This is an optimization exercise on Yosys and OpenROAD, whose aim is small area and a short achievable clock period, not a production implementation.
RTL that was checked went through simulation tests only; none was proved equivalent to the original.
Some runs may be left out. An edit can pass the tests and still lose a function that they never use.
Only the layout flow was run in run 8; the RTL was not checked for function there.

run_1/layer_met2.png
Scale: 1 px per um. Cells faint in the background.
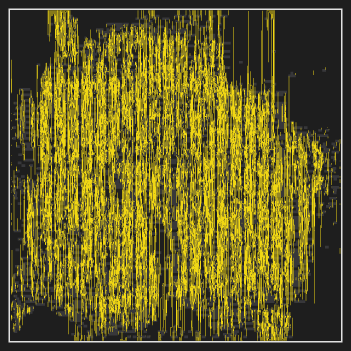
run_1/cell_density.png
Scale: 1 px per um. 33 x 33 tiles, from dark blue (low) to red (high), 0 to 100% covered.
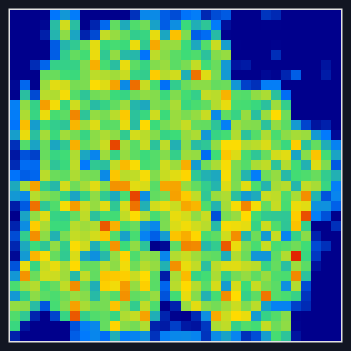
run_1/logic_types.png
Scale: 1.5 px per um.
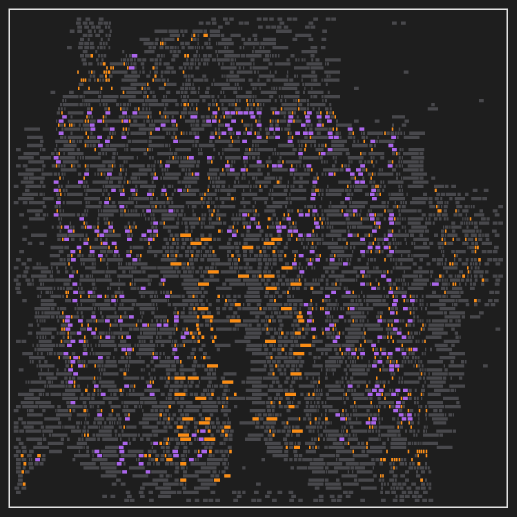
$ cat flow/config.mk
export PLATFORM = sky130hd
export DESIGN_NAME = ExecBackend
export DESIGN_NICKNAME = ExecBackend
export VERILOG_FILES = /design/flow/design.v
export SDC_FILE = /design/flow/constraint.sdc
export NUM_CORES = 4
export LEC_CHECK = 0
export CAP_MARGIN = 20
export CORE_MARGIN = 2
export CORE_UTILIZATION = 40
export SETUP_SLACK_MARGIN = 0.3
export SLEW_MARGIN = 20
$ cat flow/constraint.sdc
create_clock -name core_clock -period 5.5 [get_ports {clk}]
set_input_delay 1.1000 -clock core_clock [delete_from_list [all_inputs] [get_ports {clk}]]
set_output_delay 1.1000 -clock core_clock [all_outputs]
set_load 0.01 [all_outputs]
$ cat flow/design.v
`timescale 1ps/1ps
module ReservationStation(input clk, input rst,
    input wen, input flush,
    input [3:0] instr_index, input [3:0] instr_opcode, input [7:0] instr_i,
    input [3:0] in_op1, input [3:0] in_op2, input [15:0] in_val1, input [15:0] in_val2,
    input is_val_op1, input is_val_op2,
    output is_full,
    output iss_valid, output [3:0] iss_index, output [2:0] iss_kind,
    output [15:0] iss_val1, output [15:0] iss_val2,
    input [3:0] cdb_v, input [15:0] cdb_idx, input [63:0] cdb_val
    );
    wire op_add  = instr_opcode == 4'd0;
    wire op_sub  = instr_opcode == 4'd1;
    wire op_mov  = instr_opcode == 4'd4;
    wire op_movl = instr_opcode == 4'd5;
    wire op_movh = instr_opcode == 4'd6;
    wire d_arith = op_add | op_sub;
    wire d_hi = op_sub | op_mov;
    wire d_lo = d_arith | op_mov | op_movh;
    wire [2:0] d_kind = {d_arith, d_hi, d_lo};
    wire [15:0] d_val1;
    assign d_val1[7:0]  = op_movl ? instr_i : (d_lo ? in_val1[7:0] : 8'd0);
    assign d_val1[15:8] = op_movh ? instr_i : ((d_arith | op_mov) ? in_val1[15:8] : 8'd0);
    reg [3:0] valid;
    reg [3:0] rdy1, rdy2;
    reg [3:0] rob [0:3];
    reg [2:0] kind [0:3];
    reg [3:0] tag1 [0:3];
    reg [3:0] tag2 [0:3];
    reg [15:0] val1 [0:3];
    reg [15:0] val2 [0:3];
    reg [3:0] iss;
    reg full_r;
    assign is_full = full_r;
    wire run = ~rst & ~flush;
    wire [3:0] free = {~valid[3] & valid[2] & valid[1] & valid[0],
                       ~valid[2] & valid[1] & valid[0],
                       ~valid[1] & valid[0],
                       ~valid[0]};
    wire [3:0] wr = free & {4{wen & run}};
    wire [3:0] rdy = valid & rdy1 & rdy2;
    wire [3:0] pick = {rdy[3] & ~rdy[2] & ~rdy[1] & ~rdy[0],
                       rdy[2] & ~rdy[1] & ~rdy[0],
                       rdy[1] & ~rdy[0],
                       rdy[0]};
    genvar n;
    generate for (n = 0; n < 4; n = n + 1) begin : e
        wire [3:0] m1, m2;
        genvar c;
        for (c = 0; c < 4; c = c + 1) begin : ch
            assign m1[c] = cdb_v[c] & (cdb_idx[4*c+3:4*c] == tag1[n]);
            assign m2[c] = cdb_v[c] & (cdb_idx[4*c+3:4*c] == tag2[n]);
        end
        wire [15:0] s1 = m1[0] ? cdb_val[15:0] : m1[1] ? cdb_val[31:16] : m1[2] ? cdb_val[47:32] : cdb_val[63:48];
        wire [15:0] s2 = m2[0] ? cdb_val[15:0] : m2[1] ? cdb_val[31:16] : m2[2] ? cdb_val[47:32] : cdb_val[63:48];
        wire snoop1 = run & valid[n] & ~rdy1[n] & (|m1);
        wire snoop2 = run & valid[n] & ~rdy2[n] & (|m2);
        always @(posedge clk) begin
            if (wr[n]) begin
                rob[n] <= instr_index;
                kind[n] <= d_kind;
                tag1[n] <= in_op1;
                tag2[n] <= in_op2;
            end
            if (wr[n]) begin
                val1[n] <= d_val1;
                rdy1[n] <= is_val_op1;
            end else if (snoop1) begin
                if (kind[n][0]) val1[n][7:0] <= s1[7:0];
                if (kind[n][1] | kind[n][2]) val1[n][15:8] <= s1[15:8];
                rdy1[n] <= 1'b1;
            end
            if (wr[n]) begin
                val2[n] <= in_val2;
                rdy2[n] <= is_val_op2;
            end else if (snoop2) begin
                val2[n] <= s2;
                rdy2[n] <= 1'b1;
            end
            if (rst) valid[n] <= 1'b0;
            else if (wr[n]) valid[n] <= 1'b1;
            else if (run & pick[n]) valid[n] <= 1'b0;
        end
    end endgenerate
    always @(posedge clk) begin
        if (rst) begin
            iss <= 4'd0;
            full_r <= 1'b0;
        end else if (~flush) begin
            iss <= pick;
            full_r <= &valid;
        end
    end
    assign iss_valid = |iss;
    assign iss_index = ({4{iss[0]}} & rob[0]) | ({4{iss[1]}} & rob[1]) | ({4{iss[2]}} & rob[2]) | ({4{iss[3]}} & rob[3]);
    assign iss_kind = ({3{iss[0]}} & kind[0]) | ({3{iss[1]}} & kind[1]) | ({3{iss[2]}} & kind[2]) | ({3{iss[3]}} & kind[3]);
    assign iss_val1 = ({16{iss[0]}} & val1[0]) | ({16{iss[1]}} & val1[1]) | ({16{iss[2]}} & val1[2]) | ({16{iss[3]}} & val1[3]);
    assign iss_val2 = ({16{iss[0]}} & val2[0]) | ({16{iss[1]}} & val2[1]) | ({16{iss[2]}} & val2[2]) | ({16{iss[3]}} & val2[3]);
endmodule
module BranchStation(input clk, input rst,
    input wen,
    input [3:0] instr_index, input [3:0] instr_opcode,
    input [3:0] in_op1, input [3:0] in_op2, input [15:0] in_val1, input [15:0] in_val2,
    input is_val_op1, input is_val_op2,
    output is_full,
    output iss_valid, output [3:0] iss_index, output iss_taken, output [15:0] iss_target,
    input [3:0] cdb_v, input [15:0] cdb_idx, input [63:0] cdb_val
    );
    wire op_en = instr_opcode[3:2] == 2'b10;
    wire t0 = op_en & (instr_opcode[1:0] == 2'b00 || instr_opcode[1:0] == 2'b11);
    wire t1 = op_en & instr_opcode[0];
    wire t2 = op_en & (instr_opcode[1:0] == 2'b01 || instr_opcode[1:0] == 2'b10);
    wire d_z = in_val2 == 16'd0;
    wire d_taken = d_z ? t0 : (in_val2[0] ? t2 : t1);
    wire [2:0] d_cond = {t2, t1, is_val_op2 ? d_taken : t0};
    wire [3:0] cz, cb;
    genvar c;
    generate for (c = 0; c < 4; c = c + 1) begin : cls
        assign cz[c] = cdb_val[16*c+15:16*c] == 16'd0;
        assign cb[c] = cdb_val[16*c];
    end endgenerate
    reg [3:0] valid;
    reg [3:0] rdy1, rdy2;
    reg [3:0] rob [0:3];
    reg [2:0] cond [0:3];
    reg [3:0] tag1 [0:3];
    reg [3:0] tag2 [0:3];
    reg [15:0] val1 [0:3];
    reg [3:0] iss;
    reg full_r;
    assign is_full = full_r;
    wire [3:0] free = {~valid[3] & valid[2] & valid[1] & valid[0],
                       ~valid[2] & valid[1] & valid[0],
                       ~valid[1] & valid[0],
                       ~valid[0]};
    wire [3:0] wr = free & {4{wen & ~rst}};
    wire [3:0] rdy = valid & rdy1 & rdy2;
    wire [3:0] pick = {rdy[3] & ~rdy[2] & ~rdy[1] & ~rdy[0],
                       rdy[2] & ~rdy[1] & ~rdy[0],
                       rdy[1] & ~rdy[0],
                       rdy[0]};
    genvar n;
    generate for (n = 0; n < 4; n = n + 1) begin : e
        wire [3:0] m1, m2;
        genvar k;
        for (k = 0; k < 4; k = k + 1) begin : ch
            assign m1[k] = cdb_v[k] & (cdb_idx[4*k+3:4*k] == tag1[n]);
            assign m2[k] = cdb_v[k] & (cdb_idx[4*k+3:4*k] == tag2[n]);
        end
        wire [15:0] s1 = m1[0] ? cdb_val[15:0] : m1[1] ? cdb_val[31:16] : m1[2] ? cdb_val[47:32] : cdb_val[63:48];
        wire sz = m2[0] ? cz[0] : m2[1] ? cz[1] : m2[2] ? cz[2] : cz[3];
        wire sb = m2[0] ? cb[0] : m2[1] ? cb[1] : m2[2] ? cb[2] : cb[3];
        wire snoop1 = ~rst & valid[n] & ~rdy1[n] & (|m1);
        wire snoop2 = ~rst & valid[n] & ~rdy2[n] & (|m2);
        always @(posedge clk) begin
            if (wr[n]) begin
                rob[n] <= instr_index;
                tag1[n] <= in_op1;
                tag2[n] <= in_op2;
            end
            if (wr[n]) begin
                val1[n] <= in_val1;
                rdy1[n] <= is_val_op1;
            end else if (snoop1) begin
                val1[n] <= s1;
                rdy1[n] <= 1'b1;
            end
            if (wr[n]) begin
                cond[n] <= d_cond;
                rdy2[n] <= is_val_op2;
            end else if (snoop2) begin
                cond[n][0] <= sz ? cond[n][0] : (sb ? cond[n][2] : cond[n][1]);
                rdy2[n] <= 1'b1;
            end
            if (rst) valid[n] <= 1'b0;
            else if (wr[n]) valid[n] <= 1'b1;
            else if (pick[n]) valid[n] <= 1'b0;
        end
    end endgenerate
    always @(posedge clk) begin
        if (rst) begin
            iss <= 4'd0;
            full_r <= 1'b0;
        end else begin
            iss <= pick;
            full_r <= &valid;
        end
    end
    assign iss_valid = |iss;
    assign iss_index = ({4{iss[0]}} & rob[0]) | ({4{iss[1]}} & rob[1]) | ({4{iss[2]}} & rob[2]) | ({4{iss[3]}} & rob[3]);
    assign iss_taken = (iss[0] & cond[0][0]) | (iss[1] & cond[1][0]) | (iss[2] & cond[2][0]) | (iss[3] & cond[3][0]);
    assign iss_target = ({16{iss[0]}} & val1[0]) | ({16{iss[1]}} & val1[1]) | ({16{iss[2]}} & val1[2]) | ({16{iss[3]}} & val1[3]);
endmodule
`timescale 1ps/1ps
module FXU
(input clk, input rst, input flush,
input [2:0] in_kind, input [3:0] in_index, input in_valid,
input [15:0] in_va, input [15:0] in_vb,
output out_valid, output [3:0] out_rob_index, output [15:0] out_return_value);
    reg m_valid;
    reg [3:0] rob_index;
    reg [15:0] result;
    wire is_sub = in_kind[1];
    wire [15:0] sum = in_va + (in_vb ^ {16{is_sub}}) + {15'd0, is_sub};
    always @(posedge clk) begin
        m_valid <= ~rst & ~flush & in_valid;
        rob_index <= in_index;
        result <= in_kind[2] ? sum : in_va;
    end
    assign out_valid = m_valid;
    assign out_rob_index = rob_index;
    assign out_return_value = result;
endmodule
`timescale 1ps/1ps
module BranchUnit
(input clk, input rst,
input in_taken, input [3:0] in_index, input in_valid, input [15:0] vt,
output out_valid, output [3:0] rob_index, output [15:0] branch_target);
    reg m_valid;
    reg [3:0] m_in_index;
    reg [15:0] m_vt;
    always @(posedge clk) begin
        m_valid <= ~rst & in_valid & in_taken;
        m_in_index <= in_index;
        m_vt <= vt;
    end
    assign out_valid = m_valid;
    assign rob_index = m_in_index;
    assign branch_target = m_vt;
endmodule
`timescale 1ps/1ps
module ExecBackend
(input clk, input rst, input flush,
input fxu0_valid, input [3:0] fxu0_rob_idx, input [3:0] fxu0_opcode, input [7:0] fxu0_imm,
input [3:0] fxu0_a_owner, input [3:0] fxu0_b_owner, input [15:0] fxu0_a_value, input [15:0] fxu0_b_value,
input fxu0_a_ready, input fxu0_b_ready,
input fxu1_valid, input [3:0] fxu1_rob_idx, input [3:0] fxu1_opcode, input [7:0] fxu1_imm,
input [3:0] fxu1_a_owner, input [3:0] fxu1_b_owner, input [15:0] fxu1_a_value, input [15:0] fxu1_b_value,
input fxu1_a_ready, input fxu1_b_ready,
input br_valid, input [3:0] br_rob_idx, input [3:0] br_opcode,
input [3:0] br_a_owner, input [3:0] br_b_owner, input [15:0] br_a_value, input [15:0] br_b_value,
input br_a_ready, input br_b_ready,
input lsu_cdb_valid, input [3:0] lsu_cdb_index, input [15:0] lsu_cdb_value,
output fxu0_full, output fxu1_full, output br_full,
output fxu0_cdb_valid, output [3:0] fxu0_cdb_index, output [15:0] fxu0_cdb_value,
output fxu1_cdb_valid, output [3:0] fxu1_cdb_index, output [15:0] fxu1_cdb_value,
output br_cdb_valid, output [3:0] br_cdb_index, output [15:0] br_cdb_target
);
    wire [3:0] cdb_v = {br_cdb_valid, lsu_cdb_valid, fxu1_cdb_valid, fxu0_cdb_valid};
    wire [15:0] cdb_idx = {br_cdb_index, lsu_cdb_index, fxu1_cdb_index, fxu0_cdb_index};
    wire [63:0] cdb_val = {br_cdb_target, lsu_cdb_value, fxu1_cdb_value, fxu0_cdb_value};
    wire f0_v; wire [3:0] f0_idx; wire [2:0] f0_kind; wire [15:0] f0_a, f0_b;
    ReservationStation fxu0_reservationstation
    (clk, rst, fxu0_valid, flush,
    fxu0_rob_idx, fxu0_opcode, fxu0_imm, fxu0_a_owner, fxu0_b_owner, fxu0_a_value, fxu0_b_value, fxu0_a_ready, fxu0_b_ready,
    fxu0_full, f0_v, f0_idx, f0_kind, f0_a, f0_b,
    cdb_v, cdb_idx, cdb_val);
    FXU fxu0
    (clk, rst, flush, f0_kind, f0_idx, f0_v, f0_a, f0_b,
    fxu0_cdb_valid, fxu0_cdb_index, fxu0_cdb_value);
    wire f1_v; wire [3:0] f1_idx; wire [2:0] f1_kind; wire [15:0] f1_a, f1_b;
    ReservationStation fxu1_reservationstation
    (clk, rst, fxu1_valid, flush,
    fxu1_rob_idx, fxu1_opcode, fxu1_imm, fxu1_a_owner, fxu1_b_owner, fxu1_a_value, fxu1_b_value, fxu1_a_ready, fxu1_b_ready,
    fxu1_full, f1_v, f1_idx, f1_kind, f1_a, f1_b,
    cdb_v, cdb_idx, cdb_val);
    FXU fxu1
    (clk, rst, flush, f1_kind, f1_idx, f1_v, f1_a, f1_b,
    fxu1_cdb_valid, fxu1_cdb_index, fxu1_cdb_value);
    wire b_v, b_taken; wire [3:0] b_idx; wire [15:0] b_target;
    BranchStation branch_unit_reservationstation
    (clk, rst, br_valid,
    br_rob_idx, br_opcode, br_a_owner, br_b_owner, br_a_value, br_b_value, br_a_ready, br_b_ready,
    br_full, b_v, b_idx, b_taken, b_target,
    cdb_v, cdb_idx, cdb_val);
    BranchUnit branch_unit
    (clk, rst, b_taken, b_idx, b_v, b_target,
    br_cdb_valid, br_cdb_index, br_cdb_target);
endmodule
$ cat flow/run.sh
#!/bin/bash
# synth_recipe.tcl (not shown) runs the flow's synth.tcl, then flattens the netlist and writes it again
# the make line also repeats each setting of config.mk as NAME=value (left out here)
make -C /OpenROAD-flow-scripts/flow DESIGN_CONFIG=/design/flow/config.mk WORK_HOME=/design/flow/orfs CLKGATE_MAP_FILE= SYNTH_SCRIPT=/design/flow/synth_recipe.tcl finish
==> impl_metrics.csv, run 1 <==
group,metric,value,unit
clock_network,cts_root_buf,"clkbuf_16",
clock_network,cts_max_path_buffers,3,
timing,skew,0.0357,ns
place,io_buffers,258,
global_routing,overflow,0,
critical_path,cp-start-kind,"register",
synthesis,syn_nets,4873,
critical_path,end_kind,"register",
finish,layout_commonest_cell,"edfxtp_1",
detailed_routing,wl_per_cell,28.3,um
place,dp_hpwl,114000,um
synthesis,synthTopCellsByCount,"524 x edfxtp_1, 513 x nand2_1, 447 x a21oi_1, 440 x nor2_1, 337 x mux2i_1",
run_status,status,"no timing/DRC/antenna violations",
synthesis,synth-edff-count,524,
critical_path,crit_fanout,34,
timing,min_period_over_period,72.8,%
floorplanning,io_pins,259,
finish,fillers,10000,
synthesis,yosys.cell_types.count,78,
timing,max_clock_freq,250,MHz
floorplanning,die_h,331,um
detailed_routing,wl_met2,78600,um
detailed_routing,viasPerCell,6.19,
floorplanning,rows,119,
detailed_routing,met1_length,67600,um
critical_path,crit_family,"compound AO/OA/AOI/OAI gates",
clock_network,cts_max_level,3,
synthesis,syn-cell-area,42800,sq um
global_routing,grt_usage,30.9,%
critical_path,cp-startpoint,"fxu0_reservationstation.iss[2]",
detailed_routing,wl_met3,17700,um
clock_network,cts_buffers,74,
global_routing,gr-usage-met2,49.0,%
synthesis,ys.flop_type,"edfxtp_1",
detailed_routing,drt_pass1_iterations,6,
timing,setup_viol,0,
critical_path,slowest_stage,"dfxtp_1",
synthesis,ys_seq_area_share,41.0,%
clock_network,holdBufCountCts,0,
global_routing,grt_busiest_layer,"met2",
global_routing,grtUsageMet1,39.5,%
global_routing,antenna_found_initial,5,
floorplanning,die-area,110000,sq um
timing,setup_tns,0,ns
timing,tightest_slew,1.22,ns
About layer_met2.png:
nets with wire on the layer = 3,753
main direction = vertical
longest straight run = 114 um

About cell_density.png:
mean over tiles = 43%
fullest tile = 96%
nearly empty tiles = 16%

About logic_types.png:
mux cells -> purple  # cells 345
nor cells -> orange  # cells 605, where all over the die

[run 1: state kept, by name, summed over array words and instances, names as in the netlist, 64 cells and up]
| name | flops |
|---|---|
| fxu0_reservationstation.val1 | 64 |
| branch_unit_reservationstation.val1 | 64 |
| fxu1_reservationstation.val1 | 64 |
| fxu1_reservationstation.val2 | 64 |
| fxu0_reservationstation.val2 | 64 |
[run 1: cells by family after synthesis]
family / synth area share (%)
AOI/OAI and AO/OA: 21.0
and+or+nand+nor: 13.5
DFF: 41.0
buffers and inverters: 6.48
xor gates and xnor gates: 8.97
muxes: 8.11
adders and majority gates: 0.912
[run 1: per-stage QoR]
stage                     setup slack (ns)  instances
after floorplan                       1.48       4650
after global placement                1.09       6006
after detailed placement              1.08       6006
after CTS                             1.54       6144
after global routing                  1.14       6144
final                                 1.50       6145
[run 1: cell type report]
class                   count  area [sq um]  area share [%]
diodes                      1          2.50         0.00508
clock buffers              92          2000            4.07
clock inverters            46           533            1.08
inverters                  61           229           0.465
multi-input cells        3474         23000            46.6
flip-flops and latches    614         17600            35.7
well taps                1391          1740            3.53
repair buffers            466          4220            8.57
run_1/chip.png
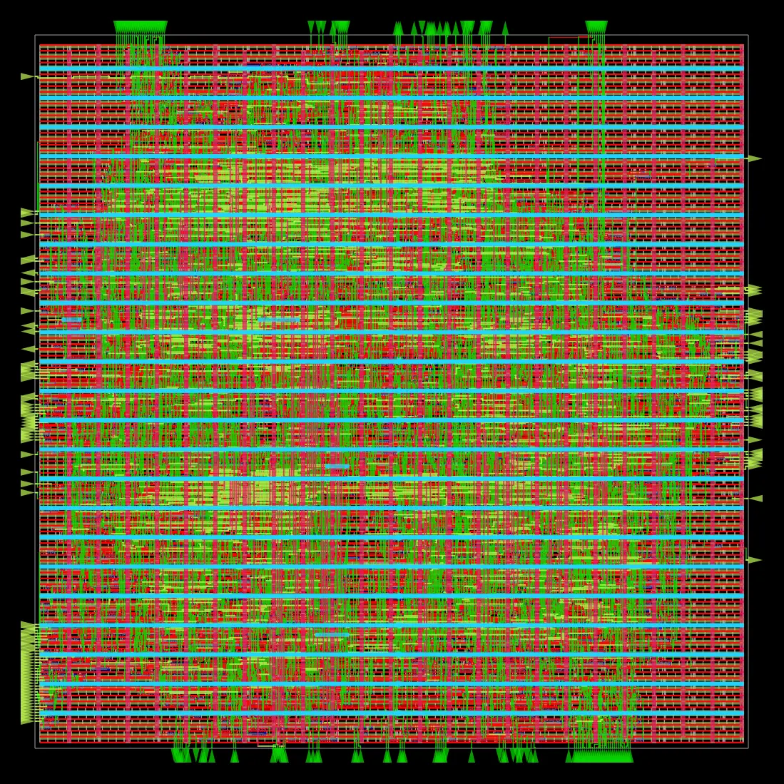

==> run 2: changes to the inputs <==
--- a/flow/design.v
+++ b/flow/design.v
@@ -17,8 +17,8 @@
     wire d_arith = op_add | op_sub;
-    wire d_hi = op_sub | op_mov;
-    wire d_lo = d_arith | op_mov | op_movh;
-    wire [2:0] d_kind = {d_arith, d_hi, d_lo};
+    wire [2:0] d_kind = {d_arith, op_sub | op_mov | op_movh, ~d_arith & ~op_movh};
     wire [15:0] d_val1;
-    assign d_val1[7:0]  = op_movl ? instr_i : (d_lo ? in_val1[7:0] : 8'd0);
-    assign d_val1[15:8] = op_movh ? instr_i : ((d_arith | op_mov) ? in_val1[15:8] : 8'd0);
+    assign d_val1[15:8] = (op_movh | op_movl) ? instr_i : ((d_arith | op_mov) ? in_val1[15:8] : 8'd0);
+    assign d_val1[7:4]  = in_val1[7:4];
+    assign d_val1[3:0]  = is_val_op1 ? in_val1[3:0] : in_op1;
+    wire [15:0] d_val2 = {in_val2[15:4], is_val_op2 ? in_val2[3:0] : in_op2};
     reg [3:0] valid;
@@ -27,4 +27,2 @@
     reg [2:0] kind [0:3];
-    reg [3:0] tag1 [0:3];
-    reg [3:0] tag2 [0:3];
     reg [15:0] val1 [0:3];
@@ -50,7 +48,11 @@
         for (c = 0; c < 4; c = c + 1) begin : ch
-            assign m1[c] = cdb_v[c] & (cdb_idx[4*c+3:4*c] == tag1[n]);
-            assign m2[c] = cdb_v[c] & (cdb_idx[4*c+3:4*c] == tag2[n]);
-        end
-        wire [15:0] s1 = m1[0] ? cdb_val[15:0] : m1[1] ? cdb_val[31:16] : m1[2] ? cdb_val[47:32] : cdb_val[63:48];
-        wire [15:0] s2 = m2[0] ? cdb_val[15:0] : m2[1] ? cdb_val[31:16] : m2[2] ? cdb_val[47:32] : cdb_val[63:48];
+            assign m1[c] = cdb_v[c] & (cdb_idx[4*c+3:4*c] == val1[n][3:0]);
+            assign m2[c] = cdb_v[c] & (cdb_idx[4*c+3:4*c] == val2[n][3:0]);
+        end
+        wire [3:0] p1 = {m1[3] & ~m1[2] & ~m1[1] & ~m1[0], m1[2] & ~m1[1] & ~m1[0], m1[1] & ~m1[0], m1[0]};
+        wire [3:0] p2 = {m2[3] & ~m2[2] & ~m2[1] & ~m2[0], m2[2] & ~m2[1] & ~m2[0], m2[1] & ~m2[0], m2[0]};
+        wire [15:0] s1 = ({16{p1[0]}} & cdb_val[15:0]) | ({16{p1[1]}} & cdb_val[31:16]) |
+                         ({16{p1[2]}} & cdb_val[47:32]) | ({16{p1[3]}} & cdb_val[63:48]);
+        wire [15:0] s2 = ({16{p2[0]}} & cdb_val[15:0]) | ({16{p2[1]}} & cdb_val[31:16]) |
+                         ({16{p2[2]}} & cdb_val[47:32]) | ({16{p2[3]}} & cdb_val[63:48]);
         wire snoop1 = run & valid[n] & ~rdy1[n] & (|m1);
@@ -61,4 +63,2 @@
                 kind[n] <= d_kind;
-                tag1[n] <= in_op1;
-                tag2[n] <= in_op2;
             end
@@ -68,4 +68,4 @@
             end else if (snoop1) begin
-                if (kind[n][0]) val1[n][7:0] <= s1[7:0];
-                if (kind[n][1] | kind[n][2]) val1[n][15:8] <= s1[15:8];
+                val1[n][7:0] <= s1[7:0];
+                if (kind[n][2] | (kind[n][1] & kind[n][0])) val1[n][15:8] <= s1[15:8];
                 rdy1[n] <= 1'b1;
@@ -73,3 +73,3 @@
             if (wr[n]) begin
-                val2[n] <= in_val2;
+                val2[n] <= d_val2;
                 rdy2[n] <= is_val_op2;
@@ -125,3 +125,2 @@
     reg [2:0] cond [0:3];
-    reg [3:0] tag1 [0:3];
     reg [3:0] tag2 [0:3];
@@ -146,8 +145,11 @@
         for (k = 0; k < 4; k = k + 1) begin : ch
-            assign m1[k] = cdb_v[k] & (cdb_idx[4*k+3:4*k] == tag1[n]);
+            assign m1[k] = cdb_v[k] & (cdb_idx[4*k+3:4*k] == val1[n][3:0]);
             assign m2[k] = cdb_v[k] & (cdb_idx[4*k+3:4*k] == tag2[n]);
         end
-        wire [15:0] s1 = m1[0] ? cdb_val[15:0] : m1[1] ? cdb_val[31:16] : m1[2] ? cdb_val[47:32] : cdb_val[63:48];
-        wire sz = m2[0] ? cz[0] : m2[1] ? cz[1] : m2[2] ? cz[2] : cz[3];
-        wire sb = m2[0] ? cb[0] : m2[1] ? cb[1] : m2[2] ? cb[2] : cb[3];
+        wire [3:0] p1 = {m1[3] & ~m1[2] & ~m1[1] & ~m1[0], m1[2] & ~m1[1] & ~m1[0], m1[1] & ~m1[0], m1[0]};
+        wire [3:0] p2 = {m2[3] & ~m2[2] & ~m2[1] & ~m2[0], m2[2] & ~m2[1] & ~m2[0], m2[1] & ~m2[0], m2[0]};
+        wire [15:0] s1 = ({16{p1[0]}} & cdb_val[15:0]) | ({16{p1[1]}} & cdb_val[31:16]) |
+                         ({16{p1[2]}} & cdb_val[47:32]) | ({16{p1[3]}} & cdb_val[63:48]);
+        wire sz = |(p2 & cz);
+        wire sb = |(p2 & cb);
         wire snoop1 = ~rst & valid[n] & ~rdy1[n] & (|m1);
@@ -157,3 +159,2 @@
                 rob[n] <= instr_index;
-                tag1[n] <= in_op1;
                 tag2[n] <= in_op2;
@@ -161,3 +162,3 @@
             if (wr[n]) begin
-                val1[n] <= in_val1;
+                val1[n] <= {in_val1[15:4], is_val_op1 ? in_val1[3:0] : in_op1};
                 rdy1[n] <= is_val_op1;
@@ -203,3 +204,4 @@
     wire is_sub = in_kind[1];
-    wire [15:0] sum = in_va + (in_vb ^ {16{is_sub}}) + {15'd0, is_sub};
+    wire [15:0] sum;
+    Adder16 add (in_va, in_vb ^ {16{is_sub}}, is_sub, sum);
     always @(posedge clk) begin
@@ -207,3 +209,3 @@
         rob_index <= in_index;
-        result <= in_kind[2] ? sum : in_va;
+        result <= in_kind[2] ? sum : (in_kind[1] ? in_va : {8'd0, in_va[15:8]});
     end
@@ -212,2 +214,15 @@
     assign out_return_value = result;
+endmodule
+module Adder16(input [15:0] a, input [15:0] b, input cin, output [15:0] s);
+    wire [15:0] p = a ^ b;
+    wire [15:0] g0 = (a & b) | {15'd0, p[0] & cin};
+    wire [15:0] p0 = p;
+    wire [15:0] g1 = g0 | (p0 & {g0[14:0], 1'b0});
+    wire [15:0] p1 = p0 & {p0[14:0], 1'b0};
+    wire [15:0] g2 = g1 | (p1 & {g1[13:0], 2'b0});
+    wire [15:0] p2 = p1 & {p1[13:0], 2'b0};
+    wire [15:0] g3 = g2 | (p2 & {g2[11:0], 4'b0});
+    wire [15:0] p3 = p2 & {p2[11:0], 4'b0};
+    wire [15:0] g4 = g3 | (p3 & {g3[7:0], 8'b0});
+    assign s = p ^ {g4[14:0], cin};
 endmodule
--- a/flow/config.mk
+++ b/flow/config.mk
@@ -10,3 +10,3 @@
 export CORE_UTILIZATION = 40
-export SETUP_SLACK_MARGIN = 0.3
+export SETUP_SLACK_MARGIN = 2.5
 export SLEW_MARGIN = 20
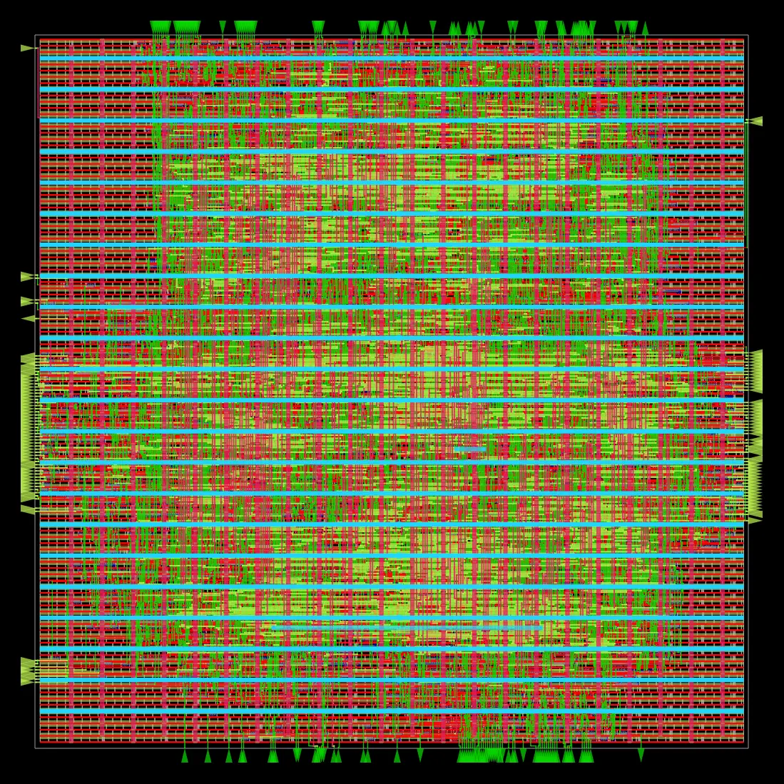
run_2/chip.png
post-route cell area: 47,300 sq um
Die W: 312 um
Die H: 312 um

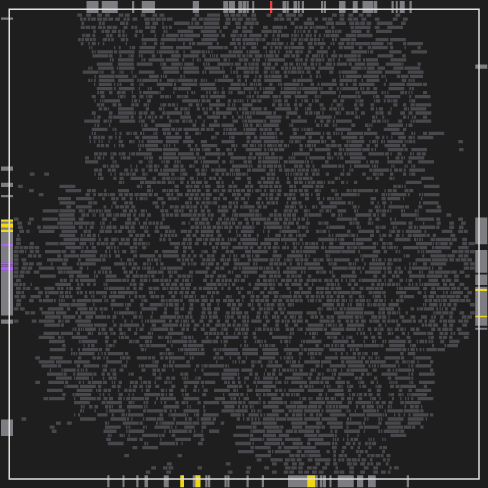
run_2/io_placement.png
Scale: 1.5 px per um. Pins as bars across the die edge, other pins in grey.
fxu0_valid -> red  # pins 1, direction input, edge north
br_a_owner -> purple  # pins 4, direction input, edge west
br_cdb_target -> yellow  # pins 16, direction output, edge 10 south, 4 west, 2 east
all pins by edge = 78 north, 67 south, 63 west, 51 east

==> impl_metrics.csv, run 2 <==
group,metric,value,unit
synthesis,yosys.cell_types.count,61,
floorplanning,die-area,97400,sq um
clock_network,cts_max_level,3,
global_routing,grt_usage,34.9,%
synthesis,synth-edff-count,444,
detailed_routing,wl_per_cell,30.9,um
timing,skew,0.0437,ns
global_routing,overflow,0,
synthesis,yosys.area_share.xor_xnor,10.1,%
critical_path,crit_fanout,10,
finish,fin_cells,5819,
place,place_inst,5526,
clock_network,cts_max_path_buffers,3,
synthesis,synth_top_family_by_area,"compound AO/OA/AOI/OAI gates",
critical_path,slowest_stage,"ha_1",
finish,layout_commonest_cell,"nor2_1",
critical_path,end_kind,"register",
synthesis,synth_compound_area_share,26.2,%
clock_network,cts_root_buf,"clkbuf_16",
place,dp_worst_setup_slack,1.24,ns
global_routing,grt_busiest_layer,"met2",
critical_path,cp-start-kind,"register",
synthesis,ys.flop_type,"edfxtp_1",
timing,min_period_over_period,64.0,%
timing,tightest_slew,1.14,ns
synthesis,syn-cell-area,38000,sq um
synthesis,syn_nets,4571,
critical_path,cp-startpoint,"fxu0_reservationstation.iss[3]",
detailed_routing,drt_pass1_iterations,10,
run_status,status,"no timing/DRC/antenna violations",
floorplanning,rows,113,
synthesis,synth_mux_area_share,1.32,%
timing,setup_tns,0,ns
clock_network,holdBufCountCts,0,
timing,max_clock_freq,284,MHz
detailed_routing,viasPerCell,6.72,
synthesis,synthTopCellsByCount,"523 x nor2_1, 461 x clkbuf_1, 445 x a22oi_1, 444 x edfxtp_1, 416 x nand2_1",
place,dp_hpwl,109000,um
run 2: final cells by class:
| class | count | area [sq um] |
|---|---|---|
| diodes | 8 | 20.0 |
| clock buffers | 87 | 1800 |
| clock inverters | 31 | 374 |
| fillers | 8588 | 47300 |
| inverters | 24 | 120 |
| multi-input cells | 3235 | 21800 |
| flip-flops and latches | 534 | 15200 |
| well taps | 1265 | 1580 |
| repair buffers | 634 | 6280 |
| repair inverters | 1 | 7.51 |
run 2: how the worst min path moves through the flow:
stage / startpoint / endpoint / cells after the start
finish: fxu1_reservationstation.rob[1][2] / fxu1.rob_index[2] / 2
global route: fxu1_reservationstation.rob[1][2] / fxu1.rob_index[2] / 2
CTS: branch_unit_reservationstation.rob[1][1] / branch_unit.m_in_index[1] / 2
detailed placement: fxu1_reservationstation.rob[1][2] / fxu1.rob_index[2] / 2
global placement: fxu0_reservationstation.rob[1][1] / fxu0.rob_index[1] / 2
floorplan: branch_unit_reservationstation.rob[1][0] / branch_unit.m_in_index[0] / 2
run 2: layer usage:
layer	vias up	part of all wire [%]
met5	-	0.071
li1	16600	-
met2	3170	41
met4	4	7.9
met3	768	15
met1	18600	36
run_2/cell_density.png
Scale: 1 px per um. 31 x 31 tiles, from dark blue (low) to red (high), 0 to 100% covered.
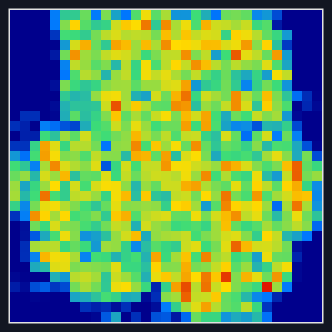

==> run 3: changes to the inputs <==
--- a/flow/design.v
+++ b/flow/design.v
@@ -7,4 +7,4 @@
     output is_full,
-    output iss_valid, output [3:0] iss_index, output [2:0] iss_kind,
-    output [15:0] iss_val1, output [15:0] iss_val2,
+    output iss_valid, output [3:0] iss_index,
+    output [15:0] iss_a, output [15:0] iss_b, output iss_cin,
     input [3:0] cdb_v, input [15:0] cdb_idx, input [63:0] cdb_val
@@ -29,3 +29,2 @@
     reg [15:0] val2 [0:3];
-    reg [3:0] iss;
     reg full_r;
@@ -37,3 +36,3 @@
                        ~valid[0]};
-    wire [3:0] wr = free & {4{wen & run}};
+    wire [3:0] wr = free & {4{wen & ~flush}};
     wire [3:0] rdy = valid & rdy1 & rdy2;
@@ -57,4 +56,4 @@
                          ({16{p2[2]}} & cdb_val[47:32]) | ({16{p2[3]}} & cdb_val[63:48]);
-        wire snoop1 = run & valid[n] & ~rdy1[n] & (|m1);
-        wire snoop2 = run & valid[n] & ~rdy2[n] & (|m2);
+        wire snoop1 = ~flush & ~rdy1[n] & (|m1);
+        wire snoop2 = ~flush & ~rdy2[n] & (|m2);
         always @(posedge clk) begin
@@ -84,16 +83,33 @@
     end endgenerate
+    wire [3:0] p_rob = ({4{pick[0]}} & rob[0]) | ({4{pick[1]}} & rob[1]) | ({4{pick[2]}} & rob[2]) | ({4{pick[3]}} & rob[3]);
+    wire [2:0] p_kind = ({3{pick[0]}} & kind[0]) | ({3{pick[1]}} & kind[1]) | ({3{pick[2]}} & kind[2]) | ({3{pick[3]}} & kind[3]);
+    wire [15:0] p_v1 = ({16{pick[0]}} & val1[0]) | ({16{pick[1]}} & val1[1]) | ({16{pick[2]}} & val1[2]) | ({16{pick[3]}} & val1[3]);
+    wire [15:0] p_v2 = ({16{pick[0]}} & val2[0]) | ({16{pick[1]}} & val2[1]) | ({16{pick[2]}} & val2[2]) | ({16{pick[3]}} & val2[3]);
+    wire p_sub = p_kind[2] & p_kind[1];
+    wire [15:0] p_a = (p_kind[2] | p_kind[1]) ? p_v1 : {8'd0, p_v1[15:8]};
+    wire [15:0] p_b = {16{p_kind[2]}} & (p_v2 ^ {16{p_sub}});
+    reg iv;
+    reg [3:0] irob;
+    reg [15:0] ia, ib;
+    reg icin;
     always @(posedge clk) begin
         if (rst) begin
-            iss <= 4'd0;
+            iv <= 1'b0;
             full_r <= 1'b0;
         end else if (~flush) begin
-            iss <= pick;
+            iv <= |rdy;
             full_r <= &valid;
         end
+        if (~flush) begin
+            irob <= p_rob;
+            ia <= p_a;
+            ib <= p_b;
+            icin <= p_sub;
+        end
     end
-    assign iss_valid = |iss;
-    assign iss_index = ({4{iss[0]}} & rob[0]) | ({4{iss[1]}} & rob[1]) | ({4{iss[2]}} & rob[2]) | ({4{iss[3]}} & rob[3]);
-    assign iss_kind = ({3{iss[0]}} & kind[0]) | ({3{iss[1]}} & kind[1]) | ({3{iss[2]}} & kind[2]) | ({3{iss[3]}} & kind[3]);
-    assign iss_val1 = ({16{iss[0]}} & val1[0]) | ({16{iss[1]}} & val1[1]) | ({16{iss[2]}} & val1[2]) | ({16{iss[3]}} & val1[3]);
-    assign iss_val2 = ({16{iss[0]}} & val2[0]) | ({16{iss[1]}} & val2[1]) | ({16{iss[2]}} & val2[2]) | ({16{iss[3]}} & val2[3]);
+    assign iss_valid = iv;
+    assign iss_index = irob;
+    assign iss_a = ia;
+    assign iss_b = ib;
+    assign iss_cin = icin;
 endmodule
@@ -134,3 +150,3 @@
                        ~valid[0]};
-    wire [3:0] wr = free & {4{wen & ~rst}};
+    wire [3:0] wr = free & {4{wen}};
     wire [3:0] rdy = valid & rdy1 & rdy2;
@@ -154,4 +170,4 @@
         wire sb = |(p2 & cb);
-        wire snoop1 = ~rst & valid[n] & ~rdy1[n] & (|m1);
-        wire snoop2 = ~rst & valid[n] & ~rdy2[n] & (|m2);
+        wire snoop1 = ~rdy1[n] & (|m1);
+        wire snoop2 = ~rdy2[n] & (|m2);
         always @(posedge clk) begin
@@ -197,4 +213,4 @@
 (input clk, input rst, input flush,
-input [2:0] in_kind, input [3:0] in_index, input in_valid,
-input [15:0] in_va, input [15:0] in_vb,
+input [3:0] in_index, input in_valid,
+input [15:0] in_a, input [15:0] in_b, input in_cin,
 output out_valid, output [3:0] out_rob_index, output [15:0] out_return_value);
@@ -203,5 +219,4 @@
     reg [15:0] result;
-    wire is_sub = in_kind[1];
     wire [15:0] sum;
-    Adder16 add (in_va, in_vb ^ {16{is_sub}}, is_sub, sum);
+    Adder16 add (in_a, in_b, in_cin, sum);
     always @(posedge clk) begin
@@ -209,3 +224,3 @@
         rob_index <= in_index;
-        result <= in_kind[2] ? sum : (in_kind[1] ? in_va : {8'd0, in_va[15:8]});
+        result <= sum;
     end
@@ -266,3 +281,3 @@
     wire [63:0] cdb_val = {br_cdb_target, lsu_cdb_value, fxu1_cdb_value, fxu0_cdb_value};
-    wire f0_v; wire [3:0] f0_idx; wire [2:0] f0_kind; wire [15:0] f0_a, f0_b;
+    wire f0_v, f0_cin; wire [3:0] f0_idx; wire [15:0] f0_a, f0_b;
     ReservationStation fxu0_reservationstation
@@ -270,8 +285,8 @@
     fxu0_rob_idx, fxu0_opcode, fxu0_imm, fxu0_a_owner, fxu0_b_owner, fxu0_a_value, fxu0_b_value, fxu0_a_ready, fxu0_b_ready,
-    fxu0_full, f0_v, f0_idx, f0_kind, f0_a, f0_b,
+    fxu0_full, f0_v, f0_idx, f0_a, f0_b, f0_cin,
     cdb_v, cdb_idx, cdb_val);
     FXU fxu0
-    (clk, rst, flush, f0_kind, f0_idx, f0_v, f0_a, f0_b,
+    (clk, rst, flush, f0_idx, f0_v, f0_a, f0_b, f0_cin,
     fxu0_cdb_valid, fxu0_cdb_index, fxu0_cdb_value);
-    wire f1_v; wire [3:0] f1_idx; wire [2:0] f1_kind; wire [15:0] f1_a, f1_b;
+    wire f1_v, f1_cin; wire [3:0] f1_idx; wire [15:0] f1_a, f1_b;
     ReservationStation fxu1_reservationstation
@@ -279,6 +294,6 @@
     fxu1_rob_idx, fxu1_opcode, fxu1_imm, fxu1_a_owner, fxu1_b_owner, fxu1_a_value, fxu1_b_value, fxu1_a_ready, fxu1_b_ready,
-    fxu1_full, f1_v, f1_idx, f1_kind, f1_a, f1_b,
+    fxu1_full, f1_v, f1_idx, f1_a, f1_b, f1_cin,
     cdb_v, cdb_idx, cdb_val);
     FXU fxu1
-    (clk, rst, flush, f1_kind, f1_idx, f1_v, f1_a, f1_b,
+    (clk, rst, flush, f1_idx, f1_v, f1_a, f1_b, f1_cin,
     fxu1_cdb_valid, fxu1_cdb_index, fxu1_cdb_value);
--- a/flow/config.mk
+++ b/flow/config.mk
@@ -10,3 +10,3 @@
 export CORE_UTILIZATION = 40
-export SETUP_SLACK_MARGIN = 2.5
+export SETUP_SLACK_MARGIN = 3.0
 export SLEW_MARGIN = 20
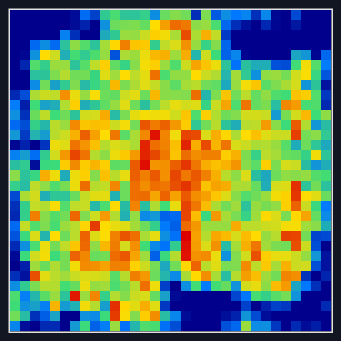
run_3/cell_density.png
Scale: 1 px per um. 32 x 32 tiles, from dark blue (low) to red (high), 0 to 100% covered.
nearly empty tiles = 11%
mean over tiles = 52%
emptiest ninth of the die = north-east
tiles over 75% full = 22%
densest ninth of the die = centre

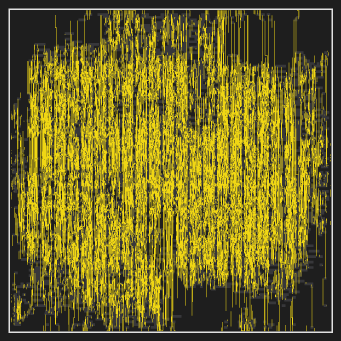
run_3/layer_met2.png
Scale: 1 px per um. Cells faint in the background.
wire length on this layer = 85.4 mm
nets with wire on the layer = 3,979
share of all routed wire = 40%
longest straight run = 114 um
main direction = vertical

==> impl_metrics.csv, run 3 <==
group,metric,value,unit
detailed_routing,drt_pass1_iterations,21,
global_routing,overflow,0,
synthesis,synth_compound_area_share,25.5,%
finish,multi_input_area_share,44.0,%
finish,inv_count,41,
synthesis,synth_top_family_by_area,"compound AO/OA/AOI/OAI gates",
floorplanning,tap_cells,1298,
clock_network,cts_max_level,3,
critical_path,end_kind,"register",
global_routing,grt_usage,38.2,%
floorplanning,die-area,103000,sq um
synthesis,yosys.cell_types.count,77,
synthesis,syn_nets,4463,
finish,final_area,55400,sq um
timing,skew,0.0550,ns
finish,clk_share,4.18,%
place,place_inst,5445,
detailed_routing,met1_length,71400,um
detailed_routing,topRoutingLayerUsed,"met5",
floorplanning,die_w,321,um
global_routing,grt_busiest_layer,"met2",
detailed_routing,viasPerCell,7.09,
run_status,status,"no timing/DRC/antenna violations",
detailed_routing,wl_per_cell,35.2,um
timing,max_clock_freq,360,MHz
critical_path,cp-startpoint,"fxu0_reservationstation.rdy2[1]",
clock_network,cts_root_buf,"clkbuf_16",
finish,nClkBuffers,95,
finish,multi_input_area,24400,sq um
finish,buffers,883,
critical_path,slowest_stage,"edfxtp_1",
place,dp_hpwl,119000,um
finish,seq_cells,602,
finish,layout_commonest_cell,"edfxtp_1",
finish,multi_input_gates,3046,
## run 3: cell count changes after synthesis, sizes merged, moves of 32 or more
| cell | change |
|---|---|
| a22oi | -275 |
| nor2 | -230 |
| a221o | +130 |
| o21ai | +113 |
| a31oi | +104 |
| buf | +99 |
| clkbuf | -94 |
| edfxtp | +74 |
| a221oi | -46 |
| nand2 | -46 |
| a22o | -37 |
| a21oi | +32 |
| nand2b | +32 |
## run 3: worst min-delay path by stage
stage	to	startpoint	depth (start not counted)
floorplan	fxu0.rob_index[0]	fxu0_reservationstation.irob[0]	0
global placement	fxu0.rob_index[1]	fxu0_reservationstation.irob[1]	0
detailed placement	fxu0.rob_index[2]	fxu0_reservationstation.irob[2]	0
CTS	fxu0.rob_index[3]	fxu0_reservationstation.irob[3]	0
global route	fxu1.rob_index[1]	fxu1_reservationstation.irob[1]	0
finish	fxu0.rob_index[3]	fxu0_reservationstation.irob[3]	0
## run 3: timing repair
item,in CTS,in global routing
endpoints found under the hold margin,0,0
setup buffers,202,172
resized for setup,448,359
pin swaps,74,119
endpoints found under the setup margin,882,607
gates cloned,33,18
run_3/chip.png
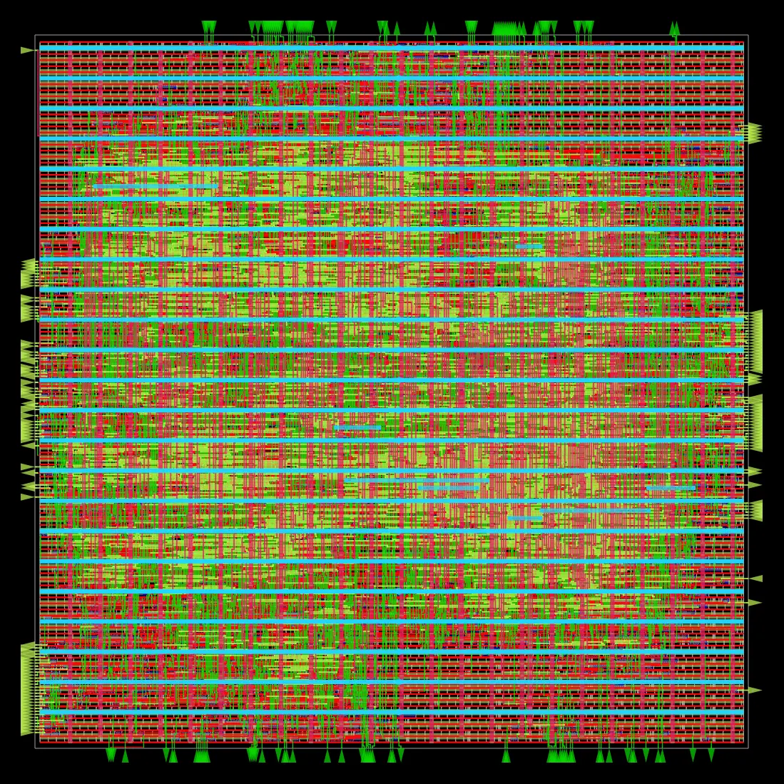

==> run 4: changes to the inputs <==
--- a/flow/design.v
+++ b/flow/design.v
@@ -64,16 +64,21 @@
             if (wr[n]) begin
-                val1[n] <= d_val1;
+                val1[n][3:0] <= d_val1[3:0];
                 rdy1[n] <= is_val_op1;
             end else if (snoop1) begin
-                val1[n][7:0] <= s1[7:0];
-                if (kind[n][2] | (kind[n][1] & kind[n][0])) val1[n][15:8] <= s1[15:8];
+                val1[n][3:0] <= s1[3:0];
                 rdy1[n] <= 1'b1;
             end
+            if (wr[n]) val1[n][7:4] <= d_val1[7:4];
+            else if (~rdy1[n]) val1[n][7:4] <= s1[7:4];
+            if (wr[n]) val1[n][15:8] <= d_val1[15:8];
+            else if (~rdy1[n] & (kind[n][2] | (kind[n][1] & kind[n][0]))) val1[n][15:8] <= s1[15:8];
             if (wr[n]) begin
-                val2[n] <= d_val2;
+                val2[n][3:0] <= d_val2[3:0];
                 rdy2[n] <= is_val_op2;
             end else if (snoop2) begin
-                val2[n] <= s2;
+                val2[n][3:0] <= s2[3:0];
                 rdy2[n] <= 1'b1;
             end
+            if (wr[n]) val2[n][15:4] <= d_val2[15:4];
+            else if (~rdy2[n]) val2[n][15:4] <= s2[15:4];
             if (rst) valid[n] <= 1'b0;
@@ -178,8 +183,10 @@
             if (wr[n]) begin
-                val1[n] <= {in_val1[15:4], is_val_op1 ? in_val1[3:0] : in_op1};
+                val1[n][3:0] <= is_val_op1 ? in_val1[3:0] : in_op1;
                 rdy1[n] <= is_val_op1;
             end else if (snoop1) begin
-                val1[n] <= s1;
+                val1[n][3:0] <= s1[3:0];
                 rdy1[n] <= 1'b1;
             end
+            if (wr[n]) val1[n][15:4] <= in_val1[15:4];
+            else if (~rdy1[n]) val1[n][15:4] <= s1[15:4];
             if (wr[n]) begin
--- a/flow/config.mk
+++ b/flow/config.mk
@@ -12 +12,2 @@
 export SLEW_MARGIN = 20
+export TNS_END_PERCENT = 5
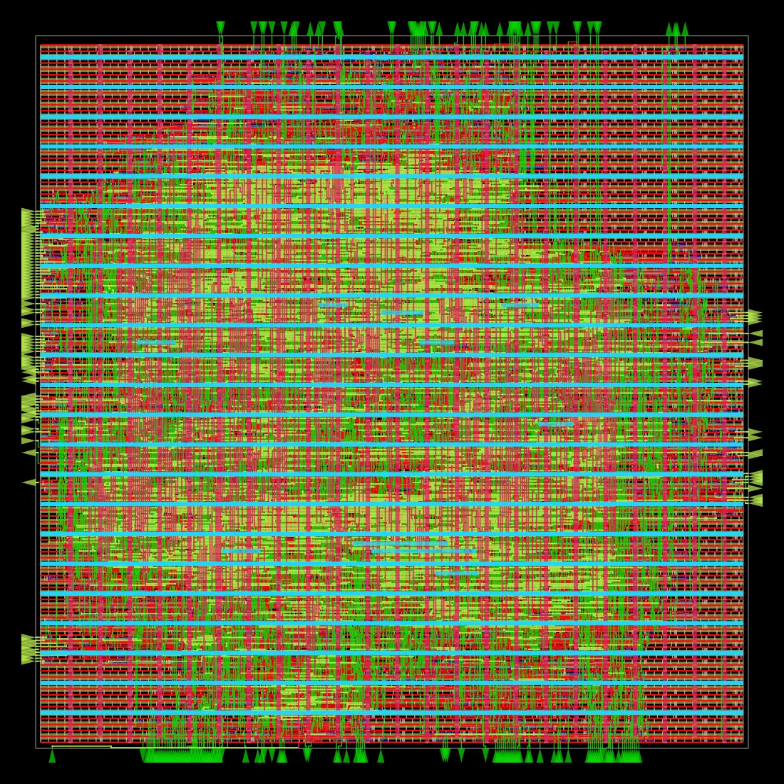
run_4/chip.png
final core utilization: 49.2%
Die W: 325 um
post-route cell area: 50,200 sq um
fin cells: 6,144
Cell Rows: 117

==> impl_metrics.csv, run 4 <==
group,metric,value,unit
global_routing,grt_max_degree,61,
timing,skew,0.0504,ns
critical_path,end_kind,"register",
min_path,hold_path_end,"fxu0.rob_index[2]",
run_status,status,"no timing/DRC/antenna violations",
critical_path,slowest_stage,"edfxtp_1",
finish,inv_count,72,
floorplanning,tap_cells,1368,
place,io_buffers,258,
min_path,hold_path_depth,0,
place,place_inst,5807,
floorplanning,die-area,106000,sq um
finish,buffers,581,
finish,areaGrowthSynthToFinish,21.7,%
critical_path,cp.depth,7,
finish,multi_input_area,22300,sq um
finish,clk_share,4.99,%
global_routing,grt_usage,35.9,%
finish,multi_input_gates,3363,
finish,fin_nets,4919,
detailed_routing,topRoutingLayerUsed,"met5",
detailed_routing,met1_length,69100,um
global_routing,met3_usage,13.7,%
min_path,hp-start,"fxu0_reservationstation.irob[2]",
detailed_routing,wl_met3,32000,um
timing,max_clock_freq,358,MHz
critical_path,reg2reg_depth,7,
clock_network,cts_buffers,74,
clock_network,cts_max_level,3,
critical_path,r2r-end,"fxu0_reservationstation.ia[2]",
critical_path,cp-startpoint,"fxu0_reservationstation.rdy1[2]",
finish,multi_input_area_share,44.3,%
detailed_routing,viasPerCell,6.95,
synthesis,synthTopCellsByCount,"522 x nand2_1, 518 x edfxtp_1, 410 x clkbuf_1, 306 x xor2_1, 305 x nor2_1",
finish,nClkBuffers,108,
synthesis,syn_inst,4601,
synthesis,syn_nets,4826,
clock_network,cts_root_buf,"clkbuf_16",
global_routing,grt_first_pass_wirelength,276000,um
job,maxCapViolCount,0,
synthesis,synth-seq-cells,602,
global_routing,grt_busiest_layer,"met2",
finish,seq_cells,602,
global_routing,overflow,0,
global_routing,antenna_found_initial,19,
critical_path,worst-path-buf-inv,1,
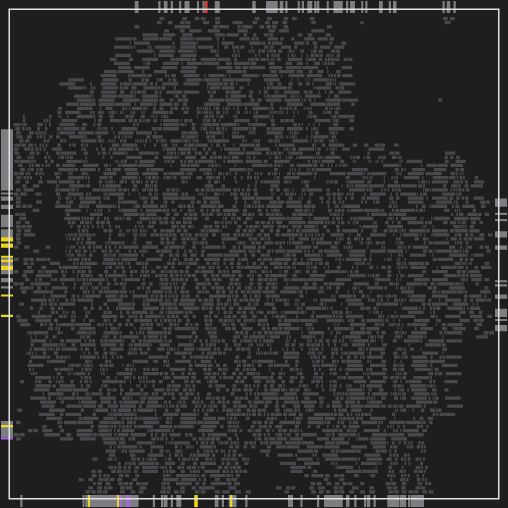
run_4/io_placement.png
Scale: 1.5 px per um. Pins as bars across the die edge, other pins in grey.
br_cdb_target -> yellow  # pins 16, direction output, edge 11 west, 5 south
br_a_owner -> purple  # pins 4, direction input, edge 3 south, 1 west
fxu0_valid -> red  # pins 1, direction input, edge north
all pins by edge = 106 south, 72 west, 58 north, 23 east

==> run 4: cell count changes in the layout (fill, tap and decap cells not counted), sizes merged, moves of 76 or more <==
| cell | previous run | this run |
|---|---|---|
| a221oi | 308 | 229 |
| a221o | 131 | 47 |
| nand3 | 52 | 249 |
| nor3 | 32 | 108 |
| nand2 | 370 | 522 |
| buf | 607 | 312 |
| o311ai | 0 | 104 |
==> run 4: logic make-up (layout without fill, tap and decap cells) <==
kind of cell,count (synthesis),in the layout,synth area share (%)
and+or+nand+nor,1491,1500,17.5
AOI/OAI and AO/OA,1368,1368,23.0
buffers and inverters,645,789,6.71
DFF,602,602,41.7
xor gates and xnor gates,424,424,8.99
muxes,39,39,0.948
adders and majority gates,32,32,1.04
other,0,22,0
==> run 4: what timing repair did <==
item	4_1_cts	5_1_grt
gates resized for setup	218	187
pin swaps	15	25
cloned	16	11
buffers inserted	95	57
endpoints found under the setup margin	832	761
run_4/logic_types.png
Scale: 1.5 px per um.
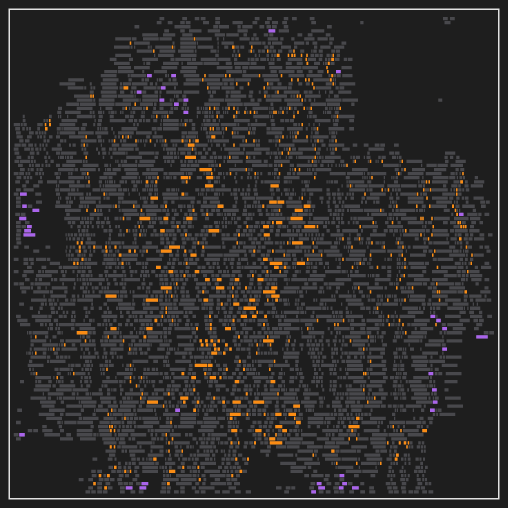

==> run 5: changes to the inputs <==
==> flow/flow/run.sh (new file) <==
#!/bin/bash
# The standard layout, except that the port buffers are plain
# sky130_fd_sc_hd__buf_2 cells instead of the delay buffers that buffer_ports
# picks by default. Every input and output port still gets its buffer, and
# timing repair may resize them as before.
set -euo pipefail
export BUFFER_PORTS_ARGS="-buffer_cell sky130_fd_sc_hd__buf_2"
bash standard.sh > standard_flow.log 2>&1
==> flow/standard.sh (new file) <==
#!/bin/bash
# synth_recipe.tcl (not shown) runs the flow's synth.tcl, then flattens the netlist and writes it again
# the make line also repeats each setting of config.mk as NAME=value (left out here)
make -C /OpenROAD-flow-scripts/flow DESIGN_CONFIG=/design/flow/config.mk WORK_HOME=/design/flow/orfs CLKGATE_MAP_FILE= SYNTH_SCRIPT=/design/flow/synth_recipe.tcl "${@:-finish}"
removed: flow/run.sh
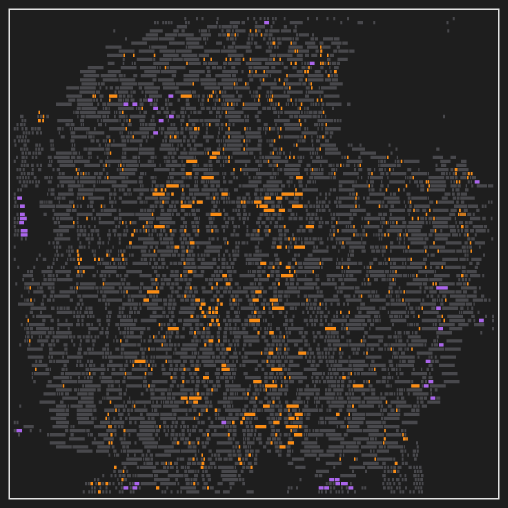
run_5/logic_types.png
Scale: 1.5 px per um.
nor cells -> orange  # cells 515
mux cells -> purple  # cells 39, where all over the die

==> impl_metrics.csv, run 5 <==
group,metric,value,unit
detailed_routing,topRoutingLayerUsed,"met5",
run_status,status,"no timing/DRC/antenna violations",
synthesis,synth_top_area_cell,"edfxtp_1",
finish,fin_nets,4880,
finish,clk_share,5.25,%
synthesis,syn_inst,4601,
synthesis,yosys.area_share.xor_xnor,8.99,%
detailed_routing,wl_met3,30700,um
min_path,hold_path_depth,0,
clock_network,cts_root_buf,"clkbuf_16",
synthesis,synth-seq-cells,602,
job,maxCapViolCount,0,
floorplanning,rows,117,
finish,areaGrowthSynthToFinish,16.8,%
finish,multi_input_gates,3357,
finish,multi_input_area,22200,sq um
floorplanning,die-area,106000,sq um
finish,nClkBuffers,98,
global_routing,met3_usage,13.1,%
synthesis,synth-simple-area-share,17.5,%
finish,buffers,551,
floorplanning,tap_cells,1368,
detailed_routing,met1_length,69300,um
synthesis,synth_fa_ha_area_share,1.04,%
synthesis,synth_compound_area_share,23.0,%
detailed_routing,viasPerCell,6.92,
synthesis,synth_top_family_by_area,"compound AO/OA/AOI/OAI gates",
critical_path,slowest_stage,"buf_2",
global_routing,grt_max_degree,58,
synthesis,synth_mux_area_share,0.948,%
floorplanning,start_util,40.5,%
timing,skew,0.0429,ns
global_routing,grt_busiest_layer,"met2",
finish,inv_count,69,
global_routing,grt_usage,35.3,%
global_routing,antenna_found_initial,24,
synthesis,syn_nets,4826,
synthesis,synthTopCellsByCount,"522 x nand2_1, 518 x edfxtp_1, 410 x clkbuf_1, 306 x xor2_1, 305 x nor2_1",
place,io_buffers,258,
critical_path,end_kind,"register",
clock_network,cts_buffers,74,
timing,max_clock_freq,358,MHz
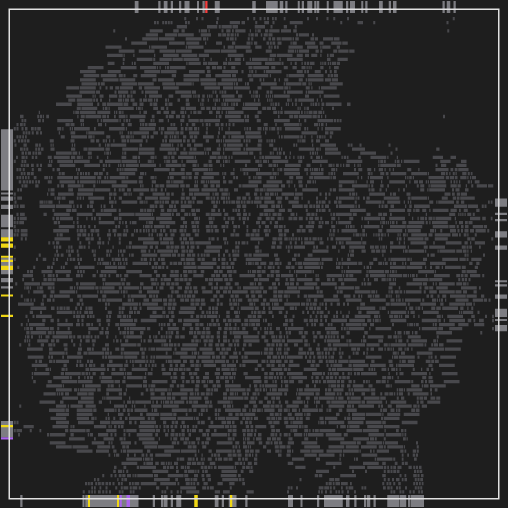
run_5/io_placement.png
Scale: 1.5 px per um. Pins as bars across the die edge, other pins in grey.
br_cdb_target -> yellow  # pins 16, direction output, edge 11 west, 5 south
br_a_owner -> purple  # pins 4, direction input, edge 3 south, 1 west
fxu0_valid -> red  # pins 1, direction input, edge north

-- run 5: worst paths after layout --
path / from / endpoint / slack [ns]
setup / recovery: lsu_cdb_value[15] / fxu0_reservationstation.val2[2][15] / 2.71
hold / removal: fxu0_reservationstation.irob[1] / fxu0.rob_index[1] / 0.34
setup reg to reg: fxu1_reservationstation.val2[1][1] / fxu1_reservationstation.val2[1][3] / 2.79
hold reg to reg: fxu0_reservationstation.irob[1] / fxu0.rob_index[1] / 0.34
-- run 5: stage by stage --
step                std cells  util, %  area (sq um)
floorplan                4601        -         41400
global placement         5789     42.2         43000
detailed placement       5789     42.2         43000
CTS                      6007     46.0         46900
global route             6087     47.3         48200
finish                   6095     47.3         48300
-- run 5: repair_timing --
item                                    4_1_cts  5_1_grt
resized for setup                           168      137
pin swaps                                    25       13
setup buffers                                79       66
cloned                                        3        8
hold buffers                                  0        0
endpoints found under the setup margin      706      640
run_5/cell_density.png
Scale: 1 px per um. 33 x 33 tiles, from dark blue (low) to red (high), 0 to 100% covered.
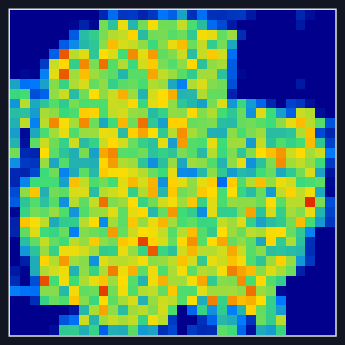

==> run 6: changes to the inputs <==
--- a/flow/config.mk
+++ b/flow/config.mk
@@ -9,3 +9,3 @@
 export CORE_MARGIN = 2
-export CORE_UTILIZATION = 40
+export CORE_UTILIZATION = 45
 export SETUP_SLACK_MARGIN = 3.0
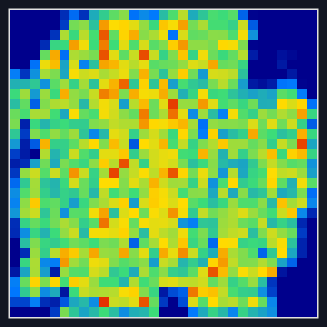
run_6/cell_density.png
Scale: 1 px per um. 31 x 31 tiles, from dark blue (low) to red (high), 0 to 100% covered.
mean over tiles = 49%
nearly empty tiles = 11%
emptiest ninth of the die = north-east
tiles over 75% full = 11%
fullest tile = 94%

==> impl_metrics.csv, run 6 <==
group,metric,value,unit
clock_network,cts-resized-gates,178,
synthesis,synth_top_area_cell,"edfxtp_1",
place,io_buffers,258,
place,place_area,42800,sq um
critical_path,cp-startpoint,"lsu_cdb_value[7]",
clock_network,cts_root_buf,"clkbuf_16",
global_routing,met3_usage,13.5,%
detailed_routing,viasPerCell,7.05,
global_routing,antenna_found_initial,15,
timing,max_clock_freq,353,MHz
min_path,hp-start,"fxu0_reservationstation.irob[3]",
floorplanning,rows,111,
finish,areaGrowthSynthToFinish,15.4,%
detailed_routing,wl_met3,28200,um
critical_path,r2r-end,"branch_unit_reservationstation.cond[1][0]",
synthesis,syn_nets,4826,
clock_network,post-cts-setup-buffers,68,
finish,fin_nets,4856,
timing,skew,0.0454,ns
place,place_inst,5605,
finish,multi_input_gates,3360,
run_status,status,"no timing/DRC/antenna violations",
min_path,hold_path_depth,0,
critical_path,rr_startpoint,"fxu1.result[9]",
critical_path,cp-endpoint,"fxu1_reservationstation.val1[1][7]",
synthesis,syn_inst,4601,
finish,nClkBuffers,96,
floorplanning,start_util,45.3,%
global_routing,grt_usage,38.8,%
finish,inv_count,68,
global_routing,grt_max_degree,61,
global_routing,grt_busiest_layer,"met2",
finish,fin_util,52.2,%
finish,multi_input_area,22200,sq um
critical_path,end_kind,"register",
critical_path,r2r_slack,2.75,ns
clock_network,holdBufCountCts,0,
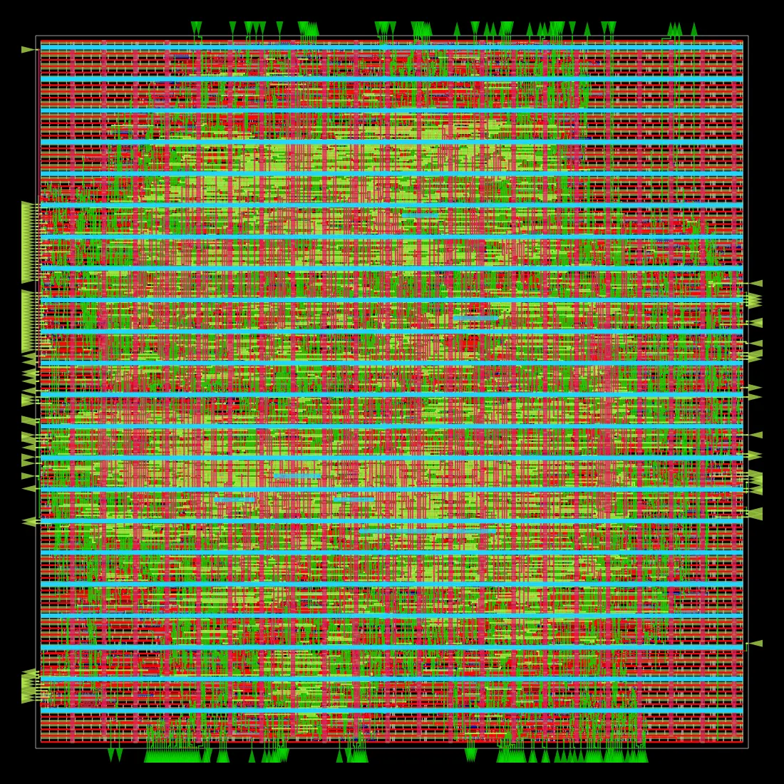
run_6/chip.png
post-route cell area: 47,600 sq um
I/O Pins: 259
fin cells: 5,891
Die W: 307 um

[run 6: cell types whose count changed in the layout (fill, tap and decap cells not counted), moves of 4 or more]
cell,previous run,this run
buf_12,32,27
o311ai_0,98,94
clkbuf_1,8,16
clkbuf_8,11,7
dfxtp_2,4,11
buf_4,222,209
diode_2,12,16
clkinv_1,11,6
o311ai_2,1,5
nand3_2,10,15
o21ai_0,269,273
clkbuf_16,83,75
dfxtp_4,22,18
mux2i_1,33,37
[run 6: logic make-up after synthesis]
| family | Yosys count | share of synthesized area (%) |
|---|---|---|
| compound gates | 1368 | 23.0 |
| xor+xnor | 424 | 8.99 |
| fa+ha+maj | 32 | 1.04 |
| mux | 39 | 0.948 |
| flops | 602 | 41.7 |
| simple gates | 1491 | 17.5 |
| buf+inv | 645 | 6.71 |
[run 6: worst max-delay path, cell delays in order]
cell	delay (ns)
buf_2	0.58
inv_1	0.58
o311ai_0	0.53
o21ai_0	0.26
o21ai_0	0.25
run_6/logic_types.png
Scale: 1.5 px per um.
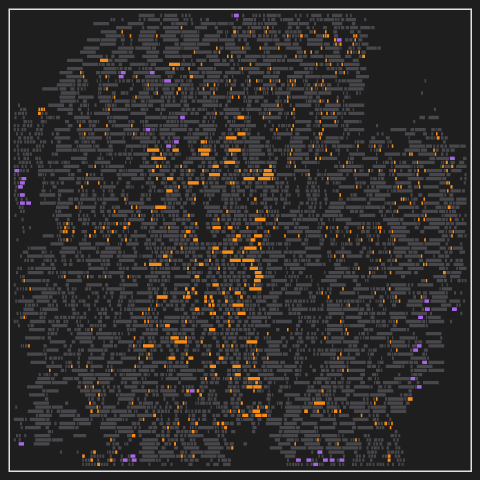

==> run 7: changes to the inputs <==
--- a/flow/design.v
+++ b/flow/design.v
@@ -88,10 +88,4 @@
     end endgenerate
-    wire [3:0] p_rob = ({4{pick[0]}} & rob[0]) | ({4{pick[1]}} & rob[1]) | ({4{pick[2]}} & rob[2]) | ({4{pick[3]}} & rob[3]);
-    wire [2:0] p_kind = ({3{pick[0]}} & kind[0]) | ({3{pick[1]}} & kind[1]) | ({3{pick[2]}} & kind[2]) | ({3{pick[3]}} & kind[3]);
-    wire [15:0] p_v1 = ({16{pick[0]}} & val1[0]) | ({16{pick[1]}} & val1[1]) | ({16{pick[2]}} & val1[2]) | ({16{pick[3]}} & val1[3]);
-    wire [15:0] p_v2 = ({16{pick[0]}} & val2[0]) | ({16{pick[1]}} & val2[1]) | ({16{pick[2]}} & val2[2]) | ({16{pick[3]}} & val2[3]);
-    wire p_sub = p_kind[2] & p_kind[1];
-    wire [15:0] p_a = (p_kind[2] | p_kind[1]) ? p_v1 : {8'd0, p_v1[15:8]};
-    wire [15:0] p_b = {16{p_kind[2]}} & (p_v2 ^ {16{p_sub}});
     reg iv;
+    reg [3:0] hptr;
     reg [3:0] irob;
@@ -99,2 +93,10 @@
     reg icin;
+    wire [3:0] sel = flush ? hptr : pick;
+    wire [3:0] p_rob = ({4{sel[0]}} & rob[0]) | ({4{sel[1]}} & rob[1]) | ({4{sel[2]}} & rob[2]) | ({4{sel[3]}} & rob[3]);
+    wire [2:0] p_kind = ({3{sel[0]}} & kind[0]) | ({3{sel[1]}} & kind[1]) | ({3{sel[2]}} & kind[2]) | ({3{sel[3]}} & kind[3]);
+    wire [15:0] p_v1 = ({16{sel[0]}} & val1[0]) | ({16{sel[1]}} & val1[1]) | ({16{sel[2]}} & val1[2]) | ({16{sel[3]}} & val1[3]);
+    wire [15:0] p_v2 = ({16{sel[0]}} & val2[0]) | ({16{sel[1]}} & val2[1]) | ({16{sel[2]}} & val2[2]) | ({16{sel[3]}} & val2[3]);
+    wire p_sub = p_kind[2] & p_kind[1];
+    wire [15:0] p_a = (p_kind[2] | p_kind[1]) ? p_v1 : {8'd0, p_v1[15:8]};
+    wire [15:0] p_b = {16{p_kind[2]}} & (p_v2 ^ {16{p_sub}});
     always @(posedge clk) begin
@@ -107,8 +109,7 @@
         end
-        if (~flush) begin
-            irob <= p_rob;
-            ia <= p_a;
-            ib <= p_b;
-            icin <= p_sub;
-        end
+        if (~flush) hptr <= pick;
+        irob <= p_rob;
+        ia <= p_a;
+        ib <= p_b;
+        icin <= p_sub;
     end
--- a/flow/config.mk
+++ b/flow/config.mk
@@ -9,3 +9,3 @@
 export CORE_MARGIN = 2
-export CORE_UTILIZATION = 45
+export CORE_UTILIZATION = 40
 export SETUP_SLACK_MARGIN = 3.0
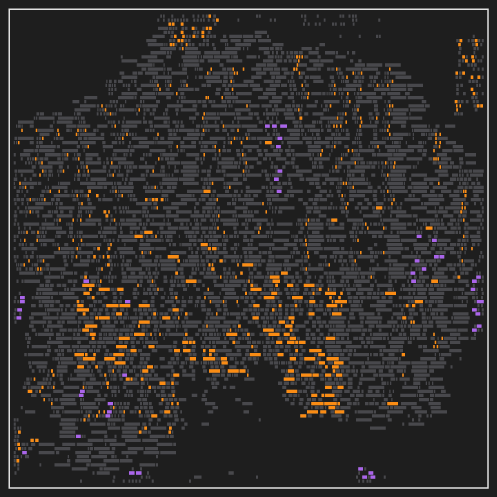
run_7/logic_types.png
Scale: 1.5 px per um.
mux cells -> purple  # cells 44, where all over the die
nor cells -> orange  # cells 519, where all over the die

==> impl_metrics.csv, run 7 <==
group,metric,value,unit
synthesis,synth_compound_area_share,23.2,%
synthesis,synth_mux_area_share,1.13,%
finish,multi_input_area,21300,sq um
critical_path,cp.depth,1,
critical_path,crit_family,"flip-flops",
run_status,status,"no timing/DRC/antenna violations",
critical_path,slowest_stage,"dfxtp_2",
critical_path,slowest_delay,0.74,ns
synthesis,synth_top_family_by_area,"compound AO/OA/AOI/OAI gates",
synthesis,synth_top_area_cell,"edfxtp_1",
place,place_area,41500,sq um
synthesis,synth-simple-area-share,16.1,%
synthesis,syn_inst,4250,
min_path,hold_path_depth,0,
timing,skew,0.0505,ns
critical_path,cp-startpoint,"fxu1.result[3]",
timing,max_clock_freq,366,MHz
critical_path,worst-path-buf-inv,1,
floorplanning,start_util,40.2,%
clock_network,cts_root_buf,"clkbuf_16",
finish,fin_util,47.9,%
place,io_buffers,258,
timing,grt_setup_unrepaired,"true",
min_path,hp-start,"fxu1_reservationstation.irob[3]",
critical_path,r2r_slack,2.81,ns
global_routing,grt_max_degree,54,
clock_network,holdBufCountCts,0,
critical_path,cp-endpoint,"fxu1_cdb_value[3]",
critical_path,r2r-end,"fxu1_reservationstation.ia[2]",
global_routing,grt_usage,32.9,%
critical_path,end_kind,"output pin",
synthesis,syn_nets,4475,
synthesis,synth_fa_ha_area_share,1.09,%
finish,fin_nets,4600,
critical_path,crit_chain,"buf_2",
synthesis,yosys.area_share.xor_xnor,9.58,%
floorplanning,io_pins,259,
floorplanning,rows,115,
place,place_inst,5403,
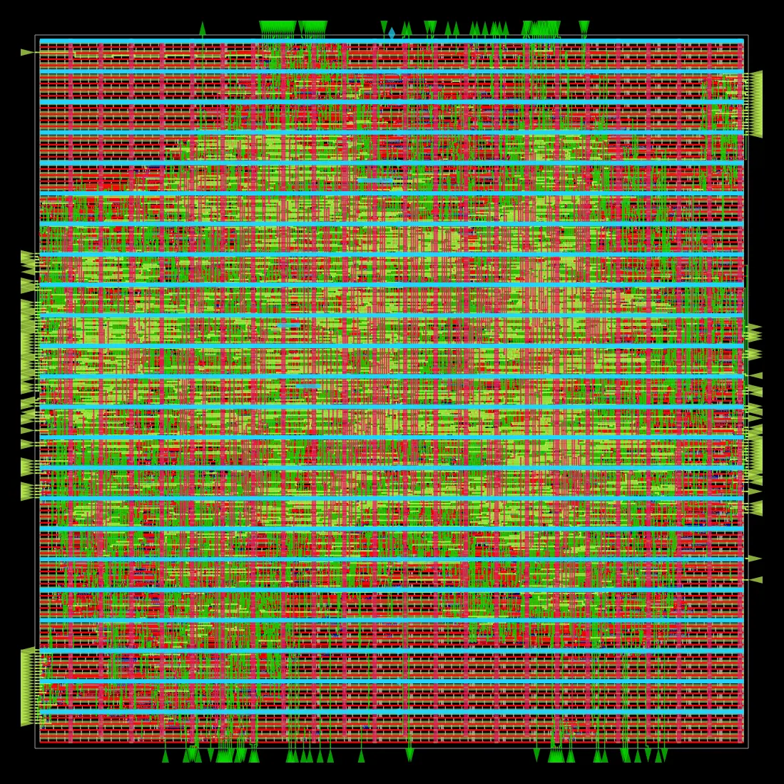
run_7/chip.png
fin cells: 5,723
Die W: 318 um

run 7: cell count changes after synthesis, sizes merged, moves of 78 or more:
cell,before,now
dfxtp,84,166
nor3,108,30
o21ai,302,200
nand3,246,69
o311ai,104,0
a222oi,0,78
a31oi,119,202
run 7: layer usage:
| layer | wire length, um | up-vias | track usage [%] |
|---|---|---|---|
| li1 | - | 16200 | - |
| met5 | 31 | - | 0 |
| met2 | 76800 | 3429 | 50.3 |
| met1 | 62200 | 18200 | 40.9 |
| met4 | 13300 | 6 | 19.1 |
| met3 | 25100 | 814 | 10.3 |
run 7: timing repair:
action | CTS | global route
gates cloned | 2 | 10
endpoints found under the setup margin | 719 | 655
gates resized for setup | 131 | 143
setup buffers | 78 | 95
pin swaps | 9 | 27
run 7: cell type report:
class	instances	share of cell area, %
Multi-Input combinational cell	3053	45.5
Timing Repair Buffer	598	9.90
Sequential cell	610	35.6
Inverter	40	0.384
Tap cell	1287	3.43
Clock buffer	98	4.35
Antenna cell	2	0.0107
Clock inverter	35	0.826
run_7/layer_met2.png
Scale: 1 px per um. Cells faint in the background.
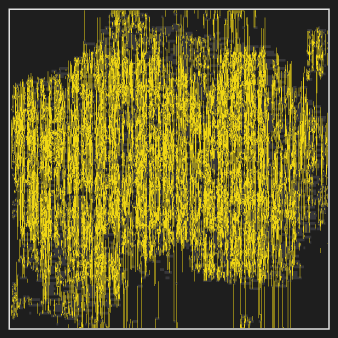

--- run 8 (changed files replaced; the others as in run 7) ---
removed: flow/flow/run.sh
removed: flow/standard.sh
==> flow/design.v <==
`timescale 1ps/1ps
module ReservationStation(input clk, input rst,
    input wen, input flush,
    input [3:0]instr_index, input [3:0]instr_opcode, input [7:0]instr_i, input [3:0]in_op1, input [3:0]in_op2, input [15:0]in_val1, input [15:0]in_val2, input is_val_op1, input is_val_op2,
    output [3:0]out_instr_index, output [3:0]out_opcode, output [7:0]out_i, output out_valid,
    output [15:0]out_val1, output [15:0]out_val2, output is_full,
    input [3:0]cdb_valid_flat, input [15:0]cdb_rob_index_flat, input [63:0]cdb_result_flat
    );
    genvar n;
    wire cdb_valid[0:3];
    wire [3:0]cdb_rob_index[0:3];
    wire [15:0]cdb_result[0:3];
    generate
        for (n=0;n<4;n=n+1) assign cdb_valid[3-n] = cdb_valid_flat[1*n+0:1*n];
        for (n=0;n<4;n=n+1) assign cdb_rob_index[3-n] = cdb_rob_index_flat[4*n+3:4*n];
        for (n=0;n<4;n=n+1) assign cdb_result[3-n] = cdb_result_flat[16*n+15:16*n];
    endgenerate
    reg [15:0]instruction_indices[0:3];  
    reg [3:0]instr_opcodes[0:3];  
    reg [7:0]instr_i_values[0:3];      
    reg instruction_valid[0:3];   
    reg [3:0]op1[0:3];    
    reg op1_valid[0:3];   
    reg [15:0]val1[0:3];  
    reg [3:0]op2[0:3];    
    reg op2_valid[0:3];   
    reg [15:0]val2[0:3];  
    reg [3:0] out_instr_index_reg;  
    reg [3:0] out_opcode_reg;  
    reg [7:0] out_i_reg;       
    reg       out_valid_reg;             
    reg [15:0]out_val1_reg;        
    reg [15:0]out_val2_reg;        
    reg is_full_reg;
    assign out_instr_index = out_instr_index_reg;
    assign out_opcode = out_opcode_reg;
    assign out_i = out_i_reg;
    assign out_valid = out_valid_reg;
    assign out_val1 = out_val1_reg;
    assign out_val2 = out_val2_reg;
    assign is_full = is_full_reg;
    integer i;
    wire i0_valid = instruction_valid[2'b00];
    wire [3:0] i0_opcode = instr_opcodes[0];
    wire i0_op1_valid = op1_valid[0];
    wire i0_op2_valid = op2_valid[0];
    always @(posedge clk) begin
        if (rst) begin
            instruction_valid[0] <= 0;
            instruction_valid[1] <= 0;
            instruction_valid[2] <= 0;
            instruction_valid[3] <= 0;
            out_valid_reg <= 0;
            is_full_reg <= 0;
        end
        else if (~flush) begin
            if (wen & ~instruction_valid[2'b00]) begin
                instruction_valid[2'b00] <= 1;
                instr_opcodes[2'b00] <= instr_opcode;
                instr_i_values[2'b00] <= instr_i;
                instruction_indices[2'b00] <= instr_index;
                op1[2'b00] <= in_op1;
                op2[2'b00] <= in_op2;
                val1[2'b00] <= in_val1;
                val2[2'b00] <= in_val2;
                op1_valid[2'b00] <= is_val_op1;
                op2_valid[2'b00] <= is_val_op2;
            end
            else if (wen & ~instruction_valid[2'b01]) begin
                instruction_valid[2'b01] <= 1;
                instr_opcodes[2'b01] <= instr_opcode;
                instr_i_values[2'b01] <= instr_i;
                instruction_indices[2'b01] <= instr_index;
                op1[2'b01] <= in_op1;
                op2[2'b01] <= in_op2;
                val1[2'b01] <= in_val1;
                val2[2'b01] <= in_val2;
                op1_valid[2'b01] <= is_val_op1;
                op2_valid[2'b01] <= is_val_op2;
            end
            else if (wen & ~instruction_valid[2'b10]) begin
                instruction_valid[2'b10] <= 1;
                instr_opcodes[2'b10] <= instr_opcode;
                instr_i_values[2'b10] <= instr_i;
                instruction_indices[2'b10] <= instr_index;
                op1[2'b10] <= in_op1;
                op2[2'b10] <= in_op2;
                val1[2'b10] <= in_val1;
                val2[2'b10] <= in_val2;
                op1_valid[2'b10] <= is_val_op1;
                op2_valid[2'b10] <= is_val_op2;
            end
            else if (wen & ~instruction_valid[2'b11]) begin
                instruction_valid[2'b11] <= 1;
                instr_opcodes[2'b11] <= instr_opcode;
                instr_i_values[2'b11] <= instr_i;
                instruction_indices[2'b11] <= instr_index;
                op1[2'b11] <= in_op1;
                op2[2'b11] <= in_op2;
                val1[2'b11] <= in_val1;
                val2[2'b11] <= in_val2;
                op1_valid[2'b11] <= is_val_op1;
                op2_valid[2'b11] <= is_val_op2;
            end
            is_full_reg <= instruction_valid[0] & instruction_valid[1] & instruction_valid[2] & instruction_valid[3];
            for(i = 0; i < 4; i = i + 1) begin
                if (instruction_valid[i] & ~op1_valid[i] & cdb_valid[0] & (cdb_rob_index[0] == op1[i])) begin
                    val1[i] <= cdb_result[0];
                    op1_valid[i] <= 1;
                end
                else if (instruction_valid[i] & ~op1_valid[i] & cdb_valid[1] & (cdb_rob_index[1] == op1[i])) begin
                    val1[i] <= cdb_result[1];
                    op1_valid[i] <= 1;
                end
                else if (instruction_valid[i] & ~op1_valid[i] & cdb_valid[2] & (cdb_rob_index[2] == op1[i])) begin
                    val1[i] <= cdb_result[2];
                    op1_valid[i] <= 1;
                end
                else if (instruction_valid[i] & ~op1_valid[i] & cdb_valid[3] & (cdb_rob_index[3] == op1[i])) begin
                    val1[i] <= cdb_result[3];
                    op1_valid[i] <= 1;
                end
                if (instruction_valid[i] & ~op2_valid[i] & cdb_valid[0] & (cdb_rob_index[0] == op2[i])) begin
                    val2[i] <= cdb_result[0];
                    op2_valid[i] <= 1;
                end
                else if (instruction_valid[i] & ~op2_valid[i] & cdb_valid[1] & (cdb_rob_index[1] == op2[i])) begin
                    val2[i] <= cdb_result[1];
                    op2_valid[i] <= 1;
                end
                else if (instruction_valid[i] & ~op2_valid[i] & cdb_valid[2] & (cdb_rob_index[2] == op2[i])) begin
                    val2[i] <= cdb_result[2];
                    op2_valid[i] <= 1;
                end
                else if (instruction_valid[i] & ~op2_valid[i] & cdb_valid[3] & (cdb_rob_index[3] == op2[i])) begin
                    val2[i] <= cdb_result[3];
                    op2_valid[i] <= 1;
                end
            end
            if (instruction_valid[2'b00] & op1_valid[2'b00] & op2_valid[2'b00]) begin
                instruction_valid[2'b00] <= 0;
                out_instr_index_reg <= instruction_indices[2'b00];
                out_opcode_reg <= instr_opcodes[2'b00]; 
                out_i_reg <= instr_i_values[2'b00];
                out_valid_reg <= 1;      
                out_val1_reg <= val1[2'b00];       
                out_val2_reg <= val2[2'b00];
            end
            else if (instruction_valid[2'b01] & op1_valid[2'b01] & op2_valid[2'b01]) begin
                instruction_valid[2'b01] <= 0;
                out_instr_index_reg <= instruction_indices[2'b01];
                out_opcode_reg <= instr_opcodes[2'b01]; 
                out_i_reg <= instr_i_values[2'b01];
                out_valid_reg <= 1;      
                out_val1_reg <= val1[2'b01];       
                out_val2_reg <= val2[2'b01];
            end
            else if (instruction_valid[2'b10] & op1_valid[2'b10] & op2_valid[2'b10]) begin
                instruction_valid[2'b10] <= 0;
                out_instr_index_reg <= instruction_indices[2'b10];
                out_opcode_reg <= instr_opcodes[2'b10]; 
                out_i_reg <= instr_i_values[2'b10];
                out_valid_reg <= 1;      
                out_val1_reg <= val1[2'b10];       
                out_val2_reg <= val2[2'b10];
            end
            else if (instruction_valid[2'b11] & op1_valid[2'b11] & op2_valid[2'b11]) begin
                instruction_valid[2'b11] <= 0;
                out_instr_index_reg <= instruction_indices[2'b11];
                out_opcode_reg <= instr_opcodes[2'b11]; 
                out_i_reg <= instr_i_values[2'b11];
                out_valid_reg <= 1;      
                out_val1_reg <= val1[2'b11];       
                out_val2_reg <= val2[2'b11];
            end
            else begin
                out_valid_reg <= 0;
            end
        end
    end
endmodule
`timescale 1ps/1ps
module FXU
(input clk, input rst, input flush,
input [3:0] in_opcode, input [3:0] in_index, input in_valid,
input [15:0] in_va, input [15:0] in_vb, input [7:0] in_i,  
output out_valid, output [3:0] out_rob_index, output [15:0] out_return_value);
    reg m_valid;
    reg m_flush;
    reg [3:0] opcode;
    reg [3:0] rob_index;
    reg [15:0] va;
    reg [15:0] vb;
    reg [15:0] i;
    always @(posedge clk) begin 
        if (rst) begin
            m_valid <= 0;
            m_flush <= 0;
        end
        else begin
            m_valid <= in_valid;
            m_flush <= flush;
        end
        opcode <= in_opcode;
        rob_index <= in_index;
        va <= in_va;
        vb <= in_vb;
        i <= in_i;
    end
    wire isAdd = opcode == 4'b0000;
    wire isSub = opcode == 4'b0001;
    wire isMov = opcode == 4'b0100;
    wire isMovl = opcode == 4'b0101;
    wire isMovh = opcode == 4'b0110;
    assign out_return_value = 
    isAdd ? va + vb : 
    isSub ? va - vb :
    isMov ? va :
    isMovl ? {{8{i[7]}}, i} : 
    isMovh ? {i, va[7:0]} : 
    0;
    assign out_valid = m_valid & ~m_flush;
    assign out_rob_index = rob_index;
endmodule
`timescale 1ps/1ps
module BranchUnit
(input clk, input rst,
input [3:0] opcode, input [3:0] in_index, input in_valid,
input [15:0] vt, input [15:0] va,   
output out_valid, output [3:0] rob_index, output [15:0] branch_target);
    reg m_valid;
    reg [3:0] m_opcode;
    reg [3:0] m_in_index;
    reg [15:0] m_vt;
    reg [15:0] m_va;
    always @(posedge clk) begin 
        if (rst) m_valid <= 0;
        else m_valid <= in_valid;
        m_opcode <= opcode;
        m_in_index <= in_index;
        m_vt <= vt;
        m_va <= va;
    end
    wire isJz = m_opcode == 4'b1000;
    wire isJnz = m_opcode == 4'b1001;
    wire isJs = m_opcode == 4'b1010;
    wire isJns = m_opcode == 4'b1011;
    wire branch_taken = 
    isJz ? m_va == 0 : 
    isJnz ? m_va != 0 :
    isJs ? m_va[0] == 1 :
    isJns ? m_va[0] != 1 : 
    0;
    assign out_valid = m_valid & branch_taken;  
    assign rob_index = m_in_index;
    assign branch_target = m_vt;
endmodule
`timescale 1ps/1ps
module ExecBackend
(input clk, input rst, input flush,
input fxu0_valid, input [3:0] fxu0_rob_idx, input [3:0] fxu0_opcode, input [7:0] fxu0_imm,
input [3:0] fxu0_a_owner, input [3:0] fxu0_b_owner, input [15:0] fxu0_a_value, input [15:0] fxu0_b_value,
input fxu0_a_ready, input fxu0_b_ready,
input fxu1_valid, input [3:0] fxu1_rob_idx, input [3:0] fxu1_opcode, input [7:0] fxu1_imm,
input [3:0] fxu1_a_owner, input [3:0] fxu1_b_owner, input [15:0] fxu1_a_value, input [15:0] fxu1_b_value,
input fxu1_a_ready, input fxu1_b_ready,
input br_valid, input [3:0] br_rob_idx, input [3:0] br_opcode,
input [3:0] br_a_owner, input [3:0] br_b_owner, input [15:0] br_a_value, input [15:0] br_b_value,
input br_a_ready, input br_b_ready,
input lsu_cdb_valid, input [3:0] lsu_cdb_index, input [15:0] lsu_cdb_value,
output fxu0_full, output fxu1_full, output br_full,
output fxu0_cdb_valid, output [3:0] fxu0_cdb_index, output [15:0] fxu0_cdb_value,
output fxu1_cdb_valid, output [3:0] fxu1_cdb_index, output [15:0] fxu1_cdb_value,
output br_cdb_valid, output [3:0] br_cdb_index, output [15:0] br_cdb_target
);
    wire cdb_valid_0 = br_cdb_valid;
    wire cdb_valid_1 = lsu_cdb_valid;
    wire cdb_valid_2 = fxu1_cdb_valid;
    wire cdb_valid_3 = fxu0_cdb_valid;
    wire [3:0] cdb_valid = {cdb_valid_3, cdb_valid_2, cdb_valid_1, cdb_valid_0};
    wire [15:0] indices = {fxu0_cdb_index, fxu1_cdb_index, lsu_cdb_index, br_cdb_index};
    wire [63:0] new_values = {fxu0_cdb_value, fxu1_cdb_value, lsu_cdb_value, br_cdb_target};
    wire [3:0]res_fxu0_out_instr_index;
    wire [3:0]res_fxu0_out_opcode;
    wire [7:0]res_fxu0_out_i;
    wire res_fxu0_out_valid;
    wire [15:0]res_fxu0_op1_value;
    wire [15:0]res_fxu0_op2_value;
    ReservationStation fxu0_reservationstation
    (clk, rst,
    fxu0_valid, flush,
    fxu0_rob_idx, fxu0_opcode, fxu0_imm, fxu0_a_owner, fxu0_b_owner, fxu0_a_value, fxu0_b_value, fxu0_a_ready, fxu0_b_ready,
    res_fxu0_out_instr_index, res_fxu0_out_opcode, res_fxu0_out_i, res_fxu0_out_valid,
    res_fxu0_op1_value, res_fxu0_op2_value, fxu0_full,
    cdb_valid, indices, new_values);
    FXU fxu0
    (clk, rst, flush,
    res_fxu0_out_opcode, res_fxu0_out_instr_index, res_fxu0_out_valid,
    res_fxu0_op1_value, res_fxu0_op2_value, res_fxu0_out_i,
    fxu0_cdb_valid, fxu0_cdb_index, fxu0_cdb_value
    );
    wire [3:0]res_fxu1_out_instr_index;
    wire [3:0]res_fxu1_out_opcode;
    wire [7:0]res_fxu1_out_i;
    wire res_fxu1_out_valid;
    wire [15:0]res_fxu1_op1_value;
    wire [15:0]res_fxu1_op2_value;
    ReservationStation fxu1_reservationstation
    (clk, rst,
    fxu1_valid, flush,
    fxu1_rob_idx, fxu1_opcode, fxu1_imm, fxu1_a_owner, fxu1_b_owner, fxu1_a_value, fxu1_b_value, fxu1_a_ready, fxu1_b_ready,
    res_fxu1_out_instr_index, res_fxu1_out_opcode, res_fxu1_out_i, res_fxu1_out_valid,
    res_fxu1_op1_value, res_fxu1_op2_value, fxu1_full,
    cdb_valid, indices, new_values);
    FXU fxu1
    (clk, rst, flush,
    res_fxu1_out_opcode, res_fxu1_out_instr_index, res_fxu1_out_valid,
    res_fxu1_op1_value, res_fxu1_op2_value, res_fxu1_out_i,
    fxu1_cdb_valid, fxu1_cdb_index, fxu1_cdb_value
    );
    wire [3:0]res_branch_out_instr_index;
    wire [3:0]res_branch_out_opcode;
    wire [7:0]res_branch_out_i;
    wire res_branch_out_valid;
    wire [15:0]res_branch_op1_value;
    wire [15:0]res_branch_op2_value;
    wire [7:0] extra = 8'd0;
    wire no = 0;
    ReservationStation branch_unit_reservationstation
    (clk, rst,
    br_valid, no,
    br_rob_idx, br_opcode, extra, br_a_owner, br_b_owner, br_a_value, br_b_value, br_a_ready, br_b_ready,
    res_branch_out_instr_index, res_branch_out_opcode, res_branch_out_i, res_branch_out_valid,
    res_branch_op1_value, res_branch_op2_value, br_full,
    cdb_valid, indices, new_values);
    BranchUnit branch_unit
    (clk, rst,
    res_branch_out_opcode, res_branch_out_instr_index, res_branch_out_valid,
    res_branch_op1_value, res_branch_op2_value,
    br_cdb_valid, br_cdb_index, br_cdb_target
    );
endmodule
==> flow/run.sh <==
#!/bin/bash
# synth_recipe.tcl (not shown) runs the flow's synth.tcl, then flattens the netlist and writes it again
# the make line also repeats each setting of config.mk as NAME=value (left out here)
make -C /OpenROAD-flow-scripts/flow DESIGN_CONFIG=/design/flow/config.mk WORK_HOME=/design/flow/orfs CLKGATE_MAP_FILE= SYNTH_SCRIPT=/design/flow/synth_recipe.tcl finish
==> flow/config.mk <==
export PLATFORM = sky130hd
export DESIGN_NAME = ExecBackend
export DESIGN_NICKNAME = ExecBackend
export VERILOG_FILES = /design/flow/design.v
export SDC_FILE = /design/flow/constraint.sdc
export NUM_CORES = 4
export LEC_CHECK = 0
export CAP_MARGIN = 20
export CORE_MARGIN = 2
export CORE_UTILIZATION = 40
export SETUP_SLACK_MARGIN = 0.3
export SLEW_MARGIN = 20
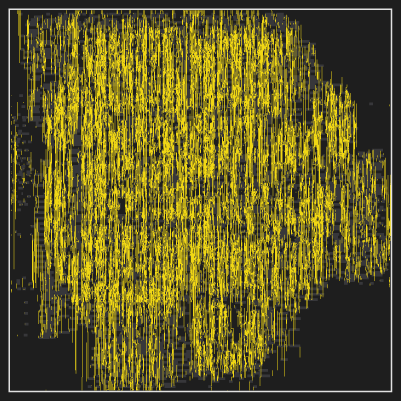
run_8/layer_met2.png
Scale: 1 px per um. Cells faint in the background.
share of all routed wire = 41%
main direction = vertical
nets with wire on the layer = 4,630
wire length on this layer = 95.0 mm
longest straight run = 176 um

==> impl_metrics.csv, run 8 <==
group,metric,value,unit
critical_path,cp.depth,13,
run_status,status,"no timing/DRC/antenna violations",
synthesis,synth_compound_area_share,18.4,%
synthesis,synth-simple-area-share,11.4,%
floorplanning,rows,138,
floorplanning,io_pins,259,
critical_path,cp-endpoint,"fxu0_cdb_value[15]",
clock_network,holdBufCountCts,0,
critical_path,end_kind,"output pin",
synthesis,synth_top_area_cell,"edfxtp_1",
synthesis,synth_fa_ha_area_share,1.46,%
critical_path,slowest_delay,0.47,ns
min_path,hold_path_depth,0,
detailed_routing,wl_met2,95000,um
global_routing,met3_usage,9.18,%
clock_network,cts-resized-gates,15,
place,place_area,62000,sq um
timing,grt_setup_unrepaired,"true",
global_routing,gr-usage-met2,44.0,%
floorplanning,die_w,381,um
global_routing,grt_busiest_layer,"met2",
clock_network,post-cts-setup-buffers,6,
synthesis,syn_nets,6061,
detailed_routing,topRoutingLayerUsed,"met5",
global_routing,grt_max_degree,85,
floorplanning,start_util,40.2,%
critical_path,cp-startpoint,"fxu0.vb[8]",
detailed_routing,wl_met3,29200,um
finish,fin_util,46.9,%
timing,max_clock_freq,194,MHz
critical_path,crit_family,"compound AO/OA/AOI/OAI gates",
finish,fin_cells,7845,
critical_path,r2r_slack,1.21,ns
synthesis,synth_top_family_by_area,"compound AO/OA/AOI/OAI gates",
detailed_routing,met1_length,93300,um
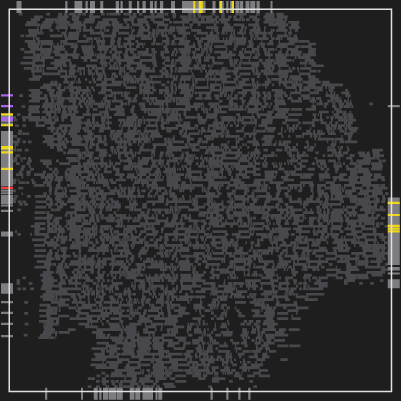
run_8/io_placement.png
Scale: 1 px per um. Pins as bars across the die edge, other pins in grey.
br_cdb_target -> yellow  # pins 16, direction output, edge 6 west, 5 north, 5 east
br_a_owner -> purple  # pins 4, direction input, edge west
fxu0_valid -> red  # pins 1, direction input, edge west

[run 8: changes by cell type in the layout (fill, tap and decap cells not counted), sizes merged, moves of 247 or more]
cell	previous run	this run
a211oi	2	461
a21oi	215	682
a221oi	290	5
buf	583	281
clkdlybuf4s50	0	247
edfxtp	444	800
mux2i	39	532
nor2	264	540
[run 8: area by class of cell]
type | instances | share of cell area (%)
repair buffers | 533 | 7.13
clock inverters | 60 | 1.25
diodes | 7 | 0.0265
well taps | 1890 | 3.57
inverters | 102 | 0.578
multi-input cells | 4151 | 41.8
flip-flops and latches | 958 | 41.1
clock buffers | 144 | 4.58
[run 8: worst min-delay path by stage]
stage                                                    startpoint                        end
global route               fxu1_reservationstation.out_val1_reg[12]                fxu1.va[12]
CTS                       fxu1_reservationstation.out_opcode_reg[2]             fxu1.opcode[2]
detailed placement   branch_unit_reservationstation.out_val2_reg[7]        branch_unit.m_va[7]
floorplan                                                  register  branch_unit.m_in_index[0]
global placement    branch_unit_reservationstation.out_val2_reg[11]       branch_unit.m_va[11]
finish                    fxu1_reservationstation.out_opcode_reg[2]             fxu1.opcode[2]

[re-timing with driven ports]
No port has a modelled driver above. Below, the same layouts with a new extraction and two added sets of constraints. Step 1: set_driving_cell puts a clkbuf_16 on clk and a buf_2 on each other input, an assumption about the parent block. Step 2 moves the port delays by t, midway between the first and last clock arrival at a register: inputs arrive t later, outputs are due t later. That takes back most of the time a late clock gives input paths. Three values: no drivers, after step 1, after step 2; two values: the first two.
run	t (ns)	setup WS [ns]	worst slew at a driven data input, ns	pins driven straight from the clock port
run 1	0.734	1.496 / 1.496 / 0.977	0.08	1
run 2	0.703	1.982 / 1.982 / 1.775	0.18	1
run 3	0.720	2.721 / 2.721 / 2.255	0.09	1
run 4	0.719	2.706 / 2.671 / 2.088	0.09	1
run 5	0.737	2.710 / 2.668 / 2.017	0.13	1
run 6	0.709	2.663 / 2.629 / 1.997	0.12	1
run 7	0.728	2.765 / 2.690 / 1.989	0.17	1
run 8	0.834	0.347 / 0.261 / 1.018	0.22	1
After both steps setup and hold are still met in every run listed. The setup slack of run 7, which loses most, moves by -0.075 ns with the drivers and by -0.776 ns with both steps.
